From an optimization exercise on the open Yosys and OpenROAD flow, aimed at small area and a short achievable clock period; shortcuts taken in it are not production practice. Function was checked by simulation only, so behaviour that the tests miss may differ from the original. The series may have gaps, and a smaller design here may also do less where the tests do not look. Power figures rest on the tool's default switching activity, not on a simulated workload.

==> design.v <==
module Xor(Z,A,B);
  input  A, B;
  output Z;
  not  xor_not0 (A_neg,  A);
  not  xor_not1 (B_neg,  B);
  and  xor_and0 (S0, A,  B_neg);
  and  xor_and1 (S1, B,  A_neg);
  or   xor_or0  (Z , S0, S1);
endmodule
module Full_Adder(A, B, Cin, S, Cout);
  input  A, B, Cin;
  output S, Cout;
  Xor  fa_xor0 (X0, A,  B);
  Xor  fa_xor1 (S , X0, Cin);
  and  fa_and0 (S0, A,    B);
  and  fa_and1 (S1, Cin,  X0);
  or   fa_or0  (Cout, S0, S1);
endmodule
module Full_Adder32(A,B,Cin,Mod,S,Cout,Overflow);
  input  [31:0] A, B;
  input         Cin, Mod;
  output [31:0] S;
  output        Cout;
  output        Overflow;
  wire [30:0] Cp;
  generate
  genvar i;
    for(i=0; i<32; i=i+1) begin: Adder_gen
      if(i == 0)
        Full_Adder Full_Adder_inst ( .A(A[i]), .B(B[i]^Mod), .Cin(Cin),     .S(S[i]), .Cout(Cp[i])   );
      else if(i<31)
        Full_Adder Full_Adder_inst ( .A(A[i]), .B(B[i]^Mod), .Cin(Cp[i-1]), .S(S[i]), .Cout(Cp[i])   );
      else  
        Full_Adder Full_Adder_inst ( .A(A[i]), .B(B[i]^Mod), .Cin(Cp[i-1]), .S(S[i]), .Cout(Cout)   );
    end
  endgenerate
  assign Overflow = Cout ^ Cp[30];
endmodule
module ALU_Adder (
   input       [31:0]   Operand1,
   input       [31:0]   Operand2,
   input       [ 3:0]   ALU_Opcode,
   output               Carry_Out,
   output               Overflow
);
   wire        sub = ALU_Opcode[3] | ALU_Opcode[2];
   wire [31:0] b   = Operand2 ^ {32{sub}};
   wire [32:0] t   = {1'b0, Operand1[30:0], 1'b1} + {1'b0, b[30:0], sub};
   wire        c31 = t[32];
   wire        c32 = (Operand1[31] & b[31]) | ((Operand1[31] ^ b[31]) & c31);
   assign Carry_Out = c32 & ~ALU_Opcode[3] & ALU_Opcode[1] & ~(ALU_Opcode[2] & ALU_Opcode[0]);
   assign Overflow  = (c32 ^ c31) & ~ALU_Opcode[3] & ALU_Opcode[1] & ~ALU_Opcode[0];
endmodule
module ALU (
   input       [31:0]   Operand1,
   input       [31:0]   Operand2,    
   input       [ 3:0]   ALU_Opcode,
   output reg  [31:0]   Result,
   output               ALU_Branch,
   output               ALU_Branch_Taken
);
   parameter OP_AND  = 4'b0000;
   parameter OP_OR   = 4'b0001;
   parameter OP_ADD  = 4'b0010;
   parameter OP_ADDU = 4'b0011;
   parameter OP_SUB  = 4'b0110;
   parameter OP_SLT  = 4'b0111;
   parameter OP_SLTU = 4'b1010;
   parameter OP_NOR  = 4'b1100;
   parameter OP_SLL  = 4'b1000;
   parameter OP_SRL  = 4'b1001;
   parameter OP_BEQ  = 4'b0100;
   parameter OP_BNQ  = 4'b0101;
   integer k;
   wire        right = ALU_Opcode[0];
   reg  [31:0] rev_in, rev_out;
   wire [31:0] sh_in  = right ? rev_in : Operand1;
   wire [31:0] sh_out = sh_in << Operand2[4:0];
   always @(*) begin
      for (k = 0; k < 32; k = k + 1) begin
         rev_in[k]  = Operand1[31-k];
         rev_out[k] = sh_out[31-k];
      end
   end
   wire [31:0] shifted = right ? rev_out : sh_out;
   wire        sub = ALU_Opcode[3] | ALU_Opcode[2];
   wire [31:0] b   = Operand2 ^ {32{sub}};
   wire [33:0] t   = {1'b0, Operand1, 1'b1} + {1'b0, b, sub};
   wire [31:0] Sum  = t[32:1];
   wire        Cout = t[33];
   wire        Ovf  = (Operand1[31] ~^ b[31]) & (Sum[31] ^ Operand1[31]);
   wire eq = (Sum == 32'b0);
   always @(*) begin
      case (ALU_Opcode)
         OP_AND:  Result = Operand1 & Operand2;
         OP_OR:   Result = Operand1 | Operand2;
         OP_NOR:  Result = ~(Operand1 | Operand2);
         OP_ADD, OP_ADDU, OP_SUB:
                  Result = Sum;
         OP_SLT:  Result = {31'b0, Sum[31] ^ Ovf};
         OP_SLTU: Result = {31'b0, ~Cout};
         OP_SLL, OP_SRL:
                  Result = shifted;
         default: Result = 32'b0;
      endcase
   end
   assign ALU_Branch       = (ALU_Opcode[3:1] == 3'b010);
   assign ALU_Branch_Taken = ALU_Branch & (eq ^ ALU_Opcode[0]);
endmodule
module Mult (
   input                Clk,
   input       [15:0]   OpA,
   input       [15:0]   OpB,
   input       [ 4:0]   Tag_In,
   output      [31:0]   Result,
   output      [ 4:0]   Tag_Out
);
   reg [15:0] a_reg, b_reg;
   reg [31:0] p1_reg, p2_reg;
   reg [ 4:0] t0_reg, t1_reg, t2_reg;
   reg [420:1] n;
   reg [255:0] pp;
   reg [31:0] ra, rb;
   integer gi, gj;
   always @(*) begin
      for (gi = 0; gi < 16; gi = gi + 1)
         for (gj = 0; gj < 16; gj = gj + 1)
            pp[gi*16+gj] = a_reg[gi] & b_reg[gj];
      n[1] = pp[13] ^ pp[28];
      n[2] = pp[13] & pp[28];
      n[3] = pp[14] ^ pp[29] ^ pp[44];
      n[4] = (pp[14] & pp[29]) | (pp[14] & pp[44]) | (pp[29] & pp[44]);
      n[5] = pp[59] ^ pp[74];
      n[6] = pp[59] & pp[74];
      n[7] = pp[15] ^ pp[30] ^ pp[45];
      n[8] = (pp[15] & pp[30]) | (pp[15] & pp[45]) | (pp[30] & pp[45]);
      n[9] = pp[60] ^ pp[75] ^ pp[90];
      n[10] = (pp[60] & pp[75]) | (pp[60] & pp[90]) | (pp[75] & pp[90]);
      n[11] = pp[105] ^ pp[120];
      n[12] = pp[105] & pp[120];
      n[13] = pp[31] ^ pp[46] ^ pp[61];
      n[14] = (pp[31] & pp[46]) | (pp[31] & pp[61]) | (pp[46] & pp[61]);
      n[15] = pp[76] ^ pp[91] ^ pp[106];
      n[16] = (pp[76] & pp[91]) | (pp[76] & pp[106]) | (pp[91] & pp[106]);
      n[17] = pp[121] ^ pp[136];
      n[18] = pp[121] & pp[136];
      n[19] = pp[47] ^ pp[62] ^ pp[77];
      n[20] = (pp[47] & pp[62]) | (pp[47] & pp[77]) | (pp[62] & pp[77]);
      n[21] = pp[92] ^ pp[107] ^ pp[122];
      n[22] = (pp[92] & pp[107]) | (pp[92] & pp[122]) | (pp[107] & pp[122]);
      n[23] = pp[63] ^ pp[78] ^ pp[93];
      n[24] = (pp[63] & pp[78]) | (pp[63] & pp[93]) | (pp[78] & pp[93]);
      n[25] = pp[9] ^ pp[24];
      n[26] = pp[9] & pp[24];
      n[27] = pp[10] ^ pp[25] ^ pp[40];
      n[28] = (pp[10] & pp[25]) | (pp[10] & pp[40]) | (pp[25] & pp[40]);
      n[29] = pp[55] ^ pp[70];
      n[30] = pp[55] & pp[70];
      n[31] = pp[11] ^ pp[26] ^ pp[41];
      n[32] = (pp[11] & pp[26]) | (pp[11] & pp[41]) | (pp[26] & pp[41]);
      n[33] = pp[56] ^ pp[71] ^ pp[86];
      n[34] = (pp[56] & pp[71]) | (pp[56] & pp[86]) | (pp[71] & pp[86]);
      n[35] = pp[101] ^ pp[116];
      n[36] = pp[101] & pp[116];
      n[37] = pp[12] ^ pp[27] ^ pp[42];
      n[38] = (pp[12] & pp[27]) | (pp[12] & pp[42]) | (pp[27] & pp[42]);
      n[39] = pp[57] ^ pp[72] ^ pp[87];
      n[40] = (pp[57] & pp[72]) | (pp[57] & pp[87]) | (pp[72] & pp[87]);
      n[41] = pp[102] ^ pp[117] ^ pp[132];
      n[42] = (pp[102] & pp[117]) | (pp[102] & pp[132]) | (pp[117] & pp[132]);
      n[43] = pp[147] ^ pp[162];
      n[44] = pp[147] & pp[162];
      n[45] = n[1] ^ pp[43] ^ pp[58];
      n[46] = (n[1] & pp[43]) | (n[1] & pp[58]) | (pp[43] & pp[58]);
      n[47] = pp[73] ^ pp[88] ^ pp[103];
      n[48] = (pp[73] & pp[88]) | (pp[73] & pp[103]) | (pp[88] & pp[103]);
      n[49] = pp[118] ^ pp[133] ^ pp[148];
      n[50] = (pp[118] & pp[133]) | (pp[118] & pp[148]) | (pp[133] & pp[148]);
      n[51] = pp[163] ^ pp[178] ^ pp[193];
      n[52] = (pp[163] & pp[178]) | (pp[163] & pp[193]) | (pp[178] & pp[193]);
      n[53] = n[2] ^ n[3] ^ n[5];
      n[54] = (n[2] & n[3]) | (n[2] & n[5]) | (n[3] & n[5]);
      n[55] = pp[89] ^ pp[104] ^ pp[119];
      n[56] = (pp[89] & pp[104]) | (pp[89] & pp[119]) | (pp[104] & pp[119]);
      n[57] = pp[134] ^ pp[149] ^ pp[164];
      n[58] = (pp[134] & pp[149]) | (pp[134] & pp[164]) | (pp[149] & pp[164]);
      n[59] = pp[179] ^ pp[194] ^ pp[209];
      n[60] = (pp[179] & pp[194]) | (pp[179] & pp[209]) | (pp[194] & pp[209]);
      n[61] = n[4] ^ n[6] ^ n[7];
      n[62] = (n[4] & n[6]) | (n[4] & n[7]) | (n[6] & n[7]);
      n[63] = n[9] ^ n[11] ^ pp[135];
      n[64] = (n[9] & n[11]) | (n[9] & pp[135]) | (n[11] & pp[135]);
      n[65] = pp[150] ^ pp[165] ^ pp[180];
      n[66] = (pp[150] & pp[165]) | (pp[150] & pp[180]) | (pp[165] & pp[180]);
      n[67] = pp[195] ^ pp[210] ^ pp[225];
      n[68] = (pp[195] & pp[210]) | (pp[195] & pp[225]) | (pp[210] & pp[225]);
      n[69] = n[8] ^ n[10] ^ n[12];
      n[70] = (n[8] & n[10]) | (n[8] & n[12]) | (n[10] & n[12]);
      n[71] = n[13] ^ n[15] ^ n[17];
      n[72] = (n[13] & n[15]) | (n[13] & n[17]) | (n[15] & n[17]);
      n[73] = pp[151] ^ pp[166] ^ pp[181];
      n[74] = (pp[151] & pp[166]) | (pp[151] & pp[181]) | (pp[166] & pp[181]);
      n[75] = pp[196] ^ pp[211] ^ pp[226];
      n[76] = (pp[196] & pp[211]) | (pp[196] & pp[226]) | (pp[211] & pp[226]);
      n[77] = n[14] ^ n[16] ^ n[18];
      n[78] = (n[14] & n[16]) | (n[14] & n[18]) | (n[16] & n[18]);
      n[79] = n[19] ^ n[21] ^ pp[137];
      n[80] = (n[19] & n[21]) | (n[19] & pp[137]) | (n[21] & pp[137]);
      n[81] = pp[152] ^ pp[167] ^ pp[182];
      n[82] = (pp[152] & pp[167]) | (pp[152] & pp[182]) | (pp[167] & pp[182]);
      n[83] = pp[197] ^ pp[212] ^ pp[227];
      n[84] = (pp[197] & pp[212]) | (pp[197] & pp[227]) | (pp[212] & pp[227]);
      n[85] = n[20] ^ n[22] ^ n[23];
      n[86] = (n[20] & n[22]) | (n[20] & n[23]) | (n[22] & n[23]);
      n[87] = pp[108] ^ pp[123] ^ pp[138];
      n[88] = (pp[108] & pp[123]) | (pp[108] & pp[138]) | (pp[123] & pp[138]);
      n[89] = pp[153] ^ pp[168] ^ pp[183];
      n[90] = (pp[153] & pp[168]) | (pp[153] & pp[183]) | (pp[168] & pp[183]);
      n[91] = pp[198] ^ pp[213] ^ pp[228];
      n[92] = (pp[198] & pp[213]) | (pp[198] & pp[228]) | (pp[213] & pp[228]);
      n[93] = n[24] ^ pp[79] ^ pp[94];
      n[94] = (n[24] & pp[79]) | (n[24] & pp[94]) | (pp[79] & pp[94]);
      n[95] = pp[109] ^ pp[124] ^ pp[139];
      n[96] = (pp[109] & pp[124]) | (pp[109] & pp[139]) | (pp[124] & pp[139]);
      n[97] = pp[154] ^ pp[169] ^ pp[184];
      n[98] = (pp[154] & pp[169]) | (pp[154] & pp[184]) | (pp[169] & pp[184]);
      n[99] = pp[199] ^ pp[214] ^ pp[229];
      n[100] = (pp[199] & pp[214]) | (pp[199] & pp[229]) | (pp[214] & pp[229]);
      n[101] = pp[95] ^ pp[110] ^ pp[125];
      n[102] = (pp[95] & pp[110]) | (pp[95] & pp[125]) | (pp[110] & pp[125]);
      n[103] = pp[140] ^ pp[155] ^ pp[170];
      n[104] = (pp[140] & pp[155]) | (pp[140] & pp[170]) | (pp[155] & pp[170]);
      n[105] = pp[185] ^ pp[200] ^ pp[215];
      n[106] = (pp[185] & pp[200]) | (pp[185] & pp[215]) | (pp[200] & pp[215]);
      n[107] = pp[111] ^ pp[126] ^ pp[141];
      n[108] = (pp[111] & pp[126]) | (pp[111] & pp[141]) | (pp[126] & pp[141]);
      n[109] = pp[156] ^ pp[171] ^ pp[186];
      n[110] = (pp[156] & pp[171]) | (pp[156] & pp[186]) | (pp[171] & pp[186]);
      n[111] = pp[127] ^ pp[142] ^ pp[157];
      n[112] = (pp[127] & pp[142]) | (pp[127] & pp[157]) | (pp[142] & pp[157]);
      n[113] = pp[6] ^ pp[21];
      n[114] = pp[6] & pp[21];
      n[115] = pp[7] ^ pp[22] ^ pp[37];
      n[116] = (pp[7] & pp[22]) | (pp[7] & pp[37]) | (pp[22] & pp[37]);
      n[117] = pp[52] ^ pp[67];
      n[118] = pp[52] & pp[67];
      n[119] = pp[8] ^ pp[23] ^ pp[38];
      n[120] = (pp[8] & pp[23]) | (pp[8] & pp[38]) | (pp[23] & pp[38]);
      n[121] = pp[53] ^ pp[68] ^ pp[83];
      n[122] = (pp[53] & pp[68]) | (pp[53] & pp[83]) | (pp[68] & pp[83]);
      n[123] = pp[98] ^ pp[113];
      n[124] = pp[98] & pp[113];
      n[125] = n[25] ^ pp[39] ^ pp[54];
      n[126] = (n[25] & pp[39]) | (n[25] & pp[54]) | (pp[39] & pp[54]);
      n[127] = pp[69] ^ pp[84] ^ pp[99];
      n[128] = (pp[69] & pp[84]) | (pp[69] & pp[99]) | (pp[84] & pp[99]);
      n[129] = pp[114] ^ pp[129] ^ pp[144];
      n[130] = (pp[114] & pp[129]) | (pp[114] & pp[144]) | (pp[129] & pp[144]);
      n[131] = n[26] ^ n[27] ^ n[29];
      n[132] = (n[26] & n[27]) | (n[26] & n[29]) | (n[27] & n[29]);
      n[133] = pp[85] ^ pp[100] ^ pp[115];
      n[134] = (pp[85] & pp[100]) | (pp[85] & pp[115]) | (pp[100] & pp[115]);
      n[135] = pp[130] ^ pp[145] ^ pp[160];
      n[136] = (pp[130] & pp[145]) | (pp[130] & pp[160]) | (pp[145] & pp[160]);
      n[137] = n[28] ^ n[30] ^ n[31];
      n[138] = (n[28] & n[30]) | (n[28] & n[31]) | (n[30] & n[31]);
      n[139] = n[33] ^ n[35] ^ pp[131];
      n[140] = (n[33] & n[35]) | (n[33] & pp[131]) | (n[35] & pp[131]);
      n[141] = pp[146] ^ pp[161] ^ pp[176];
      n[142] = (pp[146] & pp[161]) | (pp[146] & pp[176]) | (pp[161] & pp[176]);
      n[143] = n[32] ^ n[34] ^ n[36];
      n[144] = (n[32] & n[34]) | (n[32] & n[36]) | (n[34] & n[36]);
      n[145] = n[37] ^ n[39] ^ n[41];
      n[146] = (n[37] & n[39]) | (n[37] & n[41]) | (n[39] & n[41]);
      n[147] = n[43] ^ pp[177] ^ pp[192];
      n[148] = (n[43] & pp[177]) | (n[43] & pp[192]) | (pp[177] & pp[192]);
      n[149] = n[38] ^ n[40] ^ n[42];
      n[150] = (n[38] & n[40]) | (n[38] & n[42]) | (n[40] & n[42]);
      n[151] = n[44] ^ n[45] ^ n[47];
      n[152] = (n[44] & n[45]) | (n[44] & n[47]) | (n[45] & n[47]);
      n[153] = n[49] ^ n[51] ^ pp[208];
      n[154] = (n[49] & n[51]) | (n[49] & pp[208]) | (n[51] & pp[208]);
      n[155] = n[46] ^ n[48] ^ n[50];
      n[156] = (n[46] & n[48]) | (n[46] & n[50]) | (n[48] & n[50]);
      n[157] = n[52] ^ n[53] ^ n[55];
      n[158] = (n[52] & n[53]) | (n[52] & n[55]) | (n[53] & n[55]);
      n[159] = n[57] ^ n[59] ^ pp[224];
      n[160] = (n[57] & n[59]) | (n[57] & pp[224]) | (n[59] & pp[224]);
      n[161] = n[54] ^ n[56] ^ n[58];
      n[162] = (n[54] & n[56]) | (n[54] & n[58]) | (n[56] & n[58]);
      n[163] = n[60] ^ n[61] ^ n[63];
      n[164] = (n[60] & n[61]) | (n[60] & n[63]) | (n[61] & n[63]);
      n[165] = n[65] ^ n[67] ^ pp[240];
      n[166] = (n[65] & n[67]) | (n[65] & pp[240]) | (n[67] & pp[240]);
      n[167] = n[62] ^ n[64] ^ n[66];
      n[168] = (n[62] & n[64]) | (n[62] & n[66]) | (n[64] & n[66]);
      n[169] = n[68] ^ n[69] ^ n[71];
      n[170] = (n[68] & n[69]) | (n[68] & n[71]) | (n[69] & n[71]);
      n[171] = n[73] ^ n[75] ^ pp[241];
      n[172] = (n[73] & n[75]) | (n[73] & pp[241]) | (n[75] & pp[241]);
      n[173] = n[70] ^ n[72] ^ n[74];
      n[174] = (n[70] & n[72]) | (n[70] & n[74]) | (n[72] & n[74]);
      n[175] = n[76] ^ n[77] ^ n[79];
      n[176] = (n[76] & n[77]) | (n[76] & n[79]) | (n[77] & n[79]);
      n[177] = n[81] ^ n[83] ^ pp[242];
      n[178] = (n[81] & n[83]) | (n[81] & pp[242]) | (n[83] & pp[242]);
      n[179] = n[78] ^ n[80] ^ n[82];
      n[180] = (n[78] & n[80]) | (n[78] & n[82]) | (n[80] & n[82]);
      n[181] = n[84] ^ n[85] ^ n[87];
      n[182] = (n[84] & n[85]) | (n[84] & n[87]) | (n[85] & n[87]);
      n[183] = n[89] ^ n[91] ^ pp[243];
      n[184] = (n[89] & n[91]) | (n[89] & pp[243]) | (n[91] & pp[243]);
      n[185] = n[86] ^ n[88] ^ n[90];
      n[186] = (n[86] & n[88]) | (n[86] & n[90]) | (n[88] & n[90]);
      n[187] = n[92] ^ n[93] ^ n[95];
      n[188] = (n[92] & n[93]) | (n[92] & n[95]) | (n[93] & n[95]);
      n[189] = n[97] ^ n[99] ^ pp[244];
      n[190] = (n[97] & n[99]) | (n[97] & pp[244]) | (n[99] & pp[244]);
      n[191] = n[94] ^ n[96] ^ n[98];
      n[192] = (n[94] & n[96]) | (n[94] & n[98]) | (n[96] & n[98]);
      n[193] = n[100] ^ n[101] ^ n[103];
      n[194] = (n[100] & n[101]) | (n[100] & n[103]) | (n[101] & n[103]);
      n[195] = n[105] ^ pp[230] ^ pp[245];
      n[196] = (n[105] & pp[230]) | (n[105] & pp[245]) | (pp[230] & pp[245]);
      n[197] = n[102] ^ n[104] ^ n[106];
      n[198] = (n[102] & n[104]) | (n[102] & n[106]) | (n[104] & n[106]);
      n[199] = n[107] ^ n[109] ^ pp[201];
      n[200] = (n[107] & n[109]) | (n[107] & pp[201]) | (n[109] & pp[201]);
      n[201] = pp[216] ^ pp[231] ^ pp[246];
      n[202] = (pp[216] & pp[231]) | (pp[216] & pp[246]) | (pp[231] & pp[246]);
      n[203] = n[108] ^ n[110] ^ n[111];
      n[204] = (n[108] & n[110]) | (n[108] & n[111]) | (n[110] & n[111]);
      n[205] = pp[172] ^ pp[187] ^ pp[202];
      n[206] = (pp[172] & pp[187]) | (pp[172] & pp[202]) | (pp[187] & pp[202]);
      n[207] = pp[217] ^ pp[232] ^ pp[247];
      n[208] = (pp[217] & pp[232]) | (pp[217] & pp[247]) | (pp[232] & pp[247]);
      n[209] = n[112] ^ pp[143] ^ pp[158];
      n[210] = (n[112] & pp[143]) | (n[112] & pp[158]) | (pp[143] & pp[158]);
      n[211] = pp[173] ^ pp[188] ^ pp[203];
      n[212] = (pp[173] & pp[188]) | (pp[173] & pp[203]) | (pp[188] & pp[203]);
      n[213] = pp[218] ^ pp[233] ^ pp[248];
      n[214] = (pp[218] & pp[233]) | (pp[218] & pp[248]) | (pp[233] & pp[248]);
      n[215] = pp[159] ^ pp[174] ^ pp[189];
      n[216] = (pp[159] & pp[174]) | (pp[159] & pp[189]) | (pp[174] & pp[189]);
      n[217] = pp[204] ^ pp[219] ^ pp[234];
      n[218] = (pp[204] & pp[219]) | (pp[204] & pp[234]) | (pp[219] & pp[234]);
      n[219] = pp[175] ^ pp[190] ^ pp[205];
      n[220] = (pp[175] & pp[190]) | (pp[175] & pp[205]) | (pp[190] & pp[205]);
      n[221] = pp[4] ^ pp[19];
      n[222] = pp[4] & pp[19];
      n[223] = pp[5] ^ pp[20] ^ pp[35];
      n[224] = (pp[5] & pp[20]) | (pp[5] & pp[35]) | (pp[20] & pp[35]);
      n[225] = pp[50] ^ pp[65];
      n[226] = pp[50] & pp[65];
      n[227] = n[113] ^ pp[36] ^ pp[51];
      n[228] = (n[113] & pp[36]) | (n[113] & pp[51]) | (pp[36] & pp[51]);
      n[229] = pp[66] ^ pp[81] ^ pp[96];
      n[230] = (pp[66] & pp[81]) | (pp[66] & pp[96]) | (pp[81] & pp[96]);
      n[231] = n[114] ^ n[115] ^ n[117];
      n[232] = (n[114] & n[115]) | (n[114] & n[117]) | (n[115] & n[117]);
      n[233] = pp[82] ^ pp[97] ^ pp[112];
      n[234] = (pp[82] & pp[97]) | (pp[82] & pp[112]) | (pp[97] & pp[112]);
      n[235] = n[116] ^ n[118] ^ n[119];
      n[236] = (n[116] & n[118]) | (n[116] & n[119]) | (n[118] & n[119]);
      n[237] = n[121] ^ n[123] ^ pp[128];
      n[238] = (n[121] & n[123]) | (n[121] & pp[128]) | (n[123] & pp[128]);
      n[239] = n[120] ^ n[122] ^ n[124];
      n[240] = (n[120] & n[122]) | (n[120] & n[124]) | (n[122] & n[124]);
      n[241] = n[125] ^ n[127] ^ n[129];
      n[242] = (n[125] & n[127]) | (n[125] & n[129]) | (n[127] & n[129]);
      n[243] = n[126] ^ n[128] ^ n[130];
      n[244] = (n[126] & n[128]) | (n[126] & n[130]) | (n[128] & n[130]);
      n[245] = n[131] ^ n[133] ^ n[135];
      n[246] = (n[131] & n[133]) | (n[131] & n[135]) | (n[133] & n[135]);
      n[247] = n[132] ^ n[134] ^ n[136];
      n[248] = (n[132] & n[134]) | (n[132] & n[136]) | (n[134] & n[136]);
      n[249] = n[137] ^ n[139] ^ n[141];
      n[250] = (n[137] & n[139]) | (n[137] & n[141]) | (n[139] & n[141]);
      n[251] = n[138] ^ n[140] ^ n[142];
      n[252] = (n[138] & n[140]) | (n[138] & n[142]) | (n[140] & n[142]);
      n[253] = n[143] ^ n[145] ^ n[147];
      n[254] = (n[143] & n[145]) | (n[143] & n[147]) | (n[145] & n[147]);
      n[255] = n[144] ^ n[146] ^ n[148];
      n[256] = (n[144] & n[146]) | (n[144] & n[148]) | (n[146] & n[148]);
      n[257] = n[149] ^ n[151] ^ n[153];
      n[258] = (n[149] & n[151]) | (n[149] & n[153]) | (n[151] & n[153]);
      n[259] = n[150] ^ n[152] ^ n[154];
      n[260] = (n[150] & n[152]) | (n[150] & n[154]) | (n[152] & n[154]);
      n[261] = n[155] ^ n[157] ^ n[159];
      n[262] = (n[155] & n[157]) | (n[155] & n[159]) | (n[157] & n[159]);
      n[263] = n[156] ^ n[158] ^ n[160];
      n[264] = (n[156] & n[158]) | (n[156] & n[160]) | (n[158] & n[160]);
      n[265] = n[161] ^ n[163] ^ n[165];
      n[266] = (n[161] & n[163]) | (n[161] & n[165]) | (n[163] & n[165]);
      n[267] = n[162] ^ n[164] ^ n[166];
      n[268] = (n[162] & n[164]) | (n[162] & n[166]) | (n[164] & n[166]);
      n[269] = n[167] ^ n[169] ^ n[171];
      n[270] = (n[167] & n[169]) | (n[167] & n[171]) | (n[169] & n[171]);
      n[271] = n[168] ^ n[170] ^ n[172];
      n[272] = (n[168] & n[170]) | (n[168] & n[172]) | (n[170] & n[172]);
      n[273] = n[173] ^ n[175] ^ n[177];
      n[274] = (n[173] & n[175]) | (n[173] & n[177]) | (n[175] & n[177]);
      n[275] = n[174] ^ n[176] ^ n[178];
      n[276] = (n[174] & n[176]) | (n[174] & n[178]) | (n[176] & n[178]);
      n[277] = n[179] ^ n[181] ^ n[183];
      n[278] = (n[179] & n[181]) | (n[179] & n[183]) | (n[181] & n[183]);
      n[279] = n[180] ^ n[182] ^ n[184];
      n[280] = (n[180] & n[182]) | (n[180] & n[184]) | (n[182] & n[184]);
      n[281] = n[185] ^ n[187] ^ n[189];
      n[282] = (n[185] & n[187]) | (n[185] & n[189]) | (n[187] & n[189]);
      n[283] = n[186] ^ n[188] ^ n[190];
      n[284] = (n[186] & n[188]) | (n[186] & n[190]) | (n[188] & n[190]);
      n[285] = n[191] ^ n[193] ^ n[195];
      n[286] = (n[191] & n[193]) | (n[191] & n[195]) | (n[193] & n[195]);
      n[287] = n[192] ^ n[194] ^ n[196];
      n[288] = (n[192] & n[194]) | (n[192] & n[196]) | (n[194] & n[196]);
      n[289] = n[197] ^ n[199] ^ n[201];
      n[290] = (n[197] & n[199]) | (n[197] & n[201]) | (n[199] & n[201]);
      n[291] = n[198] ^ n[200] ^ n[202];
      n[292] = (n[198] & n[200]) | (n[198] & n[202]) | (n[200] & n[202]);
      n[293] = n[203] ^ n[205] ^ n[207];
      n[294] = (n[203] & n[205]) | (n[203] & n[207]) | (n[205] & n[207]);
      n[295] = n[204] ^ n[206] ^ n[208];
      n[296] = (n[204] & n[206]) | (n[204] & n[208]) | (n[206] & n[208]);
      n[297] = n[209] ^ n[211] ^ n[213];
      n[298] = (n[209] & n[211]) | (n[209] & n[213]) | (n[211] & n[213]);
      n[299] = n[210] ^ n[212] ^ n[214];
      n[300] = (n[210] & n[212]) | (n[210] & n[214]) | (n[212] & n[214]);
      n[301] = n[215] ^ n[217] ^ pp[249];
      n[302] = (n[215] & n[217]) | (n[215] & pp[249]) | (n[217] & pp[249]);
      n[303] = n[216] ^ n[218] ^ n[219];
      n[304] = (n[216] & n[218]) | (n[216] & n[219]) | (n[218] & n[219]);
      n[305] = pp[220] ^ pp[235] ^ pp[250];
      n[306] = (pp[220] & pp[235]) | (pp[220] & pp[250]) | (pp[235] & pp[250]);
      n[307] = n[220] ^ pp[191] ^ pp[206];
      n[308] = (n[220] & pp[191]) | (n[220] & pp[206]) | (pp[191] & pp[206]);
      n[309] = pp[221] ^ pp[236] ^ pp[251];
      n[310] = (pp[221] & pp[236]) | (pp[221] & pp[251]) | (pp[236] & pp[251]);
      n[311] = pp[207] ^ pp[222] ^ pp[237];
      n[312] = (pp[207] & pp[222]) | (pp[207] & pp[237]) | (pp[222] & pp[237]);
      n[313] = pp[3] ^ pp[18];
      n[314] = pp[3] & pp[18];
      n[315] = n[221] ^ pp[34] ^ pp[49];
      n[316] = (n[221] & pp[34]) | (n[221] & pp[49]) | (pp[34] & pp[49]);
      n[317] = n[222] ^ n[223] ^ n[225];
      n[318] = (n[222] & n[223]) | (n[222] & n[225]) | (n[223] & n[225]);
      n[319] = n[224] ^ n[226] ^ n[227];
      n[320] = (n[224] & n[226]) | (n[224] & n[227]) | (n[226] & n[227]);
      n[321] = n[228] ^ n[230] ^ n[231];
      n[322] = (n[228] & n[230]) | (n[228] & n[231]) | (n[230] & n[231]);
      n[323] = n[232] ^ n[234] ^ n[235];
      n[324] = (n[232] & n[234]) | (n[232] & n[235]) | (n[234] & n[235]);
      n[325] = n[236] ^ n[238] ^ n[239];
      n[326] = (n[236] & n[238]) | (n[236] & n[239]) | (n[238] & n[239]);
      n[327] = n[240] ^ n[242] ^ n[243];
      n[328] = (n[240] & n[242]) | (n[240] & n[243]) | (n[242] & n[243]);
      n[329] = n[244] ^ n[246] ^ n[247];
      n[330] = (n[244] & n[246]) | (n[244] & n[247]) | (n[246] & n[247]);
      n[331] = n[248] ^ n[250] ^ n[251];
      n[332] = (n[248] & n[250]) | (n[248] & n[251]) | (n[250] & n[251]);
      n[333] = n[252] ^ n[254] ^ n[255];
      n[334] = (n[252] & n[254]) | (n[252] & n[255]) | (n[254] & n[255]);
      n[335] = n[256] ^ n[258] ^ n[259];
      n[336] = (n[256] & n[258]) | (n[256] & n[259]) | (n[258] & n[259]);
      n[337] = n[260] ^ n[262] ^ n[263];
      n[338] = (n[260] & n[262]) | (n[260] & n[263]) | (n[262] & n[263]);
      n[339] = n[264] ^ n[266] ^ n[267];
      n[340] = (n[264] & n[266]) | (n[264] & n[267]) | (n[266] & n[267]);
      n[341] = n[268] ^ n[270] ^ n[271];
      n[342] = (n[268] & n[270]) | (n[268] & n[271]) | (n[270] & n[271]);
      n[343] = n[272] ^ n[274] ^ n[275];
      n[344] = (n[272] & n[274]) | (n[272] & n[275]) | (n[274] & n[275]);
      n[345] = n[276] ^ n[278] ^ n[279];
      n[346] = (n[276] & n[278]) | (n[276] & n[279]) | (n[278] & n[279]);
      n[347] = n[280] ^ n[282] ^ n[283];
      n[348] = (n[280] & n[282]) | (n[280] & n[283]) | (n[282] & n[283]);
      n[349] = n[284] ^ n[286] ^ n[287];
      n[350] = (n[284] & n[286]) | (n[284] & n[287]) | (n[286] & n[287]);
      n[351] = n[288] ^ n[290] ^ n[291];
      n[352] = (n[288] & n[290]) | (n[288] & n[291]) | (n[290] & n[291]);
      n[353] = n[292] ^ n[294] ^ n[295];
      n[354] = (n[292] & n[294]) | (n[292] & n[295]) | (n[294] & n[295]);
      n[355] = n[296] ^ n[298] ^ n[299];
      n[356] = (n[296] & n[298]) | (n[296] & n[299]) | (n[298] & n[299]);
      n[357] = n[300] ^ n[302] ^ n[303];
      n[358] = (n[300] & n[302]) | (n[300] & n[303]) | (n[302] & n[303]);
      n[359] = n[304] ^ n[306] ^ n[307];
      n[360] = (n[304] & n[306]) | (n[304] & n[307]) | (n[306] & n[307]);
      n[361] = n[308] ^ n[310] ^ n[311];
      n[362] = (n[308] & n[310]) | (n[308] & n[311]) | (n[310] & n[311]);
      n[363] = n[312] ^ pp[223] ^ pp[238];
      n[364] = (n[312] & pp[223]) | (n[312] & pp[238]) | (pp[223] & pp[238]);
      n[365] = pp[2] ^ pp[17];
      n[366] = pp[2] & pp[17];
      n[367] = n[313] ^ pp[33] ^ pp[48];
      n[368] = (n[313] & pp[33]) | (n[313] & pp[48]) | (pp[33] & pp[48]);
      n[369] = n[314] ^ n[315] ^ pp[64];
      n[370] = (n[314] & n[315]) | (n[314] & pp[64]) | (n[315] & pp[64]);
      n[371] = n[316] ^ n[317] ^ pp[80];
      n[372] = (n[316] & n[317]) | (n[316] & pp[80]) | (n[317] & pp[80]);
      n[373] = n[318] ^ n[319] ^ n[229];
      n[374] = (n[318] & n[319]) | (n[318] & n[229]) | (n[319] & n[229]);
      n[375] = n[320] ^ n[321] ^ n[233];
      n[376] = (n[320] & n[321]) | (n[320] & n[233]) | (n[321] & n[233]);
      n[377] = n[322] ^ n[323] ^ n[237];
      n[378] = (n[322] & n[323]) | (n[322] & n[237]) | (n[323] & n[237]);
      n[379] = n[324] ^ n[325] ^ n[241];
      n[380] = (n[324] & n[325]) | (n[324] & n[241]) | (n[325] & n[241]);
      n[381] = n[326] ^ n[327] ^ n[245];
      n[382] = (n[326] & n[327]) | (n[326] & n[245]) | (n[327] & n[245]);
      n[383] = n[328] ^ n[329] ^ n[249];
      n[384] = (n[328] & n[329]) | (n[328] & n[249]) | (n[329] & n[249]);
      n[385] = n[330] ^ n[331] ^ n[253];
      n[386] = (n[330] & n[331]) | (n[330] & n[253]) | (n[331] & n[253]);
      n[387] = n[332] ^ n[333] ^ n[257];
      n[388] = (n[332] & n[333]) | (n[332] & n[257]) | (n[333] & n[257]);
      n[389] = n[334] ^ n[335] ^ n[261];
      n[390] = (n[334] & n[335]) | (n[334] & n[261]) | (n[335] & n[261]);
      n[391] = n[336] ^ n[337] ^ n[265];
      n[392] = (n[336] & n[337]) | (n[336] & n[265]) | (n[337] & n[265]);
      n[393] = n[338] ^ n[339] ^ n[269];
      n[394] = (n[338] & n[339]) | (n[338] & n[269]) | (n[339] & n[269]);
      n[395] = n[340] ^ n[341] ^ n[273];
      n[396] = (n[340] & n[341]) | (n[340] & n[273]) | (n[341] & n[273]);
      n[397] = n[342] ^ n[343] ^ n[277];
      n[398] = (n[342] & n[343]) | (n[342] & n[277]) | (n[343] & n[277]);
      n[399] = n[344] ^ n[345] ^ n[281];
      n[400] = (n[344] & n[345]) | (n[344] & n[281]) | (n[345] & n[281]);
      n[401] = n[346] ^ n[347] ^ n[285];
      n[402] = (n[346] & n[347]) | (n[346] & n[285]) | (n[347] & n[285]);
      n[403] = n[348] ^ n[349] ^ n[289];
      n[404] = (n[348] & n[349]) | (n[348] & n[289]) | (n[349] & n[289]);
      n[405] = n[350] ^ n[351] ^ n[293];
      n[406] = (n[350] & n[351]) | (n[350] & n[293]) | (n[351] & n[293]);
      n[407] = n[352] ^ n[353] ^ n[297];
      n[408] = (n[352] & n[353]) | (n[352] & n[297]) | (n[353] & n[297]);
      n[409] = n[354] ^ n[355] ^ n[301];
      n[410] = (n[354] & n[355]) | (n[354] & n[301]) | (n[355] & n[301]);
      n[411] = n[356] ^ n[357] ^ n[305];
      n[412] = (n[356] & n[357]) | (n[356] & n[305]) | (n[357] & n[305]);
      n[413] = n[358] ^ n[359] ^ n[309];
      n[414] = (n[358] & n[359]) | (n[358] & n[309]) | (n[359] & n[309]);
      n[415] = n[360] ^ n[361] ^ pp[252];
      n[416] = (n[360] & n[361]) | (n[360] & pp[252]) | (n[361] & pp[252]);
      n[417] = n[362] ^ n[363] ^ pp[253];
      n[418] = (n[362] & n[363]) | (n[362] & pp[253]) | (n[363] & pp[253]);
      n[419] = n[364] ^ pp[239] ^ pp[254];
      n[420] = (n[364] & pp[239]) | (n[364] & pp[254]) | (pp[239] & pp[254]);
      ra = {1'b0, n[420], n[418], n[416], n[414], n[412], n[410], n[408], n[406], n[404], n[402], n[400], n[398], n[396], n[394], n[392], n[390], n[388], n[386], n[384], n[382], n[380], n[378], n[376], n[374], n[372], n[370], n[368], n[366], n[365], pp[1], pp[0]};
      rb = {1'b0, pp[255], n[419], n[417], n[415], n[413], n[411], n[409], n[407], n[405], n[403], n[401], n[399], n[397], n[395], n[393], n[391], n[389], n[387], n[385], n[383], n[381], n[379], n[377], n[375], n[373], n[371], n[369], n[367], pp[32], pp[16], 1'b0};
   end
   always @(posedge Clk) begin
      a_reg  <= OpA;
      b_reg  <= OpB;
      p1_reg <= ra + rb;
      p2_reg <= p1_reg;
      t0_reg <= Tag_In;
      t1_reg <= t0_reg;
      t2_reg <= t1_reg;
   end
   assign Result  = p2_reg;
   assign Tag_Out = t2_reg;
endmodule
module DCache (
   input                Clk,
   input                Rst,
   input       [31:0]   Store_Data,
   input       [11:0]   Store_Address,    
   input                Store,
   input       [11:0]   Load_Address,
   output      [31:0]   Load_Data
);
   integer i;
   reg [7:0] bank0 [0:31];
   reg [7:0] bank1 [0:31];
   reg [7:0] bank2 [0:31];
   reg [7:0] bank3 [0:31];
   wire [1:0] roff  = Load_Address[1:0];
   wire [4:0] rrow  = Load_Address[6:2];
   wire [4:0] rrown = Load_Address[11:7];
   wire [4:0] rrow0 = (roff > 2'd0) ? rrown : rrow;
   wire [4:0] rrow1 = (roff > 2'd1) ? rrown : rrow;
   wire [4:0] rrow2 = (roff > 2'd2) ? rrown : rrow;
   wire [4:0] rrow3 = rrow;
   wire [7:0] b0 = bank0[rrow0];
   wire [7:0] b1 = bank1[rrow1];
   wire [7:0] b2 = bank2[rrow2];
   wire [7:0] b3 = bank3[rrow3];
   assign Load_Data = (roff == 2'd0) ? {b3, b2, b1, b0} :
                      (roff == 2'd1) ? {b0, b3, b2, b1} :
                      (roff == 2'd2) ? {b1, b0, b3, b2} :
                                       {b2, b1, b0, b3};
   wire [1:0] off  = Store_Address[1:0];
   wire [4:0] row  = Store_Address[6:2];
   wire [4:0] rown = Store_Address[11:7];
   wire [4:0] row0 = (off > 2'd0) ? rown : row;
   wire [4:0] row1 = (off > 2'd1) ? rown : row;
   wire [4:0] row2 = (off > 2'd2) ? rown : row;
   wire [4:0] row3 = row;
   wire [7:0] d0 = Store_Data[ 7: 0];
   wire [7:0] d1 = Store_Data[15: 8];
   wire [7:0] d2 = Store_Data[23:16];
   wire [7:0] d3 = Store_Data[31:24];
   wire [7:0] w0 = (off == 2'd0) ? d0 : (off == 2'd1) ? d3 : (off == 2'd2) ? d2 : d1;
   wire [7:0] w1 = (off == 2'd0) ? d1 : (off == 2'd1) ? d0 : (off == 2'd2) ? d3 : d2;
   wire [7:0] w2 = (off == 2'd0) ? d2 : (off == 2'd1) ? d1 : (off == 2'd2) ? d0 : d3;
   wire [7:0] w3 = (off == 2'd0) ? d3 : (off == 2'd1) ? d2 : (off == 2'd2) ? d1 : d0;
   function [31:0] init_word(input integer r);
      case (r)
         0: init_word = 4;
         1: init_word = 5;
         2: init_word = 3;
         3: init_word = 9;
         4: init_word = 15;
         5: init_word = 1;
         6: init_word = 2;
         7: init_word = 2;
         8: init_word = 20;
         9: init_word = 7;
         default: init_word = 0;
      endcase
   endfunction
   always @(posedge Clk, posedge Rst) begin
      if (Rst) begin
         for (i = 0; i < 32; i = i + 1) begin
            {bank3[i], bank2[i], bank1[i], bank0[i]} <= init_word(i);
         end
      end
      else if (Store) begin
         bank0[row0] <= w0;
         bank1[row1] <= w1;
         bank2[row2] <= w2;
         bank3[row3] <= w3;
      end
   end
endmodule
module IssueQueueInt (
   input                Clk,
   input                Rst,
   input       [ 4:0]   Dispatch_Rd_Tag,
   input       [31:0]   Dispatch_Rs_Data,
   input       [ 4:0]   Dispatch_Rs_Tag,
   input                Dispatch_Rs_Data_Val,
   input       [31:0]   Dispatch_Rt_Data,
   input       [ 4:0]   Dispatch_Rt_Tag,
   input                Dispatch_Rt_Data_Val,
   input       [ 3:0]   Dispatch_Opcode,
   input       [ 4:0]   Dispatch_Shfamt,
   input                Dispatch_Enable,
   output               IssueQue_AllValid,
   input       [ 4:0]   CDB_Tag,
   input       [31:0]   CDB_Data,
   input                CDB_Valid,
   output               IssueQue_Ready,
   output      [31:0]   IssueQue_Rs_Data,
   output      [31:0]   IssueQue_Rt_Data,    
   output      [ 4:0]   IssueQue_Rd_Tag,
   output      [ 3:0]   IssueQue_Opcode,
   input                Issueblk_Issue,
   input                RB_Flush_Valid
);
   integer i;
   reg [ 3:0] op   [0:3];
   reg [ 4:0] rd   [0:3];
   reg [ 4:0] rst  [0:3];
   reg [31:0] rsd  [0:3];
   reg        rsv  [0:3];
   reg [ 4:0] rtt  [0:3];
   reg [31:0] rtd  [0:3];
   reg        rtv  [0:3];
   reg        v    [0:3];
   reg  [3:0] sel;
   wire r0 = rsv[0] & rtv[0] & v[0];
   wire r1 = rsv[1] & rtv[1] & v[1];
   wire r2 = rsv[2] & rtv[2] & v[2];
   wire r3 = rsv[3] & rtv[3] & v[3];
   wire s0 = sel[0];
   wire s1 = sel[1];
   wire s2 = sel[2];
   wire s3 = sel[3];
   assign IssueQue_Ready = r0 | r1 | r2 | r3;
   assign IssueQue_Rs_Data = ({32{s0}} & rsd[0]) | ({32{s1}} & rsd[1]) | ({32{s2}} & rsd[2]) | ({32{s3}} & rsd[3]);
   assign IssueQue_Rt_Data = ({32{s0}} & rtd[0]) | ({32{s1}} & rtd[1]) | ({32{s2}} & rtd[2]) | ({32{s3}} & rtd[3]);
   assign IssueQue_Rd_Tag  = ({ 5{s0}} & rd [0]) | ({ 5{s1}} & rd [1]) | ({ 5{s2}} & rd [2]) | ({ 5{s3}} & rd [3]);
   assign IssueQue_Opcode  = ({ 4{s0}} & op [0]) | ({ 4{s1}} & op [1]) | ({ 4{s2}} & op [2]) | ({ 4{s3}} & op [3]);
   wire i0 = Issueblk_Issue & s0;
   wire i1 = Issueblk_Issue & s1;
   wire i2 = Issueblk_Issue & s2;
   wire i3 = Issueblk_Issue & s3;
   wire allv = v[0] & v[1] & v[2] & v[3];
   wire add  = Dispatch_Enable & (~allv | Issueblk_Issue);
   wire sh1  = v[1] & ~i1 & (~v[0] | i0);
   wire sh2  = v[2] & ~i2 & (~(v[0] & v[1]) | i0 | i1);
   wire sh3  = v[3] & ~i3 & (~(v[0] & v[1] & v[2]) | i0 | i1 | i2);
   wire vn0 = ~RB_Flush_Valid & (sh1 | (v[0] & ~i0));
   wire vn1 = ~RB_Flush_Valid & (sh2 | (v[1] & ~i1 & ~sh1));
   wire vn2 = ~RB_Flush_Valid & (sh3 | (v[2] & ~i2 & ~sh2));
   wire vn3 = ~RB_Flush_Valid & (add | (v[3] & ~i3 & ~sh3));
   assign IssueQue_AllValid = allv;
   wire d_shift = (Dispatch_Opcode[3:1] == 3'b100);
   wire [31:0] d_rtd = {Dispatch_Rt_Data[31:5], d_shift ? Dispatch_Shfamt : Dispatch_Rt_Data[4:0]};
   reg        mv  [0:3];
   reg [ 3:0] nop [0:3];
   reg [ 4:0] nrd [0:3];
   reg [ 4:0] nrst[0:3];
   reg [31:0] nrsd[0:3];
   reg        nrsv[0:3];
   reg [ 4:0] nrtt[0:3];
   reg [31:0] nrtd[0:3];
   reg        nrtv[0:3];
   reg        mrs [0:3];
   reg        mrt [0:3];
   always @(*) begin
      mv[0] = sh1; mv[1] = sh2; mv[2] = sh3; mv[3] = add;
      for (i = 0; i < 3; i = i + 1) begin
         nop [i] = mv[i] ? op [i+1] : op [i];
         nrd [i] = mv[i] ? rd [i+1] : rd [i];
         nrst[i] = mv[i] ? rst[i+1] : rst[i];
         nrsd[i] = mv[i] ? rsd[i+1] : rsd[i];
         nrsv[i] = mv[i] ? rsv[i+1] : rsv[i];
         nrtt[i] = mv[i] ? rtt[i+1] : rtt[i];
         nrtd[i] = mv[i] ? rtd[i+1] : rtd[i];
         nrtv[i] = mv[i] ? rtv[i+1] : rtv[i];
      end
      nop [3] = add ? Dispatch_Opcode      : op [3];
      nrd [3] = add ? Dispatch_Rd_Tag      : rd [3];
      nrst[3] = add ? Dispatch_Rs_Tag      : rst[3];
      nrsd[3] = add ? Dispatch_Rs_Data     : rsd[3];
      nrsv[3] = add ? Dispatch_Rs_Data_Val : rsv[3];
      nrtt[3] = add ? Dispatch_Rt_Tag      : rtt[3];
      nrtd[3] = add ? d_rtd                : rtd[3];
      nrtv[3] = add ? Dispatch_Rt_Data_Val : rtv[3];
      for (i = 0; i < 4; i = i + 1) begin
         mrs[i] = CDB_Valid & ~nrsv[i] & (CDB_Tag == nrst[i]);
         mrt[i] = CDB_Valid & ~nrtv[i] & (CDB_Tag == nrtt[i]);
      end
   end
   wire rn0 = (mrs[0] | nrsv[0]) & (mrt[0] | nrtv[0]) & vn0;
   wire rn1 = (mrs[1] | nrsv[1]) & (mrt[1] | nrtv[1]) & vn1;
   wire rn2 = (mrs[2] | nrsv[2]) & (mrt[2] | nrtv[2]) & vn2;
   wire rn3 = (mrs[3] | nrsv[3]) & (mrt[3] | nrtv[3]) & vn3;
   wire sn1 = ~rn0 & rn1;
   wire sn2 = ~rn0 & ~rn1 & rn2;
   wire sn3 = ~rn0 & ~rn1 & ~rn2 & rn3;
   wire [3:0] sel_next = {sn3, sn2, sn1, ~(sn1 | sn2 | sn3)};
   always @(posedge Clk, posedge Rst) begin
      if (Rst) begin
         sel <= 4'b0001;
         for (i = 0; i < 4; i = i + 1) begin
            op[i] <= 4'b0;
            v [i] <= 1'b0;
         end
      end
      else begin
         sel <= sel_next;
         v[0] <= vn0; v[1] <= vn1; v[2] <= vn2; v[3] <= vn3;
         for (i = 0; i < 4; i = i + 1)
            op[i] <= nop[i];
      end
   end
   always @(posedge Clk) begin
      for (i = 0; i < 4; i = i + 1) begin
         rd [i] <= nrd [i];
         rst[i] <= nrst[i];
         rtt[i] <= nrtt[i];
         rsd[i] <= mrs[i] ? CDB_Data : nrsd[i];
         rsv[i] <= mrs[i] | nrsv[i];
         rtd[i] <= (mrt[i] & (nop[i][3:1] != 3'b100)) ? CDB_Data : nrtd[i];
         rtv[i] <= mrt[i] | nrtv[i];
      end
   end
endmodule
module IssueQueueMult (
   input                Clk,
   input                Rst,
   input       [ 4:0]   Dispatch_Rd_Tag,
   input       [15:0]   Dispatch_Rs_Data,
   input       [ 4:0]   Dispatch_Rs_Tag,
   input                Dispatch_Rs_Data_Val,
   input       [15:0]   Dispatch_Rt_Data,
   input       [ 4:0]   Dispatch_Rt_Tag,
   input                Dispatch_Rt_Data_Val,
   input                Dispatch_Enable,
   output               IssueQue_Full,
   input       [ 4:0]   CDB_Tag,
   input       [15:0]   CDB_Data,
   input                CDB_Valid,
   output               IssueQue_Ready,
   output      [15:0]   IssueQue_Rs_Data,
   output      [15:0]   IssueQue_Rt_Data,
   output      [ 4:0]   IssueQue_Rd_Tag,
   input                Issueblk_Issue,
   input                RB_Flush_Valid
);
   integer i;
   reg [ 4:0] rd   [0:3];
   reg [15:0] rsd  [0:3];
   reg        rsv  [0:3];
   reg [15:0] rtd  [0:3];
   reg        rtv  [0:3];
   reg        v    [0:3];
   wire r0 = rsv[0] & rtv[0] & v[0];
   wire r1 = rsv[1] & rtv[1] & v[1];
   wire r2 = rsv[2] & rtv[2] & v[2];
   wire r3 = rsv[3] & rtv[3] & v[3];
   wire s1 = ~r0 & r1;
   wire s2 = ~r0 & ~r1 & r2;
   wire s3 = ~r0 & ~r1 & ~r2 & r3;
   wire s0 = ~(s1 | s2 | s3);
   assign IssueQue_Ready = r0 | r1 | r2 | r3;
   assign IssueQue_Rs_Data = ({16{s0}} & rsd[0]) | ({16{s1}} & rsd[1]) | ({16{s2}} & rsd[2]) | ({16{s3}} & rsd[3]);
   assign IssueQue_Rt_Data = ({16{s0}} & rtd[0]) | ({16{s1}} & rtd[1]) | ({16{s2}} & rtd[2]) | ({16{s3}} & rtd[3]);
   assign IssueQue_Rd_Tag  = ({ 5{s0}} & rd [0]) | ({ 5{s1}} & rd [1]) | ({ 5{s2}} & rd [2]) | ({ 5{s3}} & rd [3]);
   wire i0 = Issueblk_Issue & r0;
   wire i1 = Issueblk_Issue & s1;
   wire i2 = Issueblk_Issue & s2;
   wire i3 = Issueblk_Issue & s3;
   wire allv = v[0] & v[1] & v[2] & v[3];
   wire add  = Dispatch_Enable & (~allv | Issueblk_Issue);
   wire sh1  = v[1] & ~i1 & (~v[0] | i0);
   wire sh2  = v[2] & ~i2 & (~(v[0] & v[1]) | i0 | i1);
   wire sh3  = v[3] & ~i3 & (~(v[0] & v[1] & v[2]) | i0 | i1 | i2);
   wire vn0 = ~RB_Flush_Valid & (sh1 | (v[0] & ~i0));
   wire vn1 = ~RB_Flush_Valid & (sh2 | (v[1] & ~i1 & ~sh1));
   wire vn2 = ~RB_Flush_Valid & (sh3 | (v[2] & ~i2 & ~sh2));
   wire vn3 = ~RB_Flush_Valid & (add | (v[3] & ~i3 & ~sh3));
   assign IssueQue_Full = allv & ~Issueblk_Issue;
   wire [15:0] d_rsd = {Dispatch_Rs_Data[15:5], Dispatch_Rs_Data_Val ? Dispatch_Rs_Data[4:0] : Dispatch_Rs_Tag};
   wire [15:0] d_rtd = {Dispatch_Rt_Data[15:5], Dispatch_Rt_Data_Val ? Dispatch_Rt_Data[4:0] : Dispatch_Rt_Tag};
   reg        mv  [0:3];
   reg [ 4:0] nrd [0:3];
   reg [15:0] nrsd[0:3];
   reg        nrsv[0:3];
   reg [15:0] nrtd[0:3];
   reg        nrtv[0:3];
   reg        mrs [0:3];
   reg        mrt [0:3];
   always @(*) begin
      mv[0] = sh1; mv[1] = sh2; mv[2] = sh3; mv[3] = add;
      for (i = 0; i < 3; i = i + 1) begin
         nrd [i] = mv[i] ? rd [i+1] : rd [i];
         nrsd[i] = mv[i] ? rsd[i+1] : rsd[i];
         nrsv[i] = mv[i] ? rsv[i+1] : rsv[i];
         nrtd[i] = mv[i] ? rtd[i+1] : rtd[i];
         nrtv[i] = mv[i] ? rtv[i+1] : rtv[i];
      end
      nrd [3] = add ? Dispatch_Rd_Tag      : rd [3];
      nrsd[3] = add ? d_rsd                : rsd[3];
      nrsv[3] = add ? Dispatch_Rs_Data_Val : rsv[3];
      nrtd[3] = add ? d_rtd                : rtd[3];
      nrtv[3] = add ? Dispatch_Rt_Data_Val : rtv[3];
      for (i = 0; i < 4; i = i + 1) begin
         mrs[i] = CDB_Valid & ~nrsv[i] & (CDB_Tag == nrsd[i][4:0]);
         mrt[i] = CDB_Valid & ~nrtv[i] & (CDB_Tag == nrtd[i][4:0]);
      end
   end
   always @(posedge Clk, posedge Rst) begin
      if (Rst) begin
         for (i = 0; i < 4; i = i + 1)
            v[i] <= 1'b0;
      end
      else begin
         v[0] <= vn0; v[1] <= vn1; v[2] <= vn2; v[3] <= vn3;
      end
   end
   always @(posedge Clk) begin
      for (i = 0; i < 4; i = i + 1) begin
         rd [i] <= nrd[i];
         rsd[i] <= mrs[i] ? CDB_Data : nrsd[i];
         rsv[i] <= mrs[i] | nrsv[i];
         rtd[i] <= mrt[i] ? CDB_Data : nrtd[i];
         rtv[i] <= mrt[i] | nrtv[i];
      end
   end
endmodule
module IssueQueueLS (
   input                Clk,
   input                Rst,
   input       [ 4:0]   Dispatch_Rd_Tag,
   input       [31:0]   Dispatch_Rs_Data,
   input       [ 4:0]   Dispatch_Rs_Tag,
   input                Dispatch_Rs_Data_Val,
   input       [31:0]   Dispatch_Rt_Data,
   input       [ 4:0]   Dispatch_Rt_Tag,
   input                Dispatch_Rt_Data_Val,
   input                Dispatch_Opcode,
   input       [15:0]   Dispatch_Imm,
   input                Dispatch_Enable,
   output               IssueQue_AllValid,
   input       [ 4:0]   CDB_Tag,
   input       [31:0]   CDB_Data,
   input                CDB_Valid,
   output               Ready_1,            
   output               Load_1,             
   output               Store_1,            
   output               Load_0,             
   output      [31:0]   IssueQue_Data,      
   output      [11:0]   Load_Address,       
   output      [11:0]   Store_Address,
   output      [ 4:0]   IssueQue_Rd_Tag,
   input                IssueUnit_Issue,    
   output               IssueQue_Store,     
   input                RB_Store_Ready,
   input                RB_Flush_Valid
);
   integer i;
   reg        op   [0:3];
   reg [ 6:0] af   [0:3];
   reg [ 4:0] rd   [0:3];
   reg [ 4:0] rst  [0:3];
   reg        rsv  [0:3];
   reg [ 4:0] rtl  [0:3];    
   reg [31:5] rth  [0:3];    
   reg        rtv  [0:3];
   reg        v    [0:3];
   wire a0 = rsv[0] & (rtv[0] | op[0]);
   wire a1 = rsv[1] & (rtv[1] | op[1]);
   wire a2 = rsv[2] & (rtv[2] | op[2]);
   wire a3 = rsv[3] & (rtv[3] | op[3]);
   wire nb0_1 = ~a0 & ~v[0];
   wire nb1_1 = ~a1 & ~v[1];
   wire nb2_1 = ~a2 & ~v[2];
   wire nb0_0 = ~(a0 & op[0]) & ~v[0];
   wire nb1_0 = ~(a1 & op[1]) & ~v[1];
   wire nb2_0 = ~(a2 & op[2]) & ~v[2];
   wire c0_1 = a0 & v[0];
   wire s1_1 = nb0_1 & a1 & v[1];
   wire s2_1 = nb0_1 & nb1_1 & a2 & v[2];
   wire s3_1 = nb0_1 & nb1_1 & nb2_1 & a3 & v[3];
   wire c0_0 = a0 & op[0] & v[0];
   wire s1_0 = nb0_0 & a1 & op[1] & v[1];
   wire s2_0 = nb0_0 & nb1_0 & a2 & op[2] & v[2];
   wire s3_0 = nb0_0 & nb1_0 & nb2_0 & a3 & op[3] & v[3];
   assign Ready_1  = c0_1 | s1_1 | s2_1 | s3_1;
   assign Load_1   = (c0_1 & op[0]) | (s1_1 & op[1]) | (s2_1 & op[2]) | (s3_1 & op[3]);
   assign Store_1  = Ready_1 & ~Load_1;
   assign Load_0   = c0_0 | s1_0 | s2_0 | s3_0;
   wire s0_1 = ~(s1_1 | s2_1 | s3_1);
   wire s0_0 = ~(s1_0 | s2_0 | s3_0);
   wire c0 = RB_Store_Ready ? c0_1 : c0_0;
   wire s1 = RB_Store_Ready ? s1_1 : s1_0;
   wire s2 = RB_Store_Ready ? s2_1 : s2_0;
   wire s3 = RB_Store_Ready ? s3_1 : s3_0;
   wire [11:0] ax0 = {af[0][6:2] + 5'd1, af[0]};
   wire [11:0] ax1 = {af[1][6:2] + 5'd1, af[1]};
   wire [11:0] ax2 = {af[2][6:2] + 5'd1, af[2]};
   wire [11:0] ax3 = {af[3][6:2] + 5'd1, af[3]};
   wire [11:0] ax_1 = ({12{s0_1}} & ax0) | ({12{s1_1}} & ax1) | ({12{s2_1}} & ax2) | ({12{s3_1}} & ax3);
   wire [11:0] ax_0 = ({12{s0_0}} & ax0) | ({12{s1_0}} & ax1) | ({12{s2_0}} & ax2) | ({12{s3_0}} & ax3);
   wire [ 4:0] rd_1 = ({ 5{s0_1}} & rd[0]) | ({ 5{s1_1}} & rd[1]) | ({ 5{s2_1}} & rd[2]) | ({ 5{s3_1}} & rd[3]);
   wire [ 4:0] rd_0 = ({ 5{s0_0}} & rd[0]) | ({ 5{s1_0}} & rd[1]) | ({ 5{s2_0}} & rd[2]) | ({ 5{s3_0}} & rd[3]);
   assign Load_Address  = RB_Store_Ready ? ax_1 : ax_0;
   assign IssueQue_Rd_Tag = RB_Store_Ready ? rd_1 : rd_0;
   assign Store_Address = ax_1;
   assign IssueQue_Data = ({32{s0_1}} & {rth[0], rtl[0]}) | ({32{s1_1}} & {rth[1], rtl[1]}) |
                          ({32{s2_1}} & {rth[2], rtl[2]}) | ({32{s3_1}} & {rth[3], rtl[3]});
   wire store = RB_Store_Ready & Store_1;
   assign IssueQue_Store = store;
   wire issue = store | IssueUnit_Issue;
   wire i0 = issue & c0;
   wire i1 = issue & s1;
   wire i2 = issue & s2;
   wire i3 = issue & s3;
   wire allv = v[0] & v[1] & v[2] & v[3];
   wire add  = Dispatch_Enable & (~allv | issue);
   wire sh1  = v[1] & ~i1 & (~v[0] | i0);
   wire sh2  = v[2] & ~i2 & (~(v[0] & v[1]) | i0 | i1);
   wire sh3  = v[3] & ~i3 & (~(v[0] & v[1] & v[2]) | i0 | i1 | i2);
   wire vn0 = ~RB_Flush_Valid & (sh1 | (v[0] & ~i0));
   wire vn1 = ~RB_Flush_Valid & (sh2 | (v[1] & ~i1 & ~sh1));
   wire vn2 = ~RB_Flush_Valid & (sh3 | (v[2] & ~i2 & ~sh2));
   wire vn3 = ~RB_Flush_Valid & (add | (v[3] & ~i3 & ~sh3));
   assign IssueQue_AllValid = allv;
   wire [6:0] d_af  = Dispatch_Rs_Data_Val ? (Dispatch_Rs_Data[6:0] + Dispatch_Imm[6:0]) : Dispatch_Imm[6:0];
   wire [4:0] d_rtl = Dispatch_Rt_Data_Val ? Dispatch_Rt_Data[4:0] : Dispatch_Rt_Tag;
   reg        mv  [0:3];
   reg        nop [0:3];
   reg [ 6:0] naf [0:3];
   reg [ 4:0] nrd [0:3];
   reg [ 4:0] nrst[0:3];
   reg        nrsv[0:3];
   reg [ 4:0] nrtl[0:3];
   reg [31:5] nrth[0:3];
   reg        nrtv[0:3];
   reg        mrs [0:3];
   reg        mrt [0:3];
   always @(*) begin
      mv[0] = sh1; mv[1] = sh2; mv[2] = sh3; mv[3] = add;
      for (i = 0; i < 3; i = i + 1) begin
         nop [i] = mv[i] ? op [i+1] : op [i];
         naf [i] = mv[i] ? af [i+1] : af [i];
         nrd [i] = mv[i] ? rd [i+1] : rd [i];
         nrst[i] = mv[i] ? rst[i+1] : rst[i];
         nrsv[i] = mv[i] ? rsv[i+1] : rsv[i];
         nrtl[i] = mv[i] ? rtl[i+1] : rtl[i];
         nrth[i] = mv[i] ? rth[i+1] : rth[i];
         nrtv[i] = mv[i] ? rtv[i+1] : rtv[i];
      end
      nop [3] = add ? Dispatch_Opcode        : op [3];
      naf [3] = add ? d_af                   : af [3];
      nrd [3] = add ? Dispatch_Rd_Tag        : rd [3];
      nrst[3] = add ? Dispatch_Rs_Tag        : rst[3];
      nrsv[3] = add ? Dispatch_Rs_Data_Val   : rsv[3];
      nrtl[3] = add ? d_rtl                  : rtl[3];
      nrth[3] = add ? Dispatch_Rt_Data[31:5] : rth[3];
      nrtv[3] = add ? Dispatch_Rt_Data_Val   : rtv[3];
      for (i = 0; i < 4; i = i + 1) begin
         mrs[i] = CDB_Valid & ~nrsv[i] & (CDB_Tag == nrst[i]);
         mrt[i] = CDB_Valid & ~nrtv[i] & (CDB_Tag == nrtl[i]);
      end
   end
   always @(posedge Clk, posedge Rst) begin
      if (Rst) begin
         for (i = 0; i < 4; i = i + 1) begin
            op [i] <= 1'b0;
            rst[i] <= 5'b0;
            rsv[i] <= 1'b0;
            rtl[i] <= 5'b0;
            rtv[i] <= 1'b0;
            v  [i] <= 1'b0;
         end
      end
      else begin
         v[0] <= vn0; v[1] <= vn1; v[2] <= vn2; v[3] <= vn3;
         for (i = 0; i < 4; i = i + 1) begin
            op [i] <= nop[i];
            rst[i] <= nrst[i];
            rsv[i] <= mrs[i] | nrsv[i];
            rtl[i] <= mrt[i] ? CDB_Data[4:0] : nrtl[i];
            rtv[i] <= mrt[i] | nrtv[i];
         end
      end
   end
   always @(posedge Clk) begin
      for (i = 0; i < 4; i = i + 1) begin
         af [i] <= mrs[i] ? (CDB_Data[6:0] + naf[i]) : naf[i];
         rd [i] <= nrd[i];
         rth[i] <= mrt[i] ? CDB_Data[31:5] : nrth[i];
      end
   end
endmodule
module IssueUnit (
   input                Clk,
   input                Rst,
   input                RB_Store_Ready,
   input                Ready_Int0,
   input                Ready_Int1,
   input                Ready_Mult,
   input                Load_1,         
   input                Load_0,         
   input                Store_1,        
   input                AllValid_Int0,
   input                AllValid_Int1,
   input                AllValid_LS,
   output               Issue_Int0,
   output               Issue_Int1,
   output               Issue_LS,
   output               Int_Sel1,       
   output               Int0_Full_1,
   output               Int0_Full_0,
   output               Int1_Full_1,
   output               Int1_Full_0,
   output               LS_Full_1,
   output               LS_Full_0,
   input       [ 4:0]   Int_Tag,
   input       [31:0]   Int_Result,
   input                Int_Branch,
   input                Int_Branch_Taken,
   input       [ 4:0]   LS_Tag,
   input       [31:0]   LS_Result,
   input       [ 4:0]   Mult_Tag,
   input       [31:0]   Mult_Result,
   output reg  [ 4:0]   CDB_Tag,
   output reg  [31:0]   CDB_Data,
   output reg           CDB_Valid,
   output reg           CDB_Branch,
   output reg           CDB_Branch_Taken
);
   reg [2:0] slot;       
   reg [1:0] LRU_reg;
   wire mult_done = slot[2];
   wire int_first = LRU_reg[1];
   wire i0_first  = LRU_reg[0];
   wire pick1 = ~mult_done & (i0_first ? (~Ready_Int0 & Ready_Int1) : Ready_Int1);
   wire pick0 = ~mult_done & (i0_first ? Ready_Int0 : (~Ready_Int1 & Ready_Int0));
   wire ls_ok = ~mult_done & ~(int_first & (Ready_Int0 | Ready_Int1));
   wire Issue_LS_1   = ls_ok & Load_1;
   wire Issue_LS_0   = ls_ok & Load_0;
   wire Issue_Int1_1 = pick1 & ~(~int_first & Load_1);
   wire Issue_Int1_0 = pick1 & ~(~int_first & Load_0);
   wire Issue_Int0_1 = pick0 & ~(~int_first & Load_1);
   wire Issue_Int0_0 = pick0 & ~(~int_first & Load_0);
   assign Issue_LS   = RB_Store_Ready ? Issue_LS_1   : Issue_LS_0;
   assign Issue_Int1 = RB_Store_Ready ? Issue_Int1_1 : Issue_Int1_0;
   assign Issue_Int0 = RB_Store_Ready ? Issue_Int0_1 : Issue_Int0_0;
   assign Int0_Full_1 = AllValid_Int0 & ~Issue_Int0_1;
   assign Int0_Full_0 = AllValid_Int0 & ~Issue_Int0_0;
   assign Int1_Full_1 = AllValid_Int1 & ~Issue_Int1_1;
   assign Int1_Full_0 = AllValid_Int1 & ~Issue_Int1_0;
   assign LS_Full_1   = AllValid_LS & ~(Store_1 | Issue_LS_1);
   assign LS_Full_0   = AllValid_LS & ~Issue_LS_0;
   assign Int_Sel1 = i0_first ? ~Ready_Int0 : Ready_Int1;
   wire [1:0] LRU_next = Issue_LS   ? {1'b1, LRU_reg[0]} :
                         Issue_Int1 ? 2'b01 :
                         Issue_Int0 ? 2'b00 : LRU_reg;
   wire int_issue = Issue_Int0 | Issue_Int1;
   always @(posedge Clk, posedge Rst) begin
      if (Rst) begin
         slot             <= 3'b000;
         LRU_reg          <= 2'b10;
         CDB_Tag          <= 5'b0;
         CDB_Data         <= 32'b0;
         CDB_Valid        <= 1'b0;
         CDB_Branch       <= 1'b0;
         CDB_Branch_Taken <= 1'b0;
      end
      else begin
         slot    <= {slot[1:0], Ready_Mult};
         LRU_reg <= LRU_next;
         CDB_Valid        <= mult_done | Issue_LS | int_issue;
         CDB_Tag          <= mult_done ? Mult_Tag    : Issue_LS ? LS_Tag    : int_issue ? Int_Tag    : 5'b0;
         CDB_Data         <= mult_done ? Mult_Result : Issue_LS ? LS_Result : int_issue ? Int_Result : 32'b0;
         CDB_Branch       <= int_issue & Int_Branch;
         CDB_Branch_Taken <= int_issue & Int_Branch_Taken;
      end
   end
endmodule
module FullFlags (
   input                RB_Store_Ready,
   input                Int0_Full_1,
   input                Int0_Full_0,
   input                Int1_Full_1,
   input                Int1_Full_0,
   input                LS_Full_1,
   input                LS_Full_0,
   output               Int0_Full,
   output               Int1_Full,
   output               LS_Full
);
   assign Int0_Full = RB_Store_Ready ? Int0_Full_1 : Int0_Full_0;
   assign Int1_Full = RB_Store_Ready ? Int1_Full_1 : Int1_Full_0;
   assign LS_Full   = RB_Store_Ready ? LS_Full_1   : LS_Full_0;
endmodule
module BackEnd (
   input                Clk,
   input                Rst,
   input       [ 4:0]   Dispatch_Rd_Tag,
   input       [31:0]   Dispatch_Rs_Data,
   input       [ 4:0]   Dispatch_Rs_Tag,
   input                Dispatch_Rs_Data_Val,
   input       [31:0]   Dispatch_Rt_Data,
   input       [ 4:0]   Dispatch_Rt_Tag,
   input                Dispatch_Rt_Data_Val,
   input       [ 3:0]   Dispatch_Opcode_Int,
   input       [ 4:0]   Dispatch_Shfamt_Int,
   input                Dispatch_Opcode_LS,
   input       [15:0]   Dispatch_Imm_LS,
   input                Dispatch_Enable_Int0,
   input                Dispatch_Enable_Int1,
   input                Dispatch_Enable_Mult,
   input                Dispatch_Enable_LS,
   output               Int0_Full_1,    
   output               Int0_Full_0,
   output               Int1_Full_1,
   output               Int1_Full_0,
   output               IssueQueMult_Full,
   output               LS_Full_1,
   output               LS_Full_0,
   input       [ 4:0]   CDB_Tag_In,
   input       [31:0]   CDB_Data_In,
   input                CDB_Valid_In,
   output      [ 4:0]   CDB_Tag_Out,
   output      [31:0]   CDB_Data_Out,
   output               CDB_Valid_Out,
   output               CDB_Branch_Out,
   output               CDB_Branch_Taken_Out,
   input                RB_Store_Ready,
   input                RB_Flush_Valid,
   output               ALU0_Overflow,
   output               ALU0_Carry_Out,
   output               ALU1_Overflow,
   output               ALU1_Carry_Out
);
   wire        Int0_Ready, Int1_Ready;
   wire [31:0] Int0_Rs, Int0_Rt, Int1_Rs, Int1_Rt;
   wire [ 4:0] Int0_Tag, Int1_Tag;
   wire [ 3:0] Int0_Op, Int1_Op;
   wire        Issue_Int0, Issue_Int1, Issue_LS, Int_Sel1;
   wire        Mult_Ready;
   wire [15:0] Mult_Rs, Mult_Rt;
   wire [ 4:0] Mult_Tag;
   wire [31:0] Mult_Result;
   wire [ 4:0] Mult_Tag_Out;
   wire        LS_Load_1, LS_Load_0, LS_Store_1, LS_Ready_1, LS_Store;
   wire        Int0_AllValid, Int1_AllValid, LS_AllValid;
   wire [31:0] LS_Data, Load_Data;
   wire [11:0] LS_Load_Address, LS_Store_Address;
   wire [ 4:0] LS_Tag;
   IssueQueueInt IssueQueueInt_inst0 (
      .Clk(Clk), .Rst(Rst),
      .Dispatch_Rd_Tag(Dispatch_Rd_Tag),
      .Dispatch_Rs_Data(Dispatch_Rs_Data), .Dispatch_Rs_Tag(Dispatch_Rs_Tag), .Dispatch_Rs_Data_Val(Dispatch_Rs_Data_Val),
      .Dispatch_Rt_Data(Dispatch_Rt_Data), .Dispatch_Rt_Tag(Dispatch_Rt_Tag), .Dispatch_Rt_Data_Val(Dispatch_Rt_Data_Val),
      .Dispatch_Opcode(Dispatch_Opcode_Int), .Dispatch_Shfamt(Dispatch_Shfamt_Int),
      .Dispatch_Enable(Dispatch_Enable_Int0), .IssueQue_AllValid(Int0_AllValid),
      .CDB_Tag(CDB_Tag_In), .CDB_Data(CDB_Data_In), .CDB_Valid(CDB_Valid_In),
      .IssueQue_Ready(Int0_Ready), .IssueQue_Rs_Data(Int0_Rs), .IssueQue_Rt_Data(Int0_Rt),
      .IssueQue_Rd_Tag(Int0_Tag), .IssueQue_Opcode(Int0_Op),
      .Issueblk_Issue(Issue_Int0), .RB_Flush_Valid(RB_Flush_Valid)
   );
   IssueQueueInt IssueQueueInt_inst1 (
      .Clk(Clk), .Rst(Rst),
      .Dispatch_Rd_Tag(Dispatch_Rd_Tag),
      .Dispatch_Rs_Data(Dispatch_Rs_Data), .Dispatch_Rs_Tag(Dispatch_Rs_Tag), .Dispatch_Rs_Data_Val(Dispatch_Rs_Data_Val),
      .Dispatch_Rt_Data(Dispatch_Rt_Data), .Dispatch_Rt_Tag(Dispatch_Rt_Tag), .Dispatch_Rt_Data_Val(Dispatch_Rt_Data_Val),
      .Dispatch_Opcode(Dispatch_Opcode_Int), .Dispatch_Shfamt(Dispatch_Shfamt_Int),
      .Dispatch_Enable(Dispatch_Enable_Int1), .IssueQue_AllValid(Int1_AllValid),
      .CDB_Tag(CDB_Tag_In), .CDB_Data(CDB_Data_In), .CDB_Valid(CDB_Valid_In),
      .IssueQue_Ready(Int1_Ready), .IssueQue_Rs_Data(Int1_Rs), .IssueQue_Rt_Data(Int1_Rt),
      .IssueQue_Rd_Tag(Int1_Tag), .IssueQue_Opcode(Int1_Op),
      .Issueblk_Issue(Issue_Int1), .RB_Flush_Valid(RB_Flush_Valid)
   );
   ALU_Adder ALU_Adder_inst0 (
      .Operand1(Int0_Rs), .Operand2(Int0_Rt), .ALU_Opcode(Int0_Op),
      .Carry_Out(ALU0_Carry_Out), .Overflow(ALU0_Overflow)
   );
   ALU_Adder ALU_Adder_inst1 (
      .Operand1(Int1_Rs), .Operand2(Int1_Rt), .ALU_Opcode(Int1_Op),
      .Carry_Out(ALU1_Carry_Out), .Overflow(ALU1_Overflow)
   );
   wire [31:0] Alu_Rs  = Int_Sel1 ? Int1_Rs  : Int0_Rs;
   wire [31:0] Alu_Rt  = Int_Sel1 ? Int1_Rt  : Int0_Rt;
   wire [ 3:0] Alu_Op  = Int_Sel1 ? Int1_Op  : Int0_Op;
   wire [ 4:0] Alu_Tag = Int_Sel1 ? Int1_Tag : Int0_Tag;
   wire [31:0] Alu_Result;
   wire        Alu_Branch, Alu_Branch_Taken;
   ALU ALU_inst0 (
      .Operand1(Alu_Rs), .Operand2(Alu_Rt), .ALU_Opcode(Alu_Op),
      .Result(Alu_Result), .ALU_Branch(Alu_Branch), .ALU_Branch_Taken(Alu_Branch_Taken)
   );
   IssueQueueMult IssueQueueMult_inst0 (
      .Clk(Clk), .Rst(Rst),
      .Dispatch_Rd_Tag(Dispatch_Rd_Tag),
      .Dispatch_Rs_Data(Dispatch_Rs_Data[15:0]), .Dispatch_Rs_Tag(Dispatch_Rs_Tag), .Dispatch_Rs_Data_Val(Dispatch_Rs_Data_Val),
      .Dispatch_Rt_Data(Dispatch_Rt_Data[15:0]), .Dispatch_Rt_Tag(Dispatch_Rt_Tag), .Dispatch_Rt_Data_Val(Dispatch_Rt_Data_Val),
      .Dispatch_Enable(Dispatch_Enable_Mult), .IssueQue_Full(IssueQueMult_Full),
      .CDB_Tag(CDB_Tag_In), .CDB_Data(CDB_Data_In[15:0]), .CDB_Valid(CDB_Valid_In),
      .IssueQue_Ready(Mult_Ready), .IssueQue_Rs_Data(Mult_Rs), .IssueQue_Rt_Data(Mult_Rt),
      .IssueQue_Rd_Tag(Mult_Tag),
      .Issueblk_Issue(Mult_Ready), .RB_Flush_Valid(RB_Flush_Valid)
   );
   Mult Mult_inst0 (
      .Clk(Clk), .OpA(Mult_Rs), .OpB(Mult_Rt), .Tag_In(Mult_Tag),
      .Result(Mult_Result), .Tag_Out(Mult_Tag_Out)
   );
   IssueQueueLS IssueQueueLS_inst0 (
      .Clk(Clk), .Rst(Rst),
      .Dispatch_Rd_Tag(Dispatch_Rd_Tag),
      .Dispatch_Rs_Data(Dispatch_Rs_Data), .Dispatch_Rs_Tag(Dispatch_Rs_Tag), .Dispatch_Rs_Data_Val(Dispatch_Rs_Data_Val),
      .Dispatch_Rt_Data(Dispatch_Rt_Data), .Dispatch_Rt_Tag(Dispatch_Rt_Tag), .Dispatch_Rt_Data_Val(Dispatch_Rt_Data_Val),
      .Dispatch_Opcode(Dispatch_Opcode_LS), .Dispatch_Imm(Dispatch_Imm_LS),
      .Dispatch_Enable(Dispatch_Enable_LS), .IssueQue_AllValid(LS_AllValid),
      .CDB_Tag(CDB_Tag_In), .CDB_Data(CDB_Data_In), .CDB_Valid(CDB_Valid_In),
      .Ready_1(LS_Ready_1), .Load_1(LS_Load_1), .Store_1(LS_Store_1), .Load_0(LS_Load_0),
      .IssueQue_Data(LS_Data), .Load_Address(LS_Load_Address), .Store_Address(LS_Store_Address),
      .IssueQue_Rd_Tag(LS_Tag),
      .IssueUnit_Issue(Issue_LS), .IssueQue_Store(LS_Store),
      .RB_Store_Ready(RB_Store_Ready), .RB_Flush_Valid(RB_Flush_Valid)
   );
   DCache DCache_inst0 (
      .Clk(Clk), .Rst(Rst),
      .Store_Data(LS_Data), .Store_Address(LS_Store_Address), .Store(LS_Store),
      .Load_Address(LS_Load_Address),
      .Load_Data(Load_Data)
   );
   IssueUnit IssueUnit_inst0 (
      .Clk(Clk), .Rst(Rst),
      .RB_Store_Ready(RB_Store_Ready),
      .Ready_Int0(Int0_Ready), .Ready_Int1(Int1_Ready), .Ready_Mult(Mult_Ready),
      .Load_1(LS_Load_1), .Load_0(LS_Load_0), .Store_1(LS_Store_1),
      .AllValid_Int0(Int0_AllValid), .AllValid_Int1(Int1_AllValid), .AllValid_LS(LS_AllValid),
      .Issue_Int0(Issue_Int0), .Issue_Int1(Issue_Int1), .Issue_LS(Issue_LS), .Int_Sel1(Int_Sel1),
      .Int0_Full_1(Int0_Full_1), .Int0_Full_0(Int0_Full_0), .Int1_Full_1(Int1_Full_1), .Int1_Full_0(Int1_Full_0),
      .LS_Full_1(LS_Full_1), .LS_Full_0(LS_Full_0),
      .Int_Tag(Alu_Tag), .Int_Result(Alu_Result),
      .Int_Branch(Alu_Branch), .Int_Branch_Taken(Alu_Branch_Taken),
      .LS_Tag(LS_Tag), .LS_Result(Load_Data),
      .Mult_Tag(Mult_Tag_Out), .Mult_Result(Mult_Result),
      .CDB_Tag(CDB_Tag_Out), .CDB_Data(CDB_Data_Out), .CDB_Valid(CDB_Valid_Out),
      .CDB_Branch(CDB_Branch_Out), .CDB_Branch_Taken(CDB_Branch_Taken_Out)
   );
endmodule
module tomasulo_backend (
   input                Clk,
   input                Rst,
   input       [ 4:0]   Dispatch_Rd_Tag,
   input       [31:0]   Dispatch_Rs_Data,
   input       [ 4:0]   Dispatch_Rs_Tag,
   input                Dispatch_Rs_Data_Val,
   input       [31:0]   Dispatch_Rt_Data,
   input       [ 4:0]   Dispatch_Rt_Tag,
   input                Dispatch_Rt_Data_Val,
   input       [ 3:0]   Dispatch_Opcode_Int,
   input       [ 4:0]   Dispatch_Shfamt_Int,
   input                Dispatch_Opcode_LS,
   input       [15:0]   Dispatch_Imm_LS,
   input                Dispatch_Enable_Int0,
   input                Dispatch_Enable_Int1,
   input                Dispatch_Enable_Mult,
   input                Dispatch_Enable_LS,
   output               IssueQueInt0_Full,
   output               IssueQueInt1_Full,
   output               IssueQueMult_Full,
   output               IssueQueLS_Full,
   output      [ 4:0]   CDB_Tag,
   output      [31:0]   CDB_Data,
   output               CDB_Valid,
   output               CDB_Branch,
   output               CDB_Branch_Taken,
   input                RB_Store_Ready,
   input                RB_Flush_Valid,
   output               ALU0_Overflow,
   output               ALU0_Carry_Out,
   output               ALU1_Overflow,
   output               ALU1_Carry_Out
);
   wire Int0_Full_1, Int0_Full_0, Int1_Full_1, Int1_Full_0, LS_Full_1, LS_Full_0;
   FullFlags FullFlags_inst0 (
   .RB_Store_Ready        (RB_Store_Ready),
   .Int0_Full_1           (Int0_Full_1),
   .Int0_Full_0           (Int0_Full_0),
   .Int1_Full_1           (Int1_Full_1),
   .Int1_Full_0           (Int1_Full_0),
   .LS_Full_1             (LS_Full_1),
   .LS_Full_0             (LS_Full_0),
   .Int0_Full             (IssueQueInt0_Full),
   .Int1_Full             (IssueQueInt1_Full),
   .LS_Full               (IssueQueLS_Full)
   );
   BackEnd BackEnd_inst0 (
   .Clk                   (Clk),
   .Rst                   (Rst),
   .Dispatch_Rd_Tag       (Dispatch_Rd_Tag),
   .Dispatch_Rs_Data      (Dispatch_Rs_Data),
   .Dispatch_Rs_Tag       (Dispatch_Rs_Tag),
   .Dispatch_Rs_Data_Val  (Dispatch_Rs_Data_Val),
   .Dispatch_Rt_Data      (Dispatch_Rt_Data),
   .Dispatch_Rt_Tag       (Dispatch_Rt_Tag),
   .Dispatch_Rt_Data_Val  (Dispatch_Rt_Data_Val),
   .Dispatch_Opcode_Int   (Dispatch_Opcode_Int),
   .Dispatch_Shfamt_Int   (Dispatch_Shfamt_Int),
   .Dispatch_Opcode_LS    (Dispatch_Opcode_LS),
   .Dispatch_Imm_LS       (Dispatch_Imm_LS),
   .Dispatch_Enable_Int0  (Dispatch_Enable_Int0),
   .Dispatch_Enable_Int1  (Dispatch_Enable_Int1),
   .Dispatch_Enable_Mult  (Dispatch_Enable_Mult),
   .Dispatch_Enable_LS    (Dispatch_Enable_LS),
   .Int0_Full_1           (Int0_Full_1),
   .Int0_Full_0           (Int0_Full_0),
   .Int1_Full_1           (Int1_Full_1),
   .Int1_Full_0           (Int1_Full_0),
   .IssueQueMult_Full     (IssueQueMult_Full),
   .LS_Full_1             (LS_Full_1),
   .LS_Full_0             (LS_Full_0),
   .CDB_Tag_In            (CDB_Tag),
   .CDB_Data_In           (CDB_Data),
   .CDB_Valid_In          (CDB_Valid),
   .CDB_Tag_Out           (CDB_Tag),
   .CDB_Data_Out          (CDB_Data),
   .CDB_Valid_Out         (CDB_Valid),
   .CDB_Branch_Out        (CDB_Branch),
   .CDB_Branch_Taken_Out  (CDB_Branch_Taken),
   .RB_Store_Ready        (RB_Store_Ready),
   .RB_Flush_Valid        (RB_Flush_Valid),
   .ALU0_Overflow         (ALU0_Overflow),
   .ALU0_Carry_Out        (ALU0_Carry_Out),
   .ALU1_Overflow         (ALU1_Overflow),
   .ALU1_Carry_Out        (ALU1_Carry_Out)
   );
endmodule
==> flow/run.sh <==
#!/bin/bash
# The standard layout (standard.sh, with its synthesis unchanged), with:
#  - timing repair aimed at a setup target tighter than the clock period,
#  - buf_4 cells as the port buffers,
set -euo pipefail
bash standard.sh \
  SETUP_SLACK_MARGIN=17 \
  "BUFFER_PORTS_ARGS=-buffer_cell sky130_fd_sc_hd__buf_4" \
  "CTS_ARGS=-sink_clustering_enable -repair_clock_nets -dont_use_dummy_load -sink_clustering_size 20 -buf_list {sky130_fd_sc_hd__clkbuf_4 sky130_fd_sc_hd__clkbuf_8}" \
  finish > make_finish.log 2>&1
==> standard.sh <==
#!/bin/bash
# synth_recipe.tcl (not shown) runs the flow's synth.tcl, then flattens the netlist and writes it again
# the make line also repeats each setting of config.mk as NAME=value (left out here)
make -C /OpenROAD-flow-scripts/flow DESIGN_CONFIG=/design/flow/config.mk WORK_HOME=/design/flow/orfs CLKGATE_MAP_FILE= SYNTH_SCRIPT=/design/flow/synth_recipe.tcl "${@:-finish}"
==> config.mk <==
export PLATFORM = sky130hd
export DESIGN_NAME = tomasulo_backend
export DESIGN_NICKNAME = tomasulo_backend
export VERILOG_FILES = /design/flow/design.v
export SDC_FILE = /design/flow/constraint.sdc
export NUM_CORES = 4
export LEC_CHECK = 0
export CAP_MARGIN = 20
export CORE_MARGIN = 2
export CORE_UTILIZATION = 65
export SLEW_MARGIN = 20
export SYNTH_HIERARCHICAL = 1
export SYNTH_MINIMUM_KEEP_SIZE = 9000
==> constraint.sdc <==
create_clock -name core_clock -period 28.0 [get_ports {Clk}]
set_input_delay 5.6000 -clock core_clock [delete_from_list [all_inputs] [get_ports {Clk}]]
set_output_delay 5.6000 -clock core_clock [all_outputs]
set_load 0.01 [all_outputs]
==> impl_metrics.env, run 1 <==
export IMPL_status="finished clean"
export IMPL_cts_root_buf="clkbuf_8"
export IMPL_cp_arrival_ps=6180
export IMPL_hold_path_startpoint="BackEnd_inst0.Mult_inst0.p1_reg[28]$_DFF_P_"
export IMPL_regArea_sq_um=58830
export IMPL_worstSetupEndpointType="output port"
export IMPL_dpl_instance_area_sq_um=122400
export IMPL_nFillCells=13470
export IMPL_cp_slowest_stage_delay_ps=320
export IMPL_synth_top_area_frac=0.2443
export IMPL_vias=100300
export IMPL_postCtsSetupBuffers=30
export IMPL_dp_slack_ps=15710
export IMPL_yosys_warnings=71
export IMPL_hp_class="flip-flop to flip-flop"
export IMPL_power_mw=16.34
export IMPL_ys_seq_area_frac=0.4971
export IMPL_criticalPathCategory="input port to output port"
export IMPL_synth_most_common_cell="nor2_1"
export IMPL_grt_pass1_vias=96300
export IMPL_crit_path_start="RB_Store_Ready"
export IMPL_antenna_found_initial=30
export IMPL_cts_buffers=375
export IMPL_rrSetupSlack_ps=17370
export IMPL_drt_first_pass_iters=12
export IMPL_grt_overflow=0
export IMPL_synthArstFlopShare=0.5236
export IMPL_cp_start_kind="input port"
export IMPL_port_buffers=153
export IMPL_grt_max_degree=160
export IMPL_track_usage=0.4629
export IMPL_initial_core_util=0.6545
export IMPL_synth_cell_types=115
export IMPL_place_inst=13840
export IMPL_cts_sinks=2248
export IMPL_reg2reg_depth=30
export IMPL_holdPathStages=0
export IMPL_syn2layout_area_growth_pct=8.912
export IMPL_wl_per_cell_microns=30.50
export IMPL_finalCritPeriodShare=0.4207
export IMPL_dieArea_sq_um=185400
export IMPL_synth_edf_count=788
export IMPL_final_antenna_net_count=0
export IMPL_synth_flop_cell="dfrtp_1"
export IMPL_drive_gt1_frac=0.1516
export IMPL_rr_startpoint="BackEnd_inst0.IssueQueueInt_inst1.rtv[3]$_DFF_P_"
## run 1: cells in the final DEF, fill, tap and decap left out, types with 46 or more instances in the layout
| cell type | netlist | routed |
|---|---|---|
| a21o_1 | 51 | 49 |
| a21oi_1 | 1111 | 1106 |
| a221o_1 | 53 | 53 |
| a221oi_1 | 117 | 116 |
| a222oi_1 | 90 | 90 |
| a22o_1 | 119 | 119 |
| a22oi_1 | 503 | 497 |
| and2_1 | 188 | 188 |
| buf_4 | 8 | 511 |
| clkbuf_8 | 0 | 375 |
| dfrtp_1 | 1155 | 1142 |
| dfxtp_1 | 283 | 283 |
| edfxtp_1 | 788 | 788 |
| fa_1 | 202 | 202 |
| ha_1 | 175 | 174 |
| inv_1 | 362 | 361 |
| mux2_2 | 585 | 582 |
| mux2i_1 | 286 | 277 |
| nand2_1 | 1285 | 1277 |
| nand3_1 | 242 | 241 |
| nand4_1 | 106 | 106 |
| nor2_1 | 1372 | 1297 |
| nor2_2 | 1 | 70 |
| nor3_1 | 51 | 46 |
| o21ai_0 | 679 | 671 |
| xnor2_1 | 273 | 271 |
| xor2_1 | 70 | 70 |
## run 1: per-layer routing
layer / share of wire / vias up / GRT usage
met3: 0.13 / 1845 / 0.1185
met1: 0.35 / 48590 / 0.5870
met2: 0.43 / 7489 / 0.6929
li1: - / 42380 / -
met4: 0.088 / 14 / 0.3349
met5: 0.00024 / - / 0
## run 1: modules after synthesis, one instance, submodules excluded
module,cell area [sq um],times used,cells inside
tomasulo_backend,33.78,1,3
BackEnd,118300,1,11770
## run 1: final cells by class
cell class                 instances  share of cell area
sequential                      2248              0.4566
multi-input combinational       8344              0.4319
clock buffer                     375             0.04006
timing repair buffer             555             0.03697
tap                             2370             0.02301
inverter                         373             0.01090
antenna                           27           0.0005244
## run 1: where the power goes
| group | switching [mW] | internal, mW | total (mW) |
|---|---|---|---|
| sequential | 0.561 | 4.22 | 4.78 |
| combinational | 5.90 | 3.24 | 9.15 |
| clock | 1.23 | 1.18 | 2.41 |
## run 1: cells by family after synthesis
group,synth area share
AO/OA/AOI/OAI,0.1742
XOR/XNOR,0.02539
adder cells (fa/ha/maj),0.05269
buffers and inverters,0.03875
flip-flops,0.4971
multiplexers,0.08299
AND/OR/NAND/NOR,0.1288
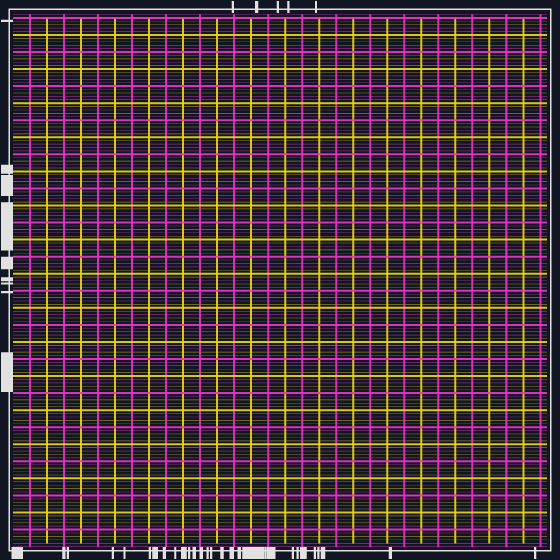
Figure 1: run 1, PDN straps and rails.
Pins as bars on the die edge.
legend:
  yellow:
    net: VDD
  magenta:
    net: VSS
met4 straps: 31
met5 straps: 31
Die X: 430.6 microns
Max VDD drop: 229.2 uV
core area: 180,700 sq um

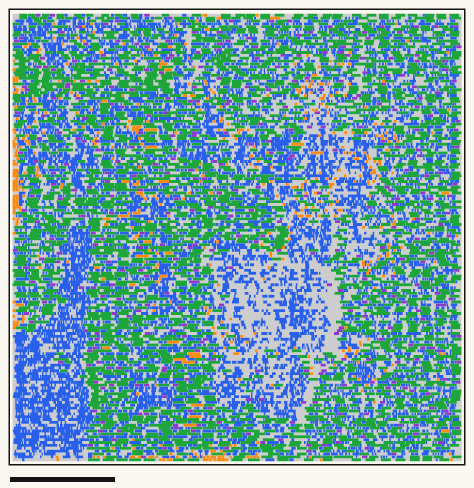
Figure 2: run 1, placed cells, one color a class.
The bar under the picture is 100 microns long. Fill, decap, tap and diode cells in gray.
legend:
  blue:
    class: remaining logic cells
    cells: 8,717
    share_of_their_area: 45%
  orange:
    class: remaining buffers and delay cells
    cells: 555
    share_of_their_area: 3.8%
  purple:
    class: clock-net drivers
    cells: 375
    share_of_their_area: 4.1%
  green:
    class: registers
    cells: 2,248
    share_of_their_area: 47%
sequential cell area share: 0.4566
Final Instance Area: 128,800 sq um
row cnt: 156
Layout Utilization: 0.7129

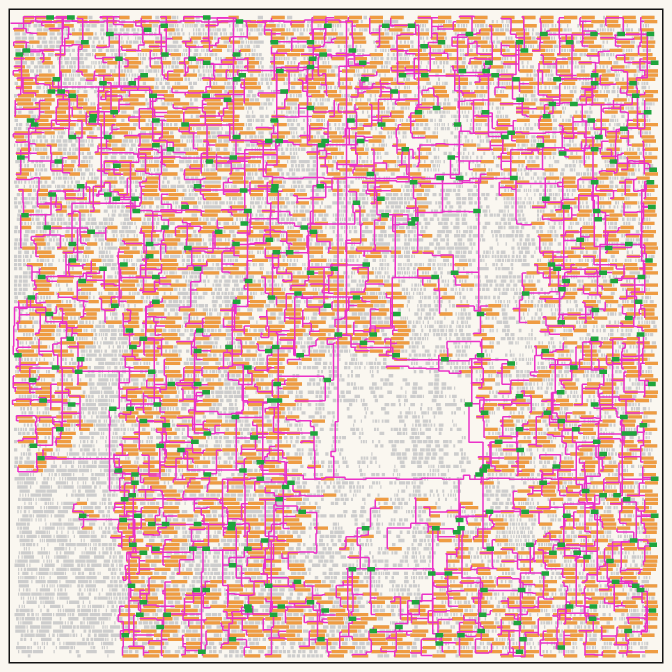
Figure 3: run 1, clock wires, drivers and flops.
legend:
  green:
    item: clock-net drivers
    count: 375
  magenta:
    item: clock wires
    length: 28.4 mm
  orange:
    item: flip-flops
    count: 2,248
routed clock nets: 376
Clk Latency, worst-skew pair: 1130 ps
P_clk: 2.41 mW
final clock skew: 134.7 ps

Figure 4. Full-chip view from the flow's report step (run 1).
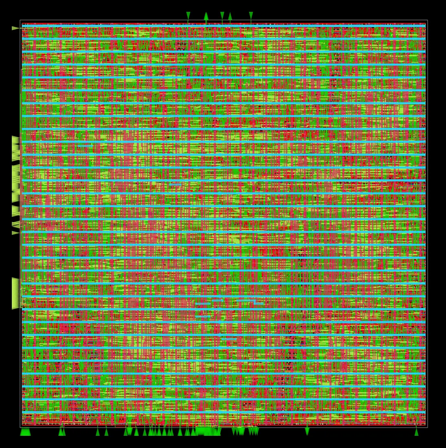

==> run 2: changes to the inputs <==
--- a/design.v
+++ b/design.v
@@ -565,9 +565,8 @@
    input                Clk,
    input                Rst,
    input       [31:0]   Store_Data,
-   input       [11:0]   Store_Address,    
+   input       [11:0]   Address,    
    input                Store,
-   input       [11:0]   Load_Address,
    output      [31:0]   Load_Data
 );
    integer i;
@@ -575,28 +574,21 @@
    reg [7:0] bank1 [0:31];
    reg [7:0] bank2 [0:31];
    reg [7:0] bank3 [0:31];
-   wire [1:0] roff  = Load_Address[1:0];
-   wire [4:0] rrow  = Load_Address[6:2];
-   wire [4:0] rrown = Load_Address[11:7];
-   wire [4:0] rrow0 = (roff > 2'd0) ? rrown : rrow;
-   wire [4:0] rrow1 = (roff > 2'd1) ? rrown : rrow;
-   wire [4:0] rrow2 = (roff > 2'd2) ? rrown : rrow;
-   wire [4:0] rrow3 = rrow;
-   wire [7:0] b0 = bank0[rrow0];
-   wire [7:0] b1 = bank1[rrow1];
-   wire [7:0] b2 = bank2[rrow2];
-   wire [7:0] b3 = bank3[rrow3];
-   assign Load_Data = (roff == 2'd0) ? {b3, b2, b1, b0} :
-                      (roff == 2'd1) ? {b0, b3, b2, b1} :
-                      (roff == 2'd2) ? {b1, b0, b3, b2} :
-                                       {b2, b1, b0, b3};
-   wire [1:0] off  = Store_Address[1:0];
-   wire [4:0] row  = Store_Address[6:2];
-   wire [4:0] rown = Store_Address[11:7];
+   wire [1:0] off  = Address[1:0];
+   wire [4:0] row  = Address[6:2];
+   wire [4:0] rown = Address[11:7];
    wire [4:0] row0 = (off > 2'd0) ? rown : row;
    wire [4:0] row1 = (off > 2'd1) ? rown : row;
    wire [4:0] row2 = (off > 2'd2) ? rown : row;
    wire [4:0] row3 = row;
+   wire [7:0] b0 = bank0[row0];
+   wire [7:0] b1 = bank1[row1];
+   wire [7:0] b2 = bank2[row2];
+   wire [7:0] b3 = bank3[row3];
+   assign Load_Data = (off == 2'd0) ? {b3, b2, b1, b0} :
+                      (off == 2'd1) ? {b0, b3, b2, b1} :
+                      (off == 2'd2) ? {b1, b0, b3, b2} :
+                                      {b2, b1, b0, b3};
    wire [7:0] d0 = Store_Data[ 7: 0];
    wire [7:0] d1 = Store_Data[15: 8];
    wire [7:0] d2 = Store_Data[23:16];
@@ -652,6 +644,7 @@
    input       [31:0]   CDB_Data,
    input                CDB_Valid,
    output               IssueQue_Ready,
+   output               IssueQue_Ready_Next,  
    output      [31:0]   IssueQue_Rs_Data,
    output      [31:0]   IssueQue_Rt_Data,    
    output      [ 4:0]   IssueQue_Rd_Tag,
@@ -743,6 +736,7 @@
    wire sn2 = ~rn0 & ~rn1 & rn2;
    wire sn3 = ~rn0 & ~rn1 & ~rn2 & rn3;
    wire [3:0] sel_next = {sn3, sn2, sn1, ~(sn1 | sn2 | sn3)};
+   assign IssueQue_Ready_Next = rn0 | rn1 | rn2 | rn3;
    always @(posedge Clk, posedge Rst) begin
       if (Rst) begin
          sel <= 4'b0001;
@@ -895,8 +889,7 @@
    output               Store_1,            
    output               Load_0,             
    output      [31:0]   IssueQue_Data,      
-   output      [11:0]   Load_Address,       
-   output      [11:0]   Store_Address,
+   output      [11:0]   Address,            
    output      [ 4:0]   IssueQue_Rd_Tag,
    input                IssueUnit_Issue,    
    output               IssueQue_Store,     
@@ -949,9 +942,8 @@
    wire [11:0] ax_0 = ({12{s0_0}} & ax0) | ({12{s1_0}} & ax1) | ({12{s2_0}} & ax2) | ({12{s3_0}} & ax3);
    wire [ 4:0] rd_1 = ({ 5{s0_1}} & rd[0]) | ({ 5{s1_1}} & rd[1]) | ({ 5{s2_1}} & rd[2]) | ({ 5{s3_1}} & rd[3]);
    wire [ 4:0] rd_0 = ({ 5{s0_0}} & rd[0]) | ({ 5{s1_0}} & rd[1]) | ({ 5{s2_0}} & rd[2]) | ({ 5{s3_0}} & rd[3]);
-   assign Load_Address  = RB_Store_Ready ? ax_1 : ax_0;
+   assign Address         = RB_Store_Ready ? ax_1 : ax_0;
    assign IssueQue_Rd_Tag = RB_Store_Ready ? rd_1 : rd_0;
-   assign Store_Address = ax_1;
    assign IssueQue_Data = ({32{s0_1}} & {rth[0], rtl[0]}) | ({32{s1_1}} & {rth[1], rtl[1]}) |
                           ({32{s2_1}} & {rth[2], rtl[2]}) | ({32{s3_1}} & {rth[3], rtl[3]});
    wire store = RB_Store_Ready & Store_1;
@@ -1045,6 +1037,8 @@
    input                RB_Store_Ready,
    input                Ready_Int0,
    input                Ready_Int1,
+   input                Ready_Int0_Next,
+   input                Ready_Int1_Next,
    input                Ready_Mult,
    input                Load_1,         
    input                Load_0,         
@@ -1093,13 +1087,14 @@
    assign Issue_LS   = RB_Store_Ready ? Issue_LS_1   : Issue_LS_0;
    assign Issue_Int1 = RB_Store_Ready ? Issue_Int1_1 : Issue_Int1_0;
    assign Issue_Int0 = RB_Store_Ready ? Issue_Int0_1 : Issue_Int0_0;
-   assign Int0_Full_1 = AllValid_Int0 & ~Issue_Int0_1;
-   assign Int0_Full_0 = AllValid_Int0 & ~Issue_Int0_0;
-   assign Int1_Full_1 = AllValid_Int1 & ~Issue_Int1_1;
-   assign Int1_Full_0 = AllValid_Int1 & ~Issue_Int1_0;
-   assign LS_Full_1   = AllValid_LS & ~(Store_1 | Issue_LS_1);
-   assign LS_Full_0   = AllValid_LS & ~Issue_LS_0;
-   assign Int_Sel1 = i0_first ? ~Ready_Int0 : Ready_Int1;
+   assign Int0_Full_1 = ~(AllValid_Int0 & ~Issue_Int0_1);
+   assign Int0_Full_0 = ~(AllValid_Int0 & ~Issue_Int0_0);
+   assign Int1_Full_1 = ~(AllValid_Int1 & ~Issue_Int1_1);
+   assign Int1_Full_0 = ~(AllValid_Int1 & ~Issue_Int1_0);
+   assign LS_Full_1   = ~(AllValid_LS & ~(Store_1 | Issue_LS_1));
+   assign LS_Full_0   = ~(AllValid_LS & ~Issue_LS_0);
+   reg  sel1_reg;
+   assign Int_Sel1 = sel1_reg;
    wire [1:0] LRU_next = Issue_LS   ? {1'b1, LRU_reg[0]} :
                          Issue_Int1 ? 2'b01 :
                          Issue_Int0 ? 2'b00 : LRU_reg;
@@ -1107,6 +1102,7 @@
    always @(posedge Clk, posedge Rst) begin
       if (Rst) begin
          slot             <= 3'b000;
+         sel1_reg         <= 1'b0;
          LRU_reg          <= 2'b10;
          CDB_Tag          <= 5'b0;
          CDB_Data         <= 32'b0;
@@ -1117,6 +1113,7 @@
       else begin
          slot    <= {slot[1:0], Ready_Mult};
          LRU_reg <= LRU_next;
+         sel1_reg <= LRU_next[0] ? ~Ready_Int0_Next : Ready_Int1_Next;
          CDB_Valid        <= mult_done | Issue_LS | int_issue;
          CDB_Tag          <= mult_done ? Mult_Tag    : Issue_LS ? LS_Tag    : int_issue ? Int_Tag    : 5'b0;
          CDB_Data         <= mult_done ? Mult_Result : Issue_LS ? LS_Result : int_issue ? Int_Result : 32'b0;
@@ -1137,9 +1134,9 @@
    output               Int1_Full,
    output               LS_Full
 );
-   assign Int0_Full = RB_Store_Ready ? Int0_Full_1 : Int0_Full_0;
-   assign Int1_Full = RB_Store_Ready ? Int1_Full_1 : Int1_Full_0;
-   assign LS_Full   = RB_Store_Ready ? LS_Full_1   : LS_Full_0;
+   assign Int0_Full = ~(RB_Store_Ready ? Int0_Full_1 : Int0_Full_0);
+   assign Int1_Full = ~(RB_Store_Ready ? Int1_Full_1 : Int1_Full_0);
+   assign LS_Full   = ~(RB_Store_Ready ? LS_Full_1   : LS_Full_0);
 endmodule
 module BackEnd (
    input                Clk,
@@ -1181,7 +1178,7 @@
    output               ALU1_Overflow,
    output               ALU1_Carry_Out
 );
-   wire        Int0_Ready, Int1_Ready;
+   wire        Int0_Ready, Int1_Ready, Int0_Ready_Next, Int1_Ready_Next;
    wire [31:0] Int0_Rs, Int0_Rt, Int1_Rs, Int1_Rt;
    wire [ 4:0] Int0_Tag, Int1_Tag;
    wire [ 3:0] Int0_Op, Int1_Op;
@@ -1194,7 +1191,7 @@
    wire        LS_Load_1, LS_Load_0, LS_Store_1, LS_Ready_1, LS_Store;
    wire        Int0_AllValid, Int1_AllValid, LS_AllValid;
    wire [31:0] LS_Data, Load_Data;
-   wire [11:0] LS_Load_Address, LS_Store_Address;
+   wire [11:0] LS_Address;
    wire [ 4:0] LS_Tag;
    IssueQueueInt IssueQueueInt_inst0 (
       .Clk(Clk), .Rst(Rst),
@@ -1204,7 +1201,7 @@
       .Dispatch_Opcode(Dispatch_Opcode_Int), .Dispatch_Shfamt(Dispatch_Shfamt_Int),
       .Dispatch_Enable(Dispatch_Enable_Int0), .IssueQue_AllValid(Int0_AllValid),
       .CDB_Tag(CDB_Tag_In), .CDB_Data(CDB_Data_In), .CDB_Valid(CDB_Valid_In),
-      .IssueQue_Ready(Int0_Ready), .IssueQue_Rs_Data(Int0_Rs), .IssueQue_Rt_Data(Int0_Rt),
+      .IssueQue_Ready(Int0_Ready), .IssueQue_Ready_Next(Int0_Ready_Next), .IssueQue_Rs_Data(Int0_Rs), .IssueQue_Rt_Data(Int0_Rt),
       .IssueQue_Rd_Tag(Int0_Tag), .IssueQue_Opcode(Int0_Op),
       .Issueblk_Issue(Issue_Int0), .RB_Flush_Valid(RB_Flush_Valid)
    );
@@ -1216,7 +1213,7 @@
       .Dispatch_Opcode(Dispatch_Opcode_Int), .Dispatch_Shfamt(Dispatch_Shfamt_Int),
       .Dispatch_Enable(Dispatch_Enable_Int1), .IssueQue_AllValid(Int1_AllValid),
       .CDB_Tag(CDB_Tag_In), .CDB_Data(CDB_Data_In), .CDB_Valid(CDB_Valid_In),
-      .IssueQue_Ready(Int1_Ready), .IssueQue_Rs_Data(Int1_Rs), .IssueQue_Rt_Data(Int1_Rt),
+      .IssueQue_Ready(Int1_Ready), .IssueQue_Ready_Next(Int1_Ready_Next), .IssueQue_Rs_Data(Int1_Rs), .IssueQue_Rt_Data(Int1_Rt),
       .IssueQue_Rd_Tag(Int1_Tag), .IssueQue_Opcode(Int1_Op),
       .Issueblk_Issue(Issue_Int1), .RB_Flush_Valid(RB_Flush_Valid)
    );
@@ -1262,21 +1259,21 @@
       .Dispatch_Enable(Dispatch_Enable_LS), .IssueQue_AllValid(LS_AllValid),
       .CDB_Tag(CDB_Tag_In), .CDB_Data(CDB_Data_In), .CDB_Valid(CDB_Valid_In),
       .Ready_1(LS_Ready_1), .Load_1(LS_Load_1), .Store_1(LS_Store_1), .Load_0(LS_Load_0),
-      .IssueQue_Data(LS_Data), .Load_Address(LS_Load_Address), .Store_Address(LS_Store_Address),
+      .IssueQue_Data(LS_Data), .Address(LS_Address),
       .IssueQue_Rd_Tag(LS_Tag),
       .IssueUnit_Issue(Issue_LS), .IssueQue_Store(LS_Store),
       .RB_Store_Ready(RB_Store_Ready), .RB_Flush_Valid(RB_Flush_Valid)
    );
    DCache DCache_inst0 (
       .Clk(Clk), .Rst(Rst),
-      .Store_Data(LS_Data), .Store_Address(LS_Store_Address), .Store(LS_Store),
-      .Load_Address(LS_Load_Address),
+      .Store_Data(LS_Data), .Address(LS_Address), .Store(LS_Store),
       .Load_Data(Load_Data)
    );
    IssueUnit IssueUnit_inst0 (
       .Clk(Clk), .Rst(Rst),
       .RB_Store_Ready(RB_Store_Ready),
       .Ready_Int0(Int0_Ready), .Ready_Int1(Int1_Ready), .Ready_Mult(Mult_Ready),
+      .Ready_Int0_Next(Int0_Ready_Next), .Ready_Int1_Next(Int1_Ready_Next),
       .Load_1(LS_Load_1), .Load_0(LS_Load_0), .Store_1(LS_Store_1),
       .AllValid_Int0(Int0_AllValid), .AllValid_Int1(Int1_AllValid), .AllValid_LS(LS_AllValid),
       .Issue_Int0(Issue_Int0), .Issue_Int1(Issue_Int1), .Issue_LS(Issue_LS), .Int_Sel1(Int_Sel1),
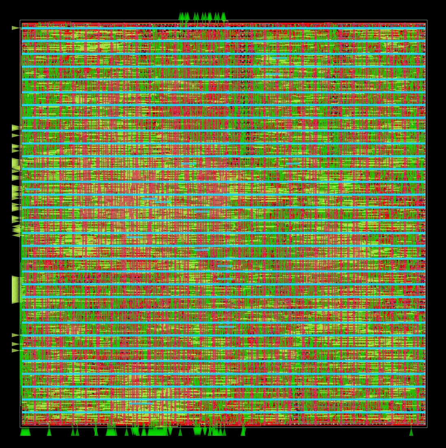
Figure 5: run 2, full-chip view from the flow's report step.
DIE AREA: 187,600 sq um
chip height: 433.1 microns

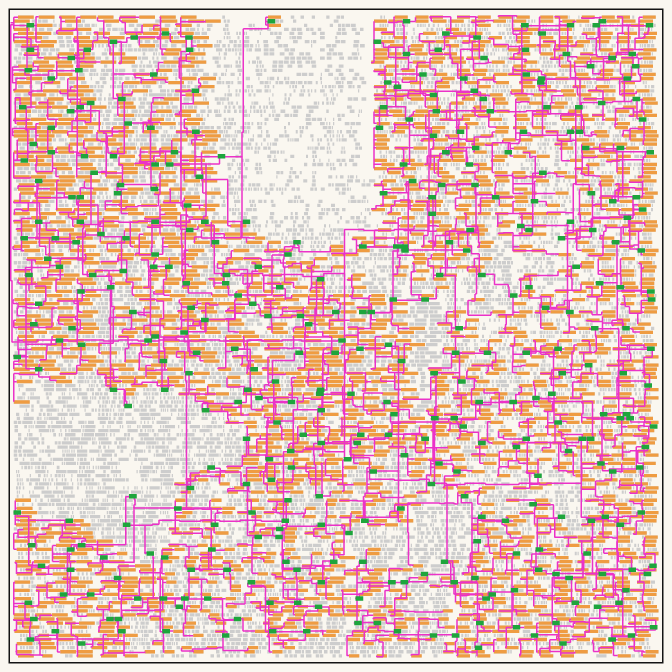
Figure 6: run 2, clock wires, drivers and flops.
legend:
  orange:
    item: flip-flops
    count: 2,249
  green:
    item: clock-net drivers
    count: 378
  magenta:
    item: clock wires
    length: 28.4 mm
routed clock nets: 379
flops lie: widely spread
P_clk: 2.42 mW
Clk Latency, worst-skew pair: 1150 ps
Clk pwr share: 0.146
final clock skew: 114.9 ps

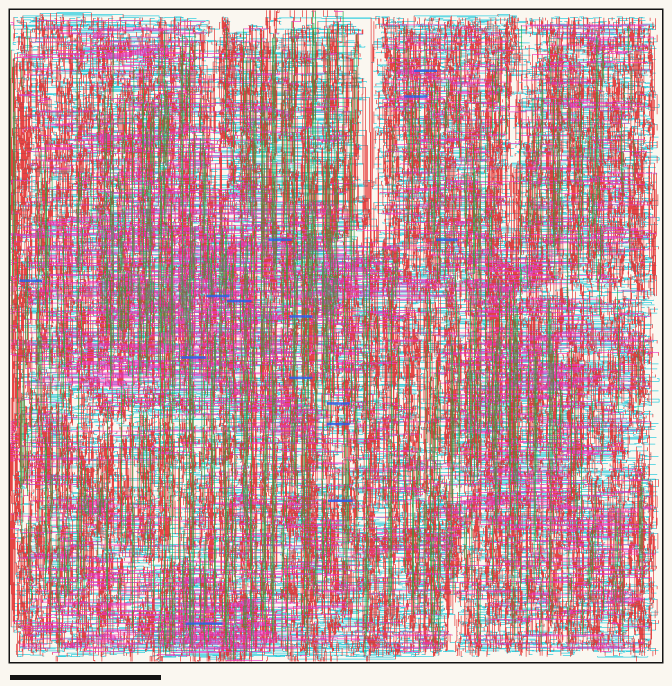
Figure 7: run 2, routed metal, one color a layer.
The bar under the picture is 100 microns long.
legend:
  cyan:
    layer: M1
    wire_length: 148 mm
  red:
    layer: M2
    wire_length: 189 mm
  magenta:
    layer: M3
    wire_length: 55.9 mm
  green:
    layer: M4
    wire_length: 37.7 mm
  blue:
    layer: M5
    wire_length: 204 microns
All-Layer GR Usage: 0.4549
Vias: 100,000
routed wire length: 431.2 mm
WL/cell: 29.99 microns

==> impl_metrics.env, run 2 <==
export IMPL_drt_met1_wl_mm=148.2
export IMPL_cts_sinks=2249
export IMPL_regArea_sq_um=58870
export IMPL_cts_root_buf="clkbuf_8"
export IMPL_num_rows=157
export IMPL_route_met3_wl_mm=55.90
export IMPL_grt_max_degree=178
export IMPL_chipWidth_microns=433.1
export IMPL_core_area_sq_um=183100
export IMPL_dpl_instance_area_sq_um=123100
export IMPL_dr_max_layer_used="met5"
export IMPL_max_cap_violations=0
export IMPL_vdd_drop_max_uv=383.4
export IMPL_grt_pass1_vias=96530
export IMPL_worstSetupEndpointType="output port"
export IMPL_cts_buffers=378
export IMPL_area_dominant_class="sequential cells"
export IMPL_cp_arrival_ps=6130
export IMPL_power_mw=16.53
export IMPL_slew_headroom=0.1048
export IMPL_antenna_found_initial=42
export IMPL_synth_top_area_frac=0.2417
export IMPL_buf_share=0.03522
export IMPL_cp_slowest_stage_delay_ps=280
export IMPL_status="finished clean"
export IMPL_layout_common_cells="nand2_1 (1,578), dfrtp_1 (1,141), o21ai_0 (1,077), edfxtp_1 (788), nor2_1 (693)"
export IMPL_criticalPathCategory="input port to output port"
export IMPL_synth_most_common_cell="nand2_1"
export IMPL_synth_cell_types=126
export IMPL_n_all_buffers=506
export IMPL_final_cell_area_sq_um=130100
export IMPL_cp_start_kind="input port"
export IMPL_final_antenna_net_count=0
export IMPL_diodes=29
export IMPL_synth_edf_count=788
export IMPL_synthArstFlopShare=0.5238
export IMPL_n_all_inverters=392
export IMPL_multi_input_cells=8358
export IMPL_syn2layout_area_growth_pct=8.700
export IMPL_flops_and_latches=2249
export IMPL_ys_seq_area_frac=0.4916
export IMPL_drive_gt1_frac=0.1455
export IMPL_seq_share=0.4525
export IMPL_holdBufCountCts=0
export IMPL_hp_class="flip-flop to flip-flop"
export IMPL_synth_flop_cell="dfrtp_1"
export IMPL_drt_first_pass_iters=13
export IMPL_clock_area_frac=0.03999
export IMPL_finalCritPeriodShare=0.4189
export IMPL_place_inst=13880
export IMPL_worst_pin_slew_ps=1341
export IMPL_grt_overflow=0
export IMPL_initial_core_util=0.6537
export IMPL_fin_util=0.7106
export IMPL_mostFrequentLayoutCell="nand2_1"
export IMPL_wl_met2_mm=189.1
export IMPL_dp_slack_ps=15440
run 2: per-module statistics from Yosys, one instance, submodules excluded:
| module | cells | area [sq um] |
|---|---|---|
| BackEnd | 11900 | 119700 |
| tomasulo_backend | 3 | 30.03 |
run 2: worst paths after layout:
path	start	to	slack, ps	cells past startpoint
setup / recovery	RB_Store_Ready	IssueQueInt1_Full	16270	3
hold / removal	BackEnd_inst0.Mult_inst0.p1_reg[9]$_DFF_P_	BackEnd_inst0.Mult_inst0.p2_reg[9]$_DFF_P_	250	0
setup reg to reg	BackEnd_inst0.IssueUnit_inst0.sel1_reg$_DFF_PP0_	BackEnd_inst0.IssueUnit_inst0.CDB_Branch_Taken$_DFF_PP0_	18110	30
hold reg to reg	BackEnd_inst0.Mult_inst0.p1_reg[9]$_DFF_P_	BackEnd_inst0.Mult_inst0.p2_reg[9]$_DFF_P_	250	0
max in group asynchronous	Rst	BackEnd_inst0.IssueUnit_inst0.CDB_Branch_Taken$_DFF_PP0_	18470	8
min in group asynchronous	Rst	BackEnd_inst0.DCache_inst0.bank1[25][6]$_DFFE_PP0P_	4790	3
run 2: report_power, final:
| group | switching, mW | internal (mW) | total, mW |
|---|---|---|---|
| clock | 1.23 | 1.19 | 2.42 |
| sequential | 0.530 | 4.18 | 4.71 |
| combinational | 6.12 | 3.28 | 9.40 |
| total | 7.88 | 8.65 | 16.5 |
run 2: cell families (layout without fill, tap and decap cells):
logic type	Yosys count	after routing	synth area share
buf+inv	1292	1276	0.04333
simple gates	3641	3641	0.1387
compound gates	3063	3063	0.1645
other cells	0	29	0
fa+ha+maj	377	377	0.05208
flops	2249	2249	0.4916
mux	933	933	0.08463
xor+xnor	344	344	0.02517
run 2: what timing repair did:
action,4_1_cts,5_1_grt
gates resized for setup,88,19
endpoints found under the hold margin,0,0
endpoints found under the setup margin,39,27
pin swaps,31,15
gates cloned,8,2
setup buffers,39,24
run 2: per-layer routing:
metal | vias up | global-route usage
met4 | 28 | 0.3359
li1 | 42670 | -
met1 | 48450 | 0.5555
met2 | 7151 | 0.6871
met5 | - | 0.004163
met3 | 1698 | 0.1333
Figure 8. Placed cells, one color a class (run 2).
The bar under the picture is 100 microns long. Fill, decap, tap and diode cells in gray.
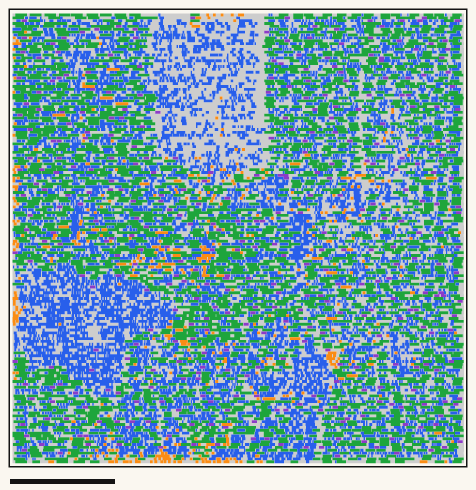

==> run 3: changes to the inputs <==
--- a/config.mk
+++ b/config.mk
@@ -5,9 +5,10 @@
 export SDC_FILE = /design/flow/constraint.sdc
 export NUM_CORES = 4
 export LEC_CHECK = 0
-export CAP_MARGIN = 20
+export CAP_MARGIN = 10
 export CORE_MARGIN = 2
 export CORE_UTILIZATION = 65
-export SLEW_MARGIN = 20
+export GPL_TIMING_DRIVEN = 0
+export SLEW_MARGIN = 10
 export SYNTH_HIERARCHICAL = 1
 export SYNTH_MINIMUM_KEEP_SIZE = 9000
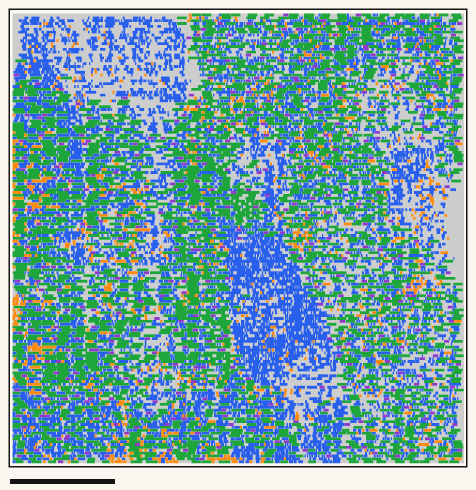
Figure 9: run 3, placed cells, one color a class.
The bar under the picture is 100 microns long. Fill, decap, tap and diode cells in gray.
legend:
  purple:
    class: clock-net drivers
    cells: 378
    share_of_their_area: 4.0%
  green:
    class: registers
    cells: 2,249
    share_of_their_area: 46%
  blue:
    class: remaining logic cells
    cells: 8,750
    share_of_their_area: 45%
  orange:
    class: remaining buffers and delay cells
    cells: 1,188
    share_of_their_area: 5.5%
Final Instance Area: 132,300 sq um
Layout Utilization: 0.7224

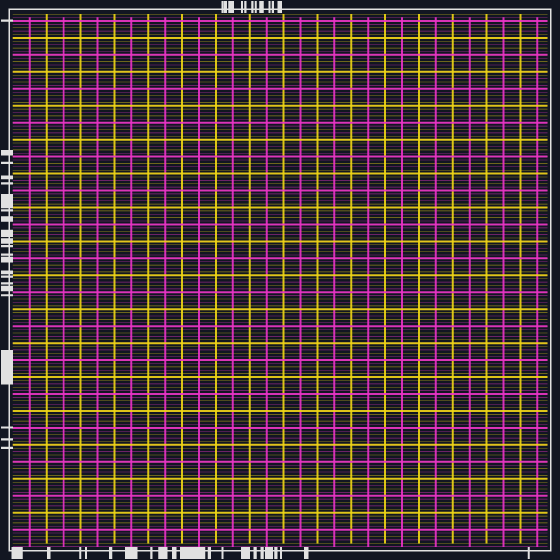
Figure 10: run 3, PDN straps and rails.
Pins as bars on the die edge.
legend:
  yellow:
    net: VDD
  magenta:
    net: VSS
met1 rails: 158
rows: 157
met5 straps: 31
signal pins: 163
met4 straps: 31
Max VDD drop: 336.1 uV
Die X: 433.1 microns

==> impl_metrics.env, run 3 <==
export IMPL_wl_met2_mm=211.9
export IMPL_synth_cell_types=126
export IMPL_clock_area_frac=0.03934
export IMPL_cp_slowest_stage_delay_ps=260
export IMPL_ys_seq_area_frac=0.4916
export IMPL_vias=111600
export IMPL_diodes=78
export IMPL_drv_slew=40
export IMPL_syn2layout_area_growth_pct=10.50
export IMPL_final_antenna_net_count=0
export IMPL_cts_root_buf="clkbuf_8"
export IMPL_num_rows=157
export IMPL_swShare=0.5191
export IMPL_criticalPathCategory="input port to output port"
export IMPL_max_cap_violations=7
export IMPL_regArea_sq_um=58840
export IMPL_drt_first_pass_iters=12
export IMPL_status="finished with violations"
export IMPL_port_buffers=151
export IMPL_worstSetupEndpointType="output port"
export IMPL_synth_flop_cell="dfrtp_1"
export IMPL_synth_top_area_frac=0.2417
export IMPL_synth_most_common_cell="nand2_1"
export IMPL_check_faults="capacitance limit, slew limit"
export IMPL_layout_common_cells="nand2_1 (1,569), dfrtp_1 (1,152), o21ai_0 (1,067), edfxtp_1 (788), nor2_1 (693)"
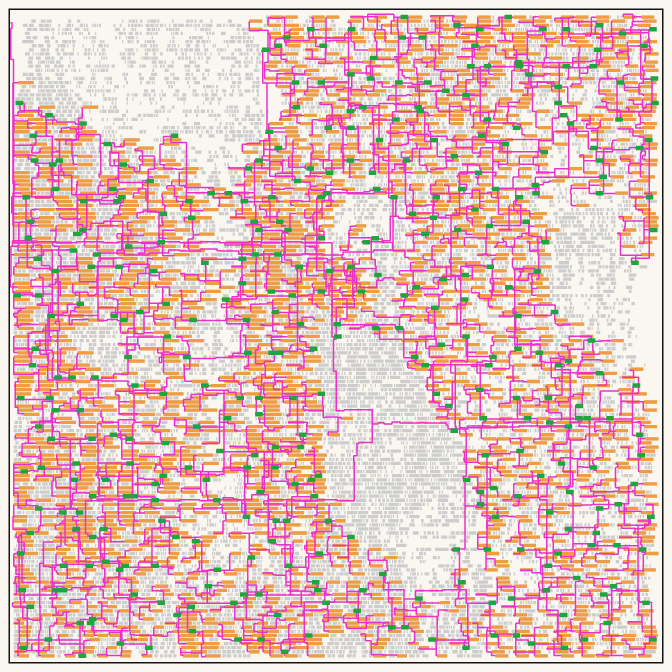
Figure 11: run 3, clock wires, drivers and flops.
legend:
  green:
    item: clock-net drivers
    count: 378
  magenta:
    item: clock wires
    length: 29.9 mm
  orange:
    item: flip-flops
    count: 2,249
routed clock nets: 379
Clk pwr share: 0.139
final clock skew: 141.3 ps
Clk Latency, worst-skew pair: 1170 ps
P_clk: 2.49 mW

[run 3: kinds of logic after synthesis]
| family | count (synthesis) | share of synthesized area |
|---|---|---|
| muxes | 933 | 0.08463 |
| and+or+nand+nor | 3641 | 0.1387 |
| DFF | 2249 | 0.4916 |
| xor gates and xnor gates | 344 | 0.02517 |
| AOI/OAI and AO/OA | 3063 | 0.1645 |
| buffers and inverters | 1292 | 0.04333 |
| adders and majority gates | 377 | 0.05208 |
[run 3: power groups by stage]
| stage | combinational [mW] | sequential (mW) | clock, mW |
|---|---|---|---|
| 2_1_floorplan | 6.04 | 4.51 | 0 |
| 3_3_place_gp | 9.42 | 4.73 | 0 |
| 3_5_place_dp | 9.68 | 4.74 | 0 |
| 4_1_cts | 9.82 | 4.69 | 2.41 |
| 5_1_grt | 11.0 | 4.77 | 2.55 |
| 6_report | 10.8 | 4.73 | 2.49 |
[run 3: per-module statistics from Yosys (local to each module, per instance)]
module | copies in the design | cell area, sq um
tomasulo_backend | 1 | 30.03
BackEnd | 1 | 119700
[run 3: how the worst min path moves through the flow]
| stage | startpoint | to | slack [ps] | cells after the start |
|---|---|---|---|---|
| after CTS | BackEnd_inst0.Mult_inst0.p1_reg[2]$_DFF_P_ | BackEnd_inst0.Mult_inst0.p2_reg[2]$_DFF_P_ | 290 | 0 |
| after floorplan | BackEnd_inst0.Mult_inst0.p1_reg[0]$_DFF_P_ | BackEnd_inst0.Mult_inst0.p2_reg[0]$_DFF_P_ | 310 | 0 |
| final | BackEnd_inst0.Mult_inst0.p1_reg[2]$_DFF_P_ | BackEnd_inst0.Mult_inst0.p2_reg[2]$_DFF_P_ | 290 | 0 |
| after global placement | BackEnd_inst0.Mult_inst0.t1_reg[4]$_DFF_P_ | BackEnd_inst0.Mult_inst0.t2_reg[4]$_DFF_P_ | 310 | 0 |
| after detailed placement | BackEnd_inst0.Mult_inst0.t1_reg[3]$_DFF_P_ | BackEnd_inst0.Mult_inst0.t2_reg[3]$_DFF_P_ | 310 | 0 |
| after global routing | BackEnd_inst0.Mult_inst0.p1_reg[2]$_DFF_P_ | BackEnd_inst0.Mult_inst0.p2_reg[2]$_DFF_P_ | 290 | 0 |
[run 3: what timing repair did]
item                                    in CTS  in global routing
pin swaps                                   30                 18
gates cloned                                 0                  0
buffers inserted                            33                 21
gates resized for setup                    212                 60
hold buffers                                 0                  0
endpoints found under the setup margin      31                133
Figure 12. Full-chip view from the flow's report step (run 3).
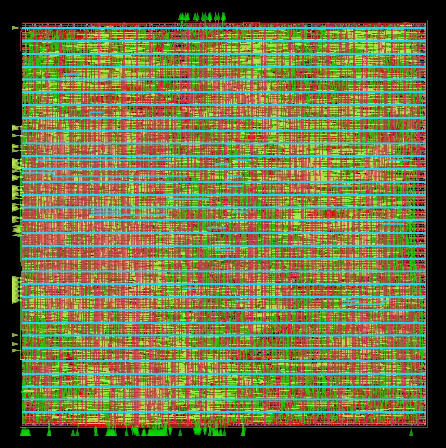

==> run 4: changes to the inputs <==
==> flow/run.sh (replaced) <==
#!/bin/bash
# The standard layout (standard.sh, with its synthesis unchanged), with:
#  - timing repair aimed at a setup target tighter than the clock period,
#  - buf_4 cells as the port buffers,
set -euo pipefail
bash standard.sh \
  SETUP_SLACK_MARGIN=17 \
  "BUFFER_PORTS_ARGS=-buffer_cell sky130_fd_sc_hd__buf_4" \
  "CTS_ARGS=-sink_clustering_enable -repair_clock_nets -dont_use_dummy_load -sink_clustering_size 30 -sink_clustering_max_diameter 40 -buf_list {sky130_fd_sc_hd__clkbuf_8}" \
  finish > make_finish.log 2>&1
==> config.mk (replaced) <==
export PLATFORM = sky130hd
export DESIGN_NAME = tomasulo_backend
export DESIGN_NICKNAME = tomasulo_backend
export VERILOG_FILES = /design/flow/design.v
export SDC_FILE = /design/flow/constraint.sdc
export NUM_CORES = 4
export LEC_CHECK = 0
export CAP_MARGIN = 20
export CORE_MARGIN = 2
export CORE_UTILIZATION = 68
export SLEW_MARGIN = 20
export SYNTH_HIERARCHICAL = 1
export SYNTH_MINIMUM_KEEP_SIZE = 9000
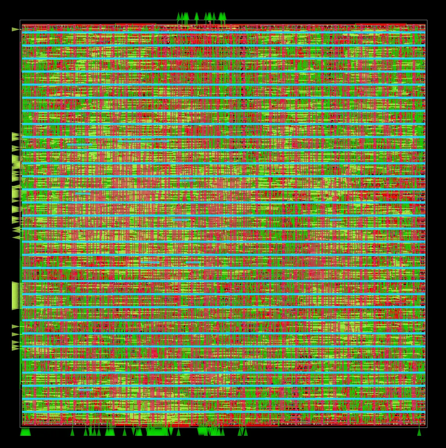
Figure 13: run 4, full-chip view from the flow's report step.
routed wire length: 426.2 mm
Die X: 423.5 microns
Layout Utilization: 0.7370
Final Instance Area: 128,500 sq um

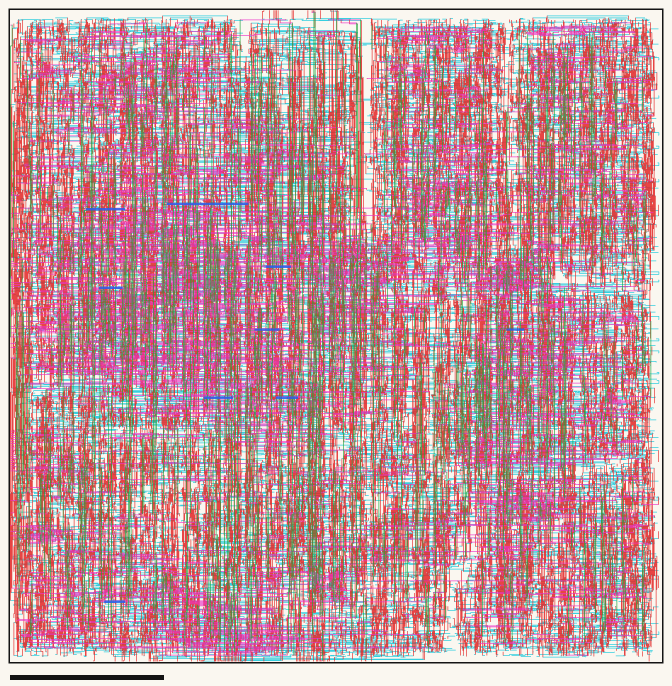
Figure 14: run 4, routed metal, one color a layer.
The bar under the picture is 100 microns long.
legend:
  green:
    layer: M4
    wire_length: 39.4 mm
  blue:
    layer: M5
    wire_length: 171 microns
  red:
    layer: M2
    wire_length: 185 mm
  magenta:
    layer: M3
    wire_length: 55.9 mm
  cyan:
    layer: M1
    wire_length: 146 mm
WL/cell: 30.17 microns
All-Layer GR Usage: 0.4681
Vias: 100,400

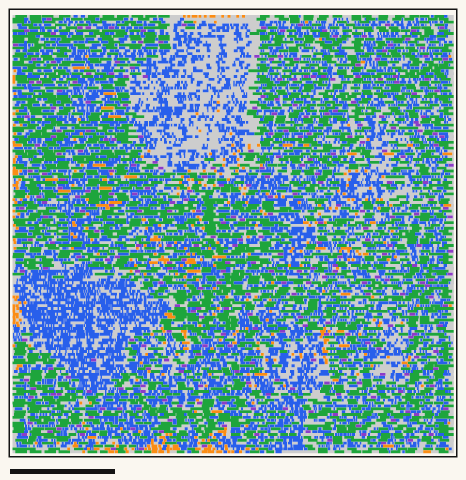
Figure 15: run 4, placed cells, one color a class.
The bar under the picture is 100 microns long. Fill, decap, tap and diode cells in gray.
legend:
  purple:
    class: clock-net drivers
    cells: 309
    share_of_their_area: 3.4%
  orange:
    class: remaining buffers and delay cells
    cells: 457
    share_of_their_area: 3.3%
  blue:
    class: remaining logic cells
    cells: 8,750
    share_of_their_area: 46%
  green:
    class: registers
    cells: 2,249
    share_of_their_area: 47%
core area: 174,400 sq um
row cnt: 153

==> impl_metrics.env, run 4 <==
export IMPL_status="finished clean"
export IMPL_synth_fa_ha_area_frac=0.05208
export IMPL_comb_power_share=0.583
export IMPL_drive_gt1_frac=0.1362
export IMPL_wl_met2_mm=184.8
export IMPL_drt_first_pass_iters=10
export IMPL_cts_buffers=309
export IMPL_power_leader="combinational cells"
export IMPL_mostFrequentLayoutCell="nand2_1"
export IMPL_syn2layout_area_growth_pct=7.392
export IMPL_drt_met1_wl_mm=145.9
export IMPL_grt_pass1_vias=97670
export IMPL_max_cap_violations=0
export IMPL_cp_slowest_stage_delay_ps=270
export IMPL_regToRegEndpoint="BackEnd_inst0.IssueUnit_inst0.CDB_Branch_Taken$_DFF_PP0_"
export IMPL_reg2reg_depth=30
export IMPL_place_inst=13730
export IMPL_crit_path_start="RB_Store_Ready"
export IMPL_initial_core_util=0.6863
export IMPL_grt_max_degree=181
export IMPL_criticalPathCategory="input port to output port"
export IMPL_route_met3_wl_mm=55.91
export IMPL_clock_latency_ps=1120
export IMPL_rr_startpoint="BackEnd_inst0.IssueUnit_inst0.sel1_reg$_DFF_PP0_"
export IMPL_crit_path_end="IssueQueInt0_Full"
==> run 4: cell counts after synthesis <==
No cell type changed its count.
==> run 4: cell type report <==
class | count | area, sq um
multi-input combinational | 8358 | 56770
antenna | 36 | 90.09
clock buffer | 309 | 4253
timing repair buffer | 457 | 4184
fill | 12330 | 45860
tap | 2325 | 2909
inverter | 392 | 1475
sequential | 2249 | 58860
==> run 4: what timing repair did <==
| item | CTS | global route |
|---|---|---|
| setup endpoints to repair | 32 | 39 |
| pin swaps | 27 | 7 |
| buffers inserted | 27 | 4 |
| cloned | 12 | 0 |
| resized for setup | 81 | 13 |
==> run 4: worst min path at each step <==
stage	start	end	cells after the start
4_1_cts	BackEnd_inst0.Mult_inst0.p1_reg[1]$_DFF_P_	BackEnd_inst0.Mult_inst0.p2_reg[1]$_DFF_P_	0
5_1_grt	BackEnd_inst0.Mult_inst0.p1_reg[1]$_DFF_P_	BackEnd_inst0.Mult_inst0.p2_reg[1]$_DFF_P_	0
6_report	BackEnd_inst0.Mult_inst0.p1_reg[1]$_DFF_P_	BackEnd_inst0.Mult_inst0.p2_reg[1]$_DFF_P_	0
2_1_floorplan	BackEnd_inst0.Mult_inst0.p1_reg[0]$_DFF_P_	BackEnd_inst0.Mult_inst0.p2_reg[0]$_DFF_P_	0
3_5_place_dp	BackEnd_inst0.Mult_inst0.t0_reg[4]$_DFF_P_	BackEnd_inst0.Mult_inst0.t1_reg[4]$_DFF_P_	0
3_3_place_gp	BackEnd_inst0.Mult_inst0.t1_reg[1]$_DFF_P_	BackEnd_inst0.Mult_inst0.t2_reg[1]$_DFF_P_	0
==> run 4: modules after synthesis (local to each module, per instance) <==
| module | flip-flops and latches | cells |
|---|---|---|
| BackEnd | 2249 | 11900 |
| tomasulo_backend | 0 | 3 |

==> re-timing with driven ports <==
In the flow no input, the clock included, has a driving cell. The finished layouts below were timed again as built, in two steps.
Step 1, drivers: a clkbuf_16 drives Clk and a buf_2 each remaining input, both assumed.
Step 2 times the ports against the registers' clock, not the clock port: input delays grow and output delays shrink by t, the midpoint of the rising clock arrivals with the driver on.
Three values: no drivers, after step 1, after step 2; two values: the first two.
| run | shift t [ns] | slack for setup (ns) | latest minus earliest clock arrival (ns) | worst slew at a driven data input, ns |
|---|---|---|---|---|
| run 1 | 1.167 | 16.220 / 15.988 / 15.567 | 0.140 / 0.141 | 0.26 |
| run 2 | 1.185 | 16.271 / 16.101 / 15.714 | 0.115 / 0.115 | 0.17 |
| run 3 | 1.205 | 16.291 / 16.227 / 15.701 | 0.144 / 0.144 | 0.08 |
| run 4 | 1.147 | 16.288 / 16.108 / 15.766 | 0.137 / 0.137 | 0.18 |
For run 1, which loses most, drivers alone change the setup slack by -0.232 ns; drivers and shift together by -0.653 ns.
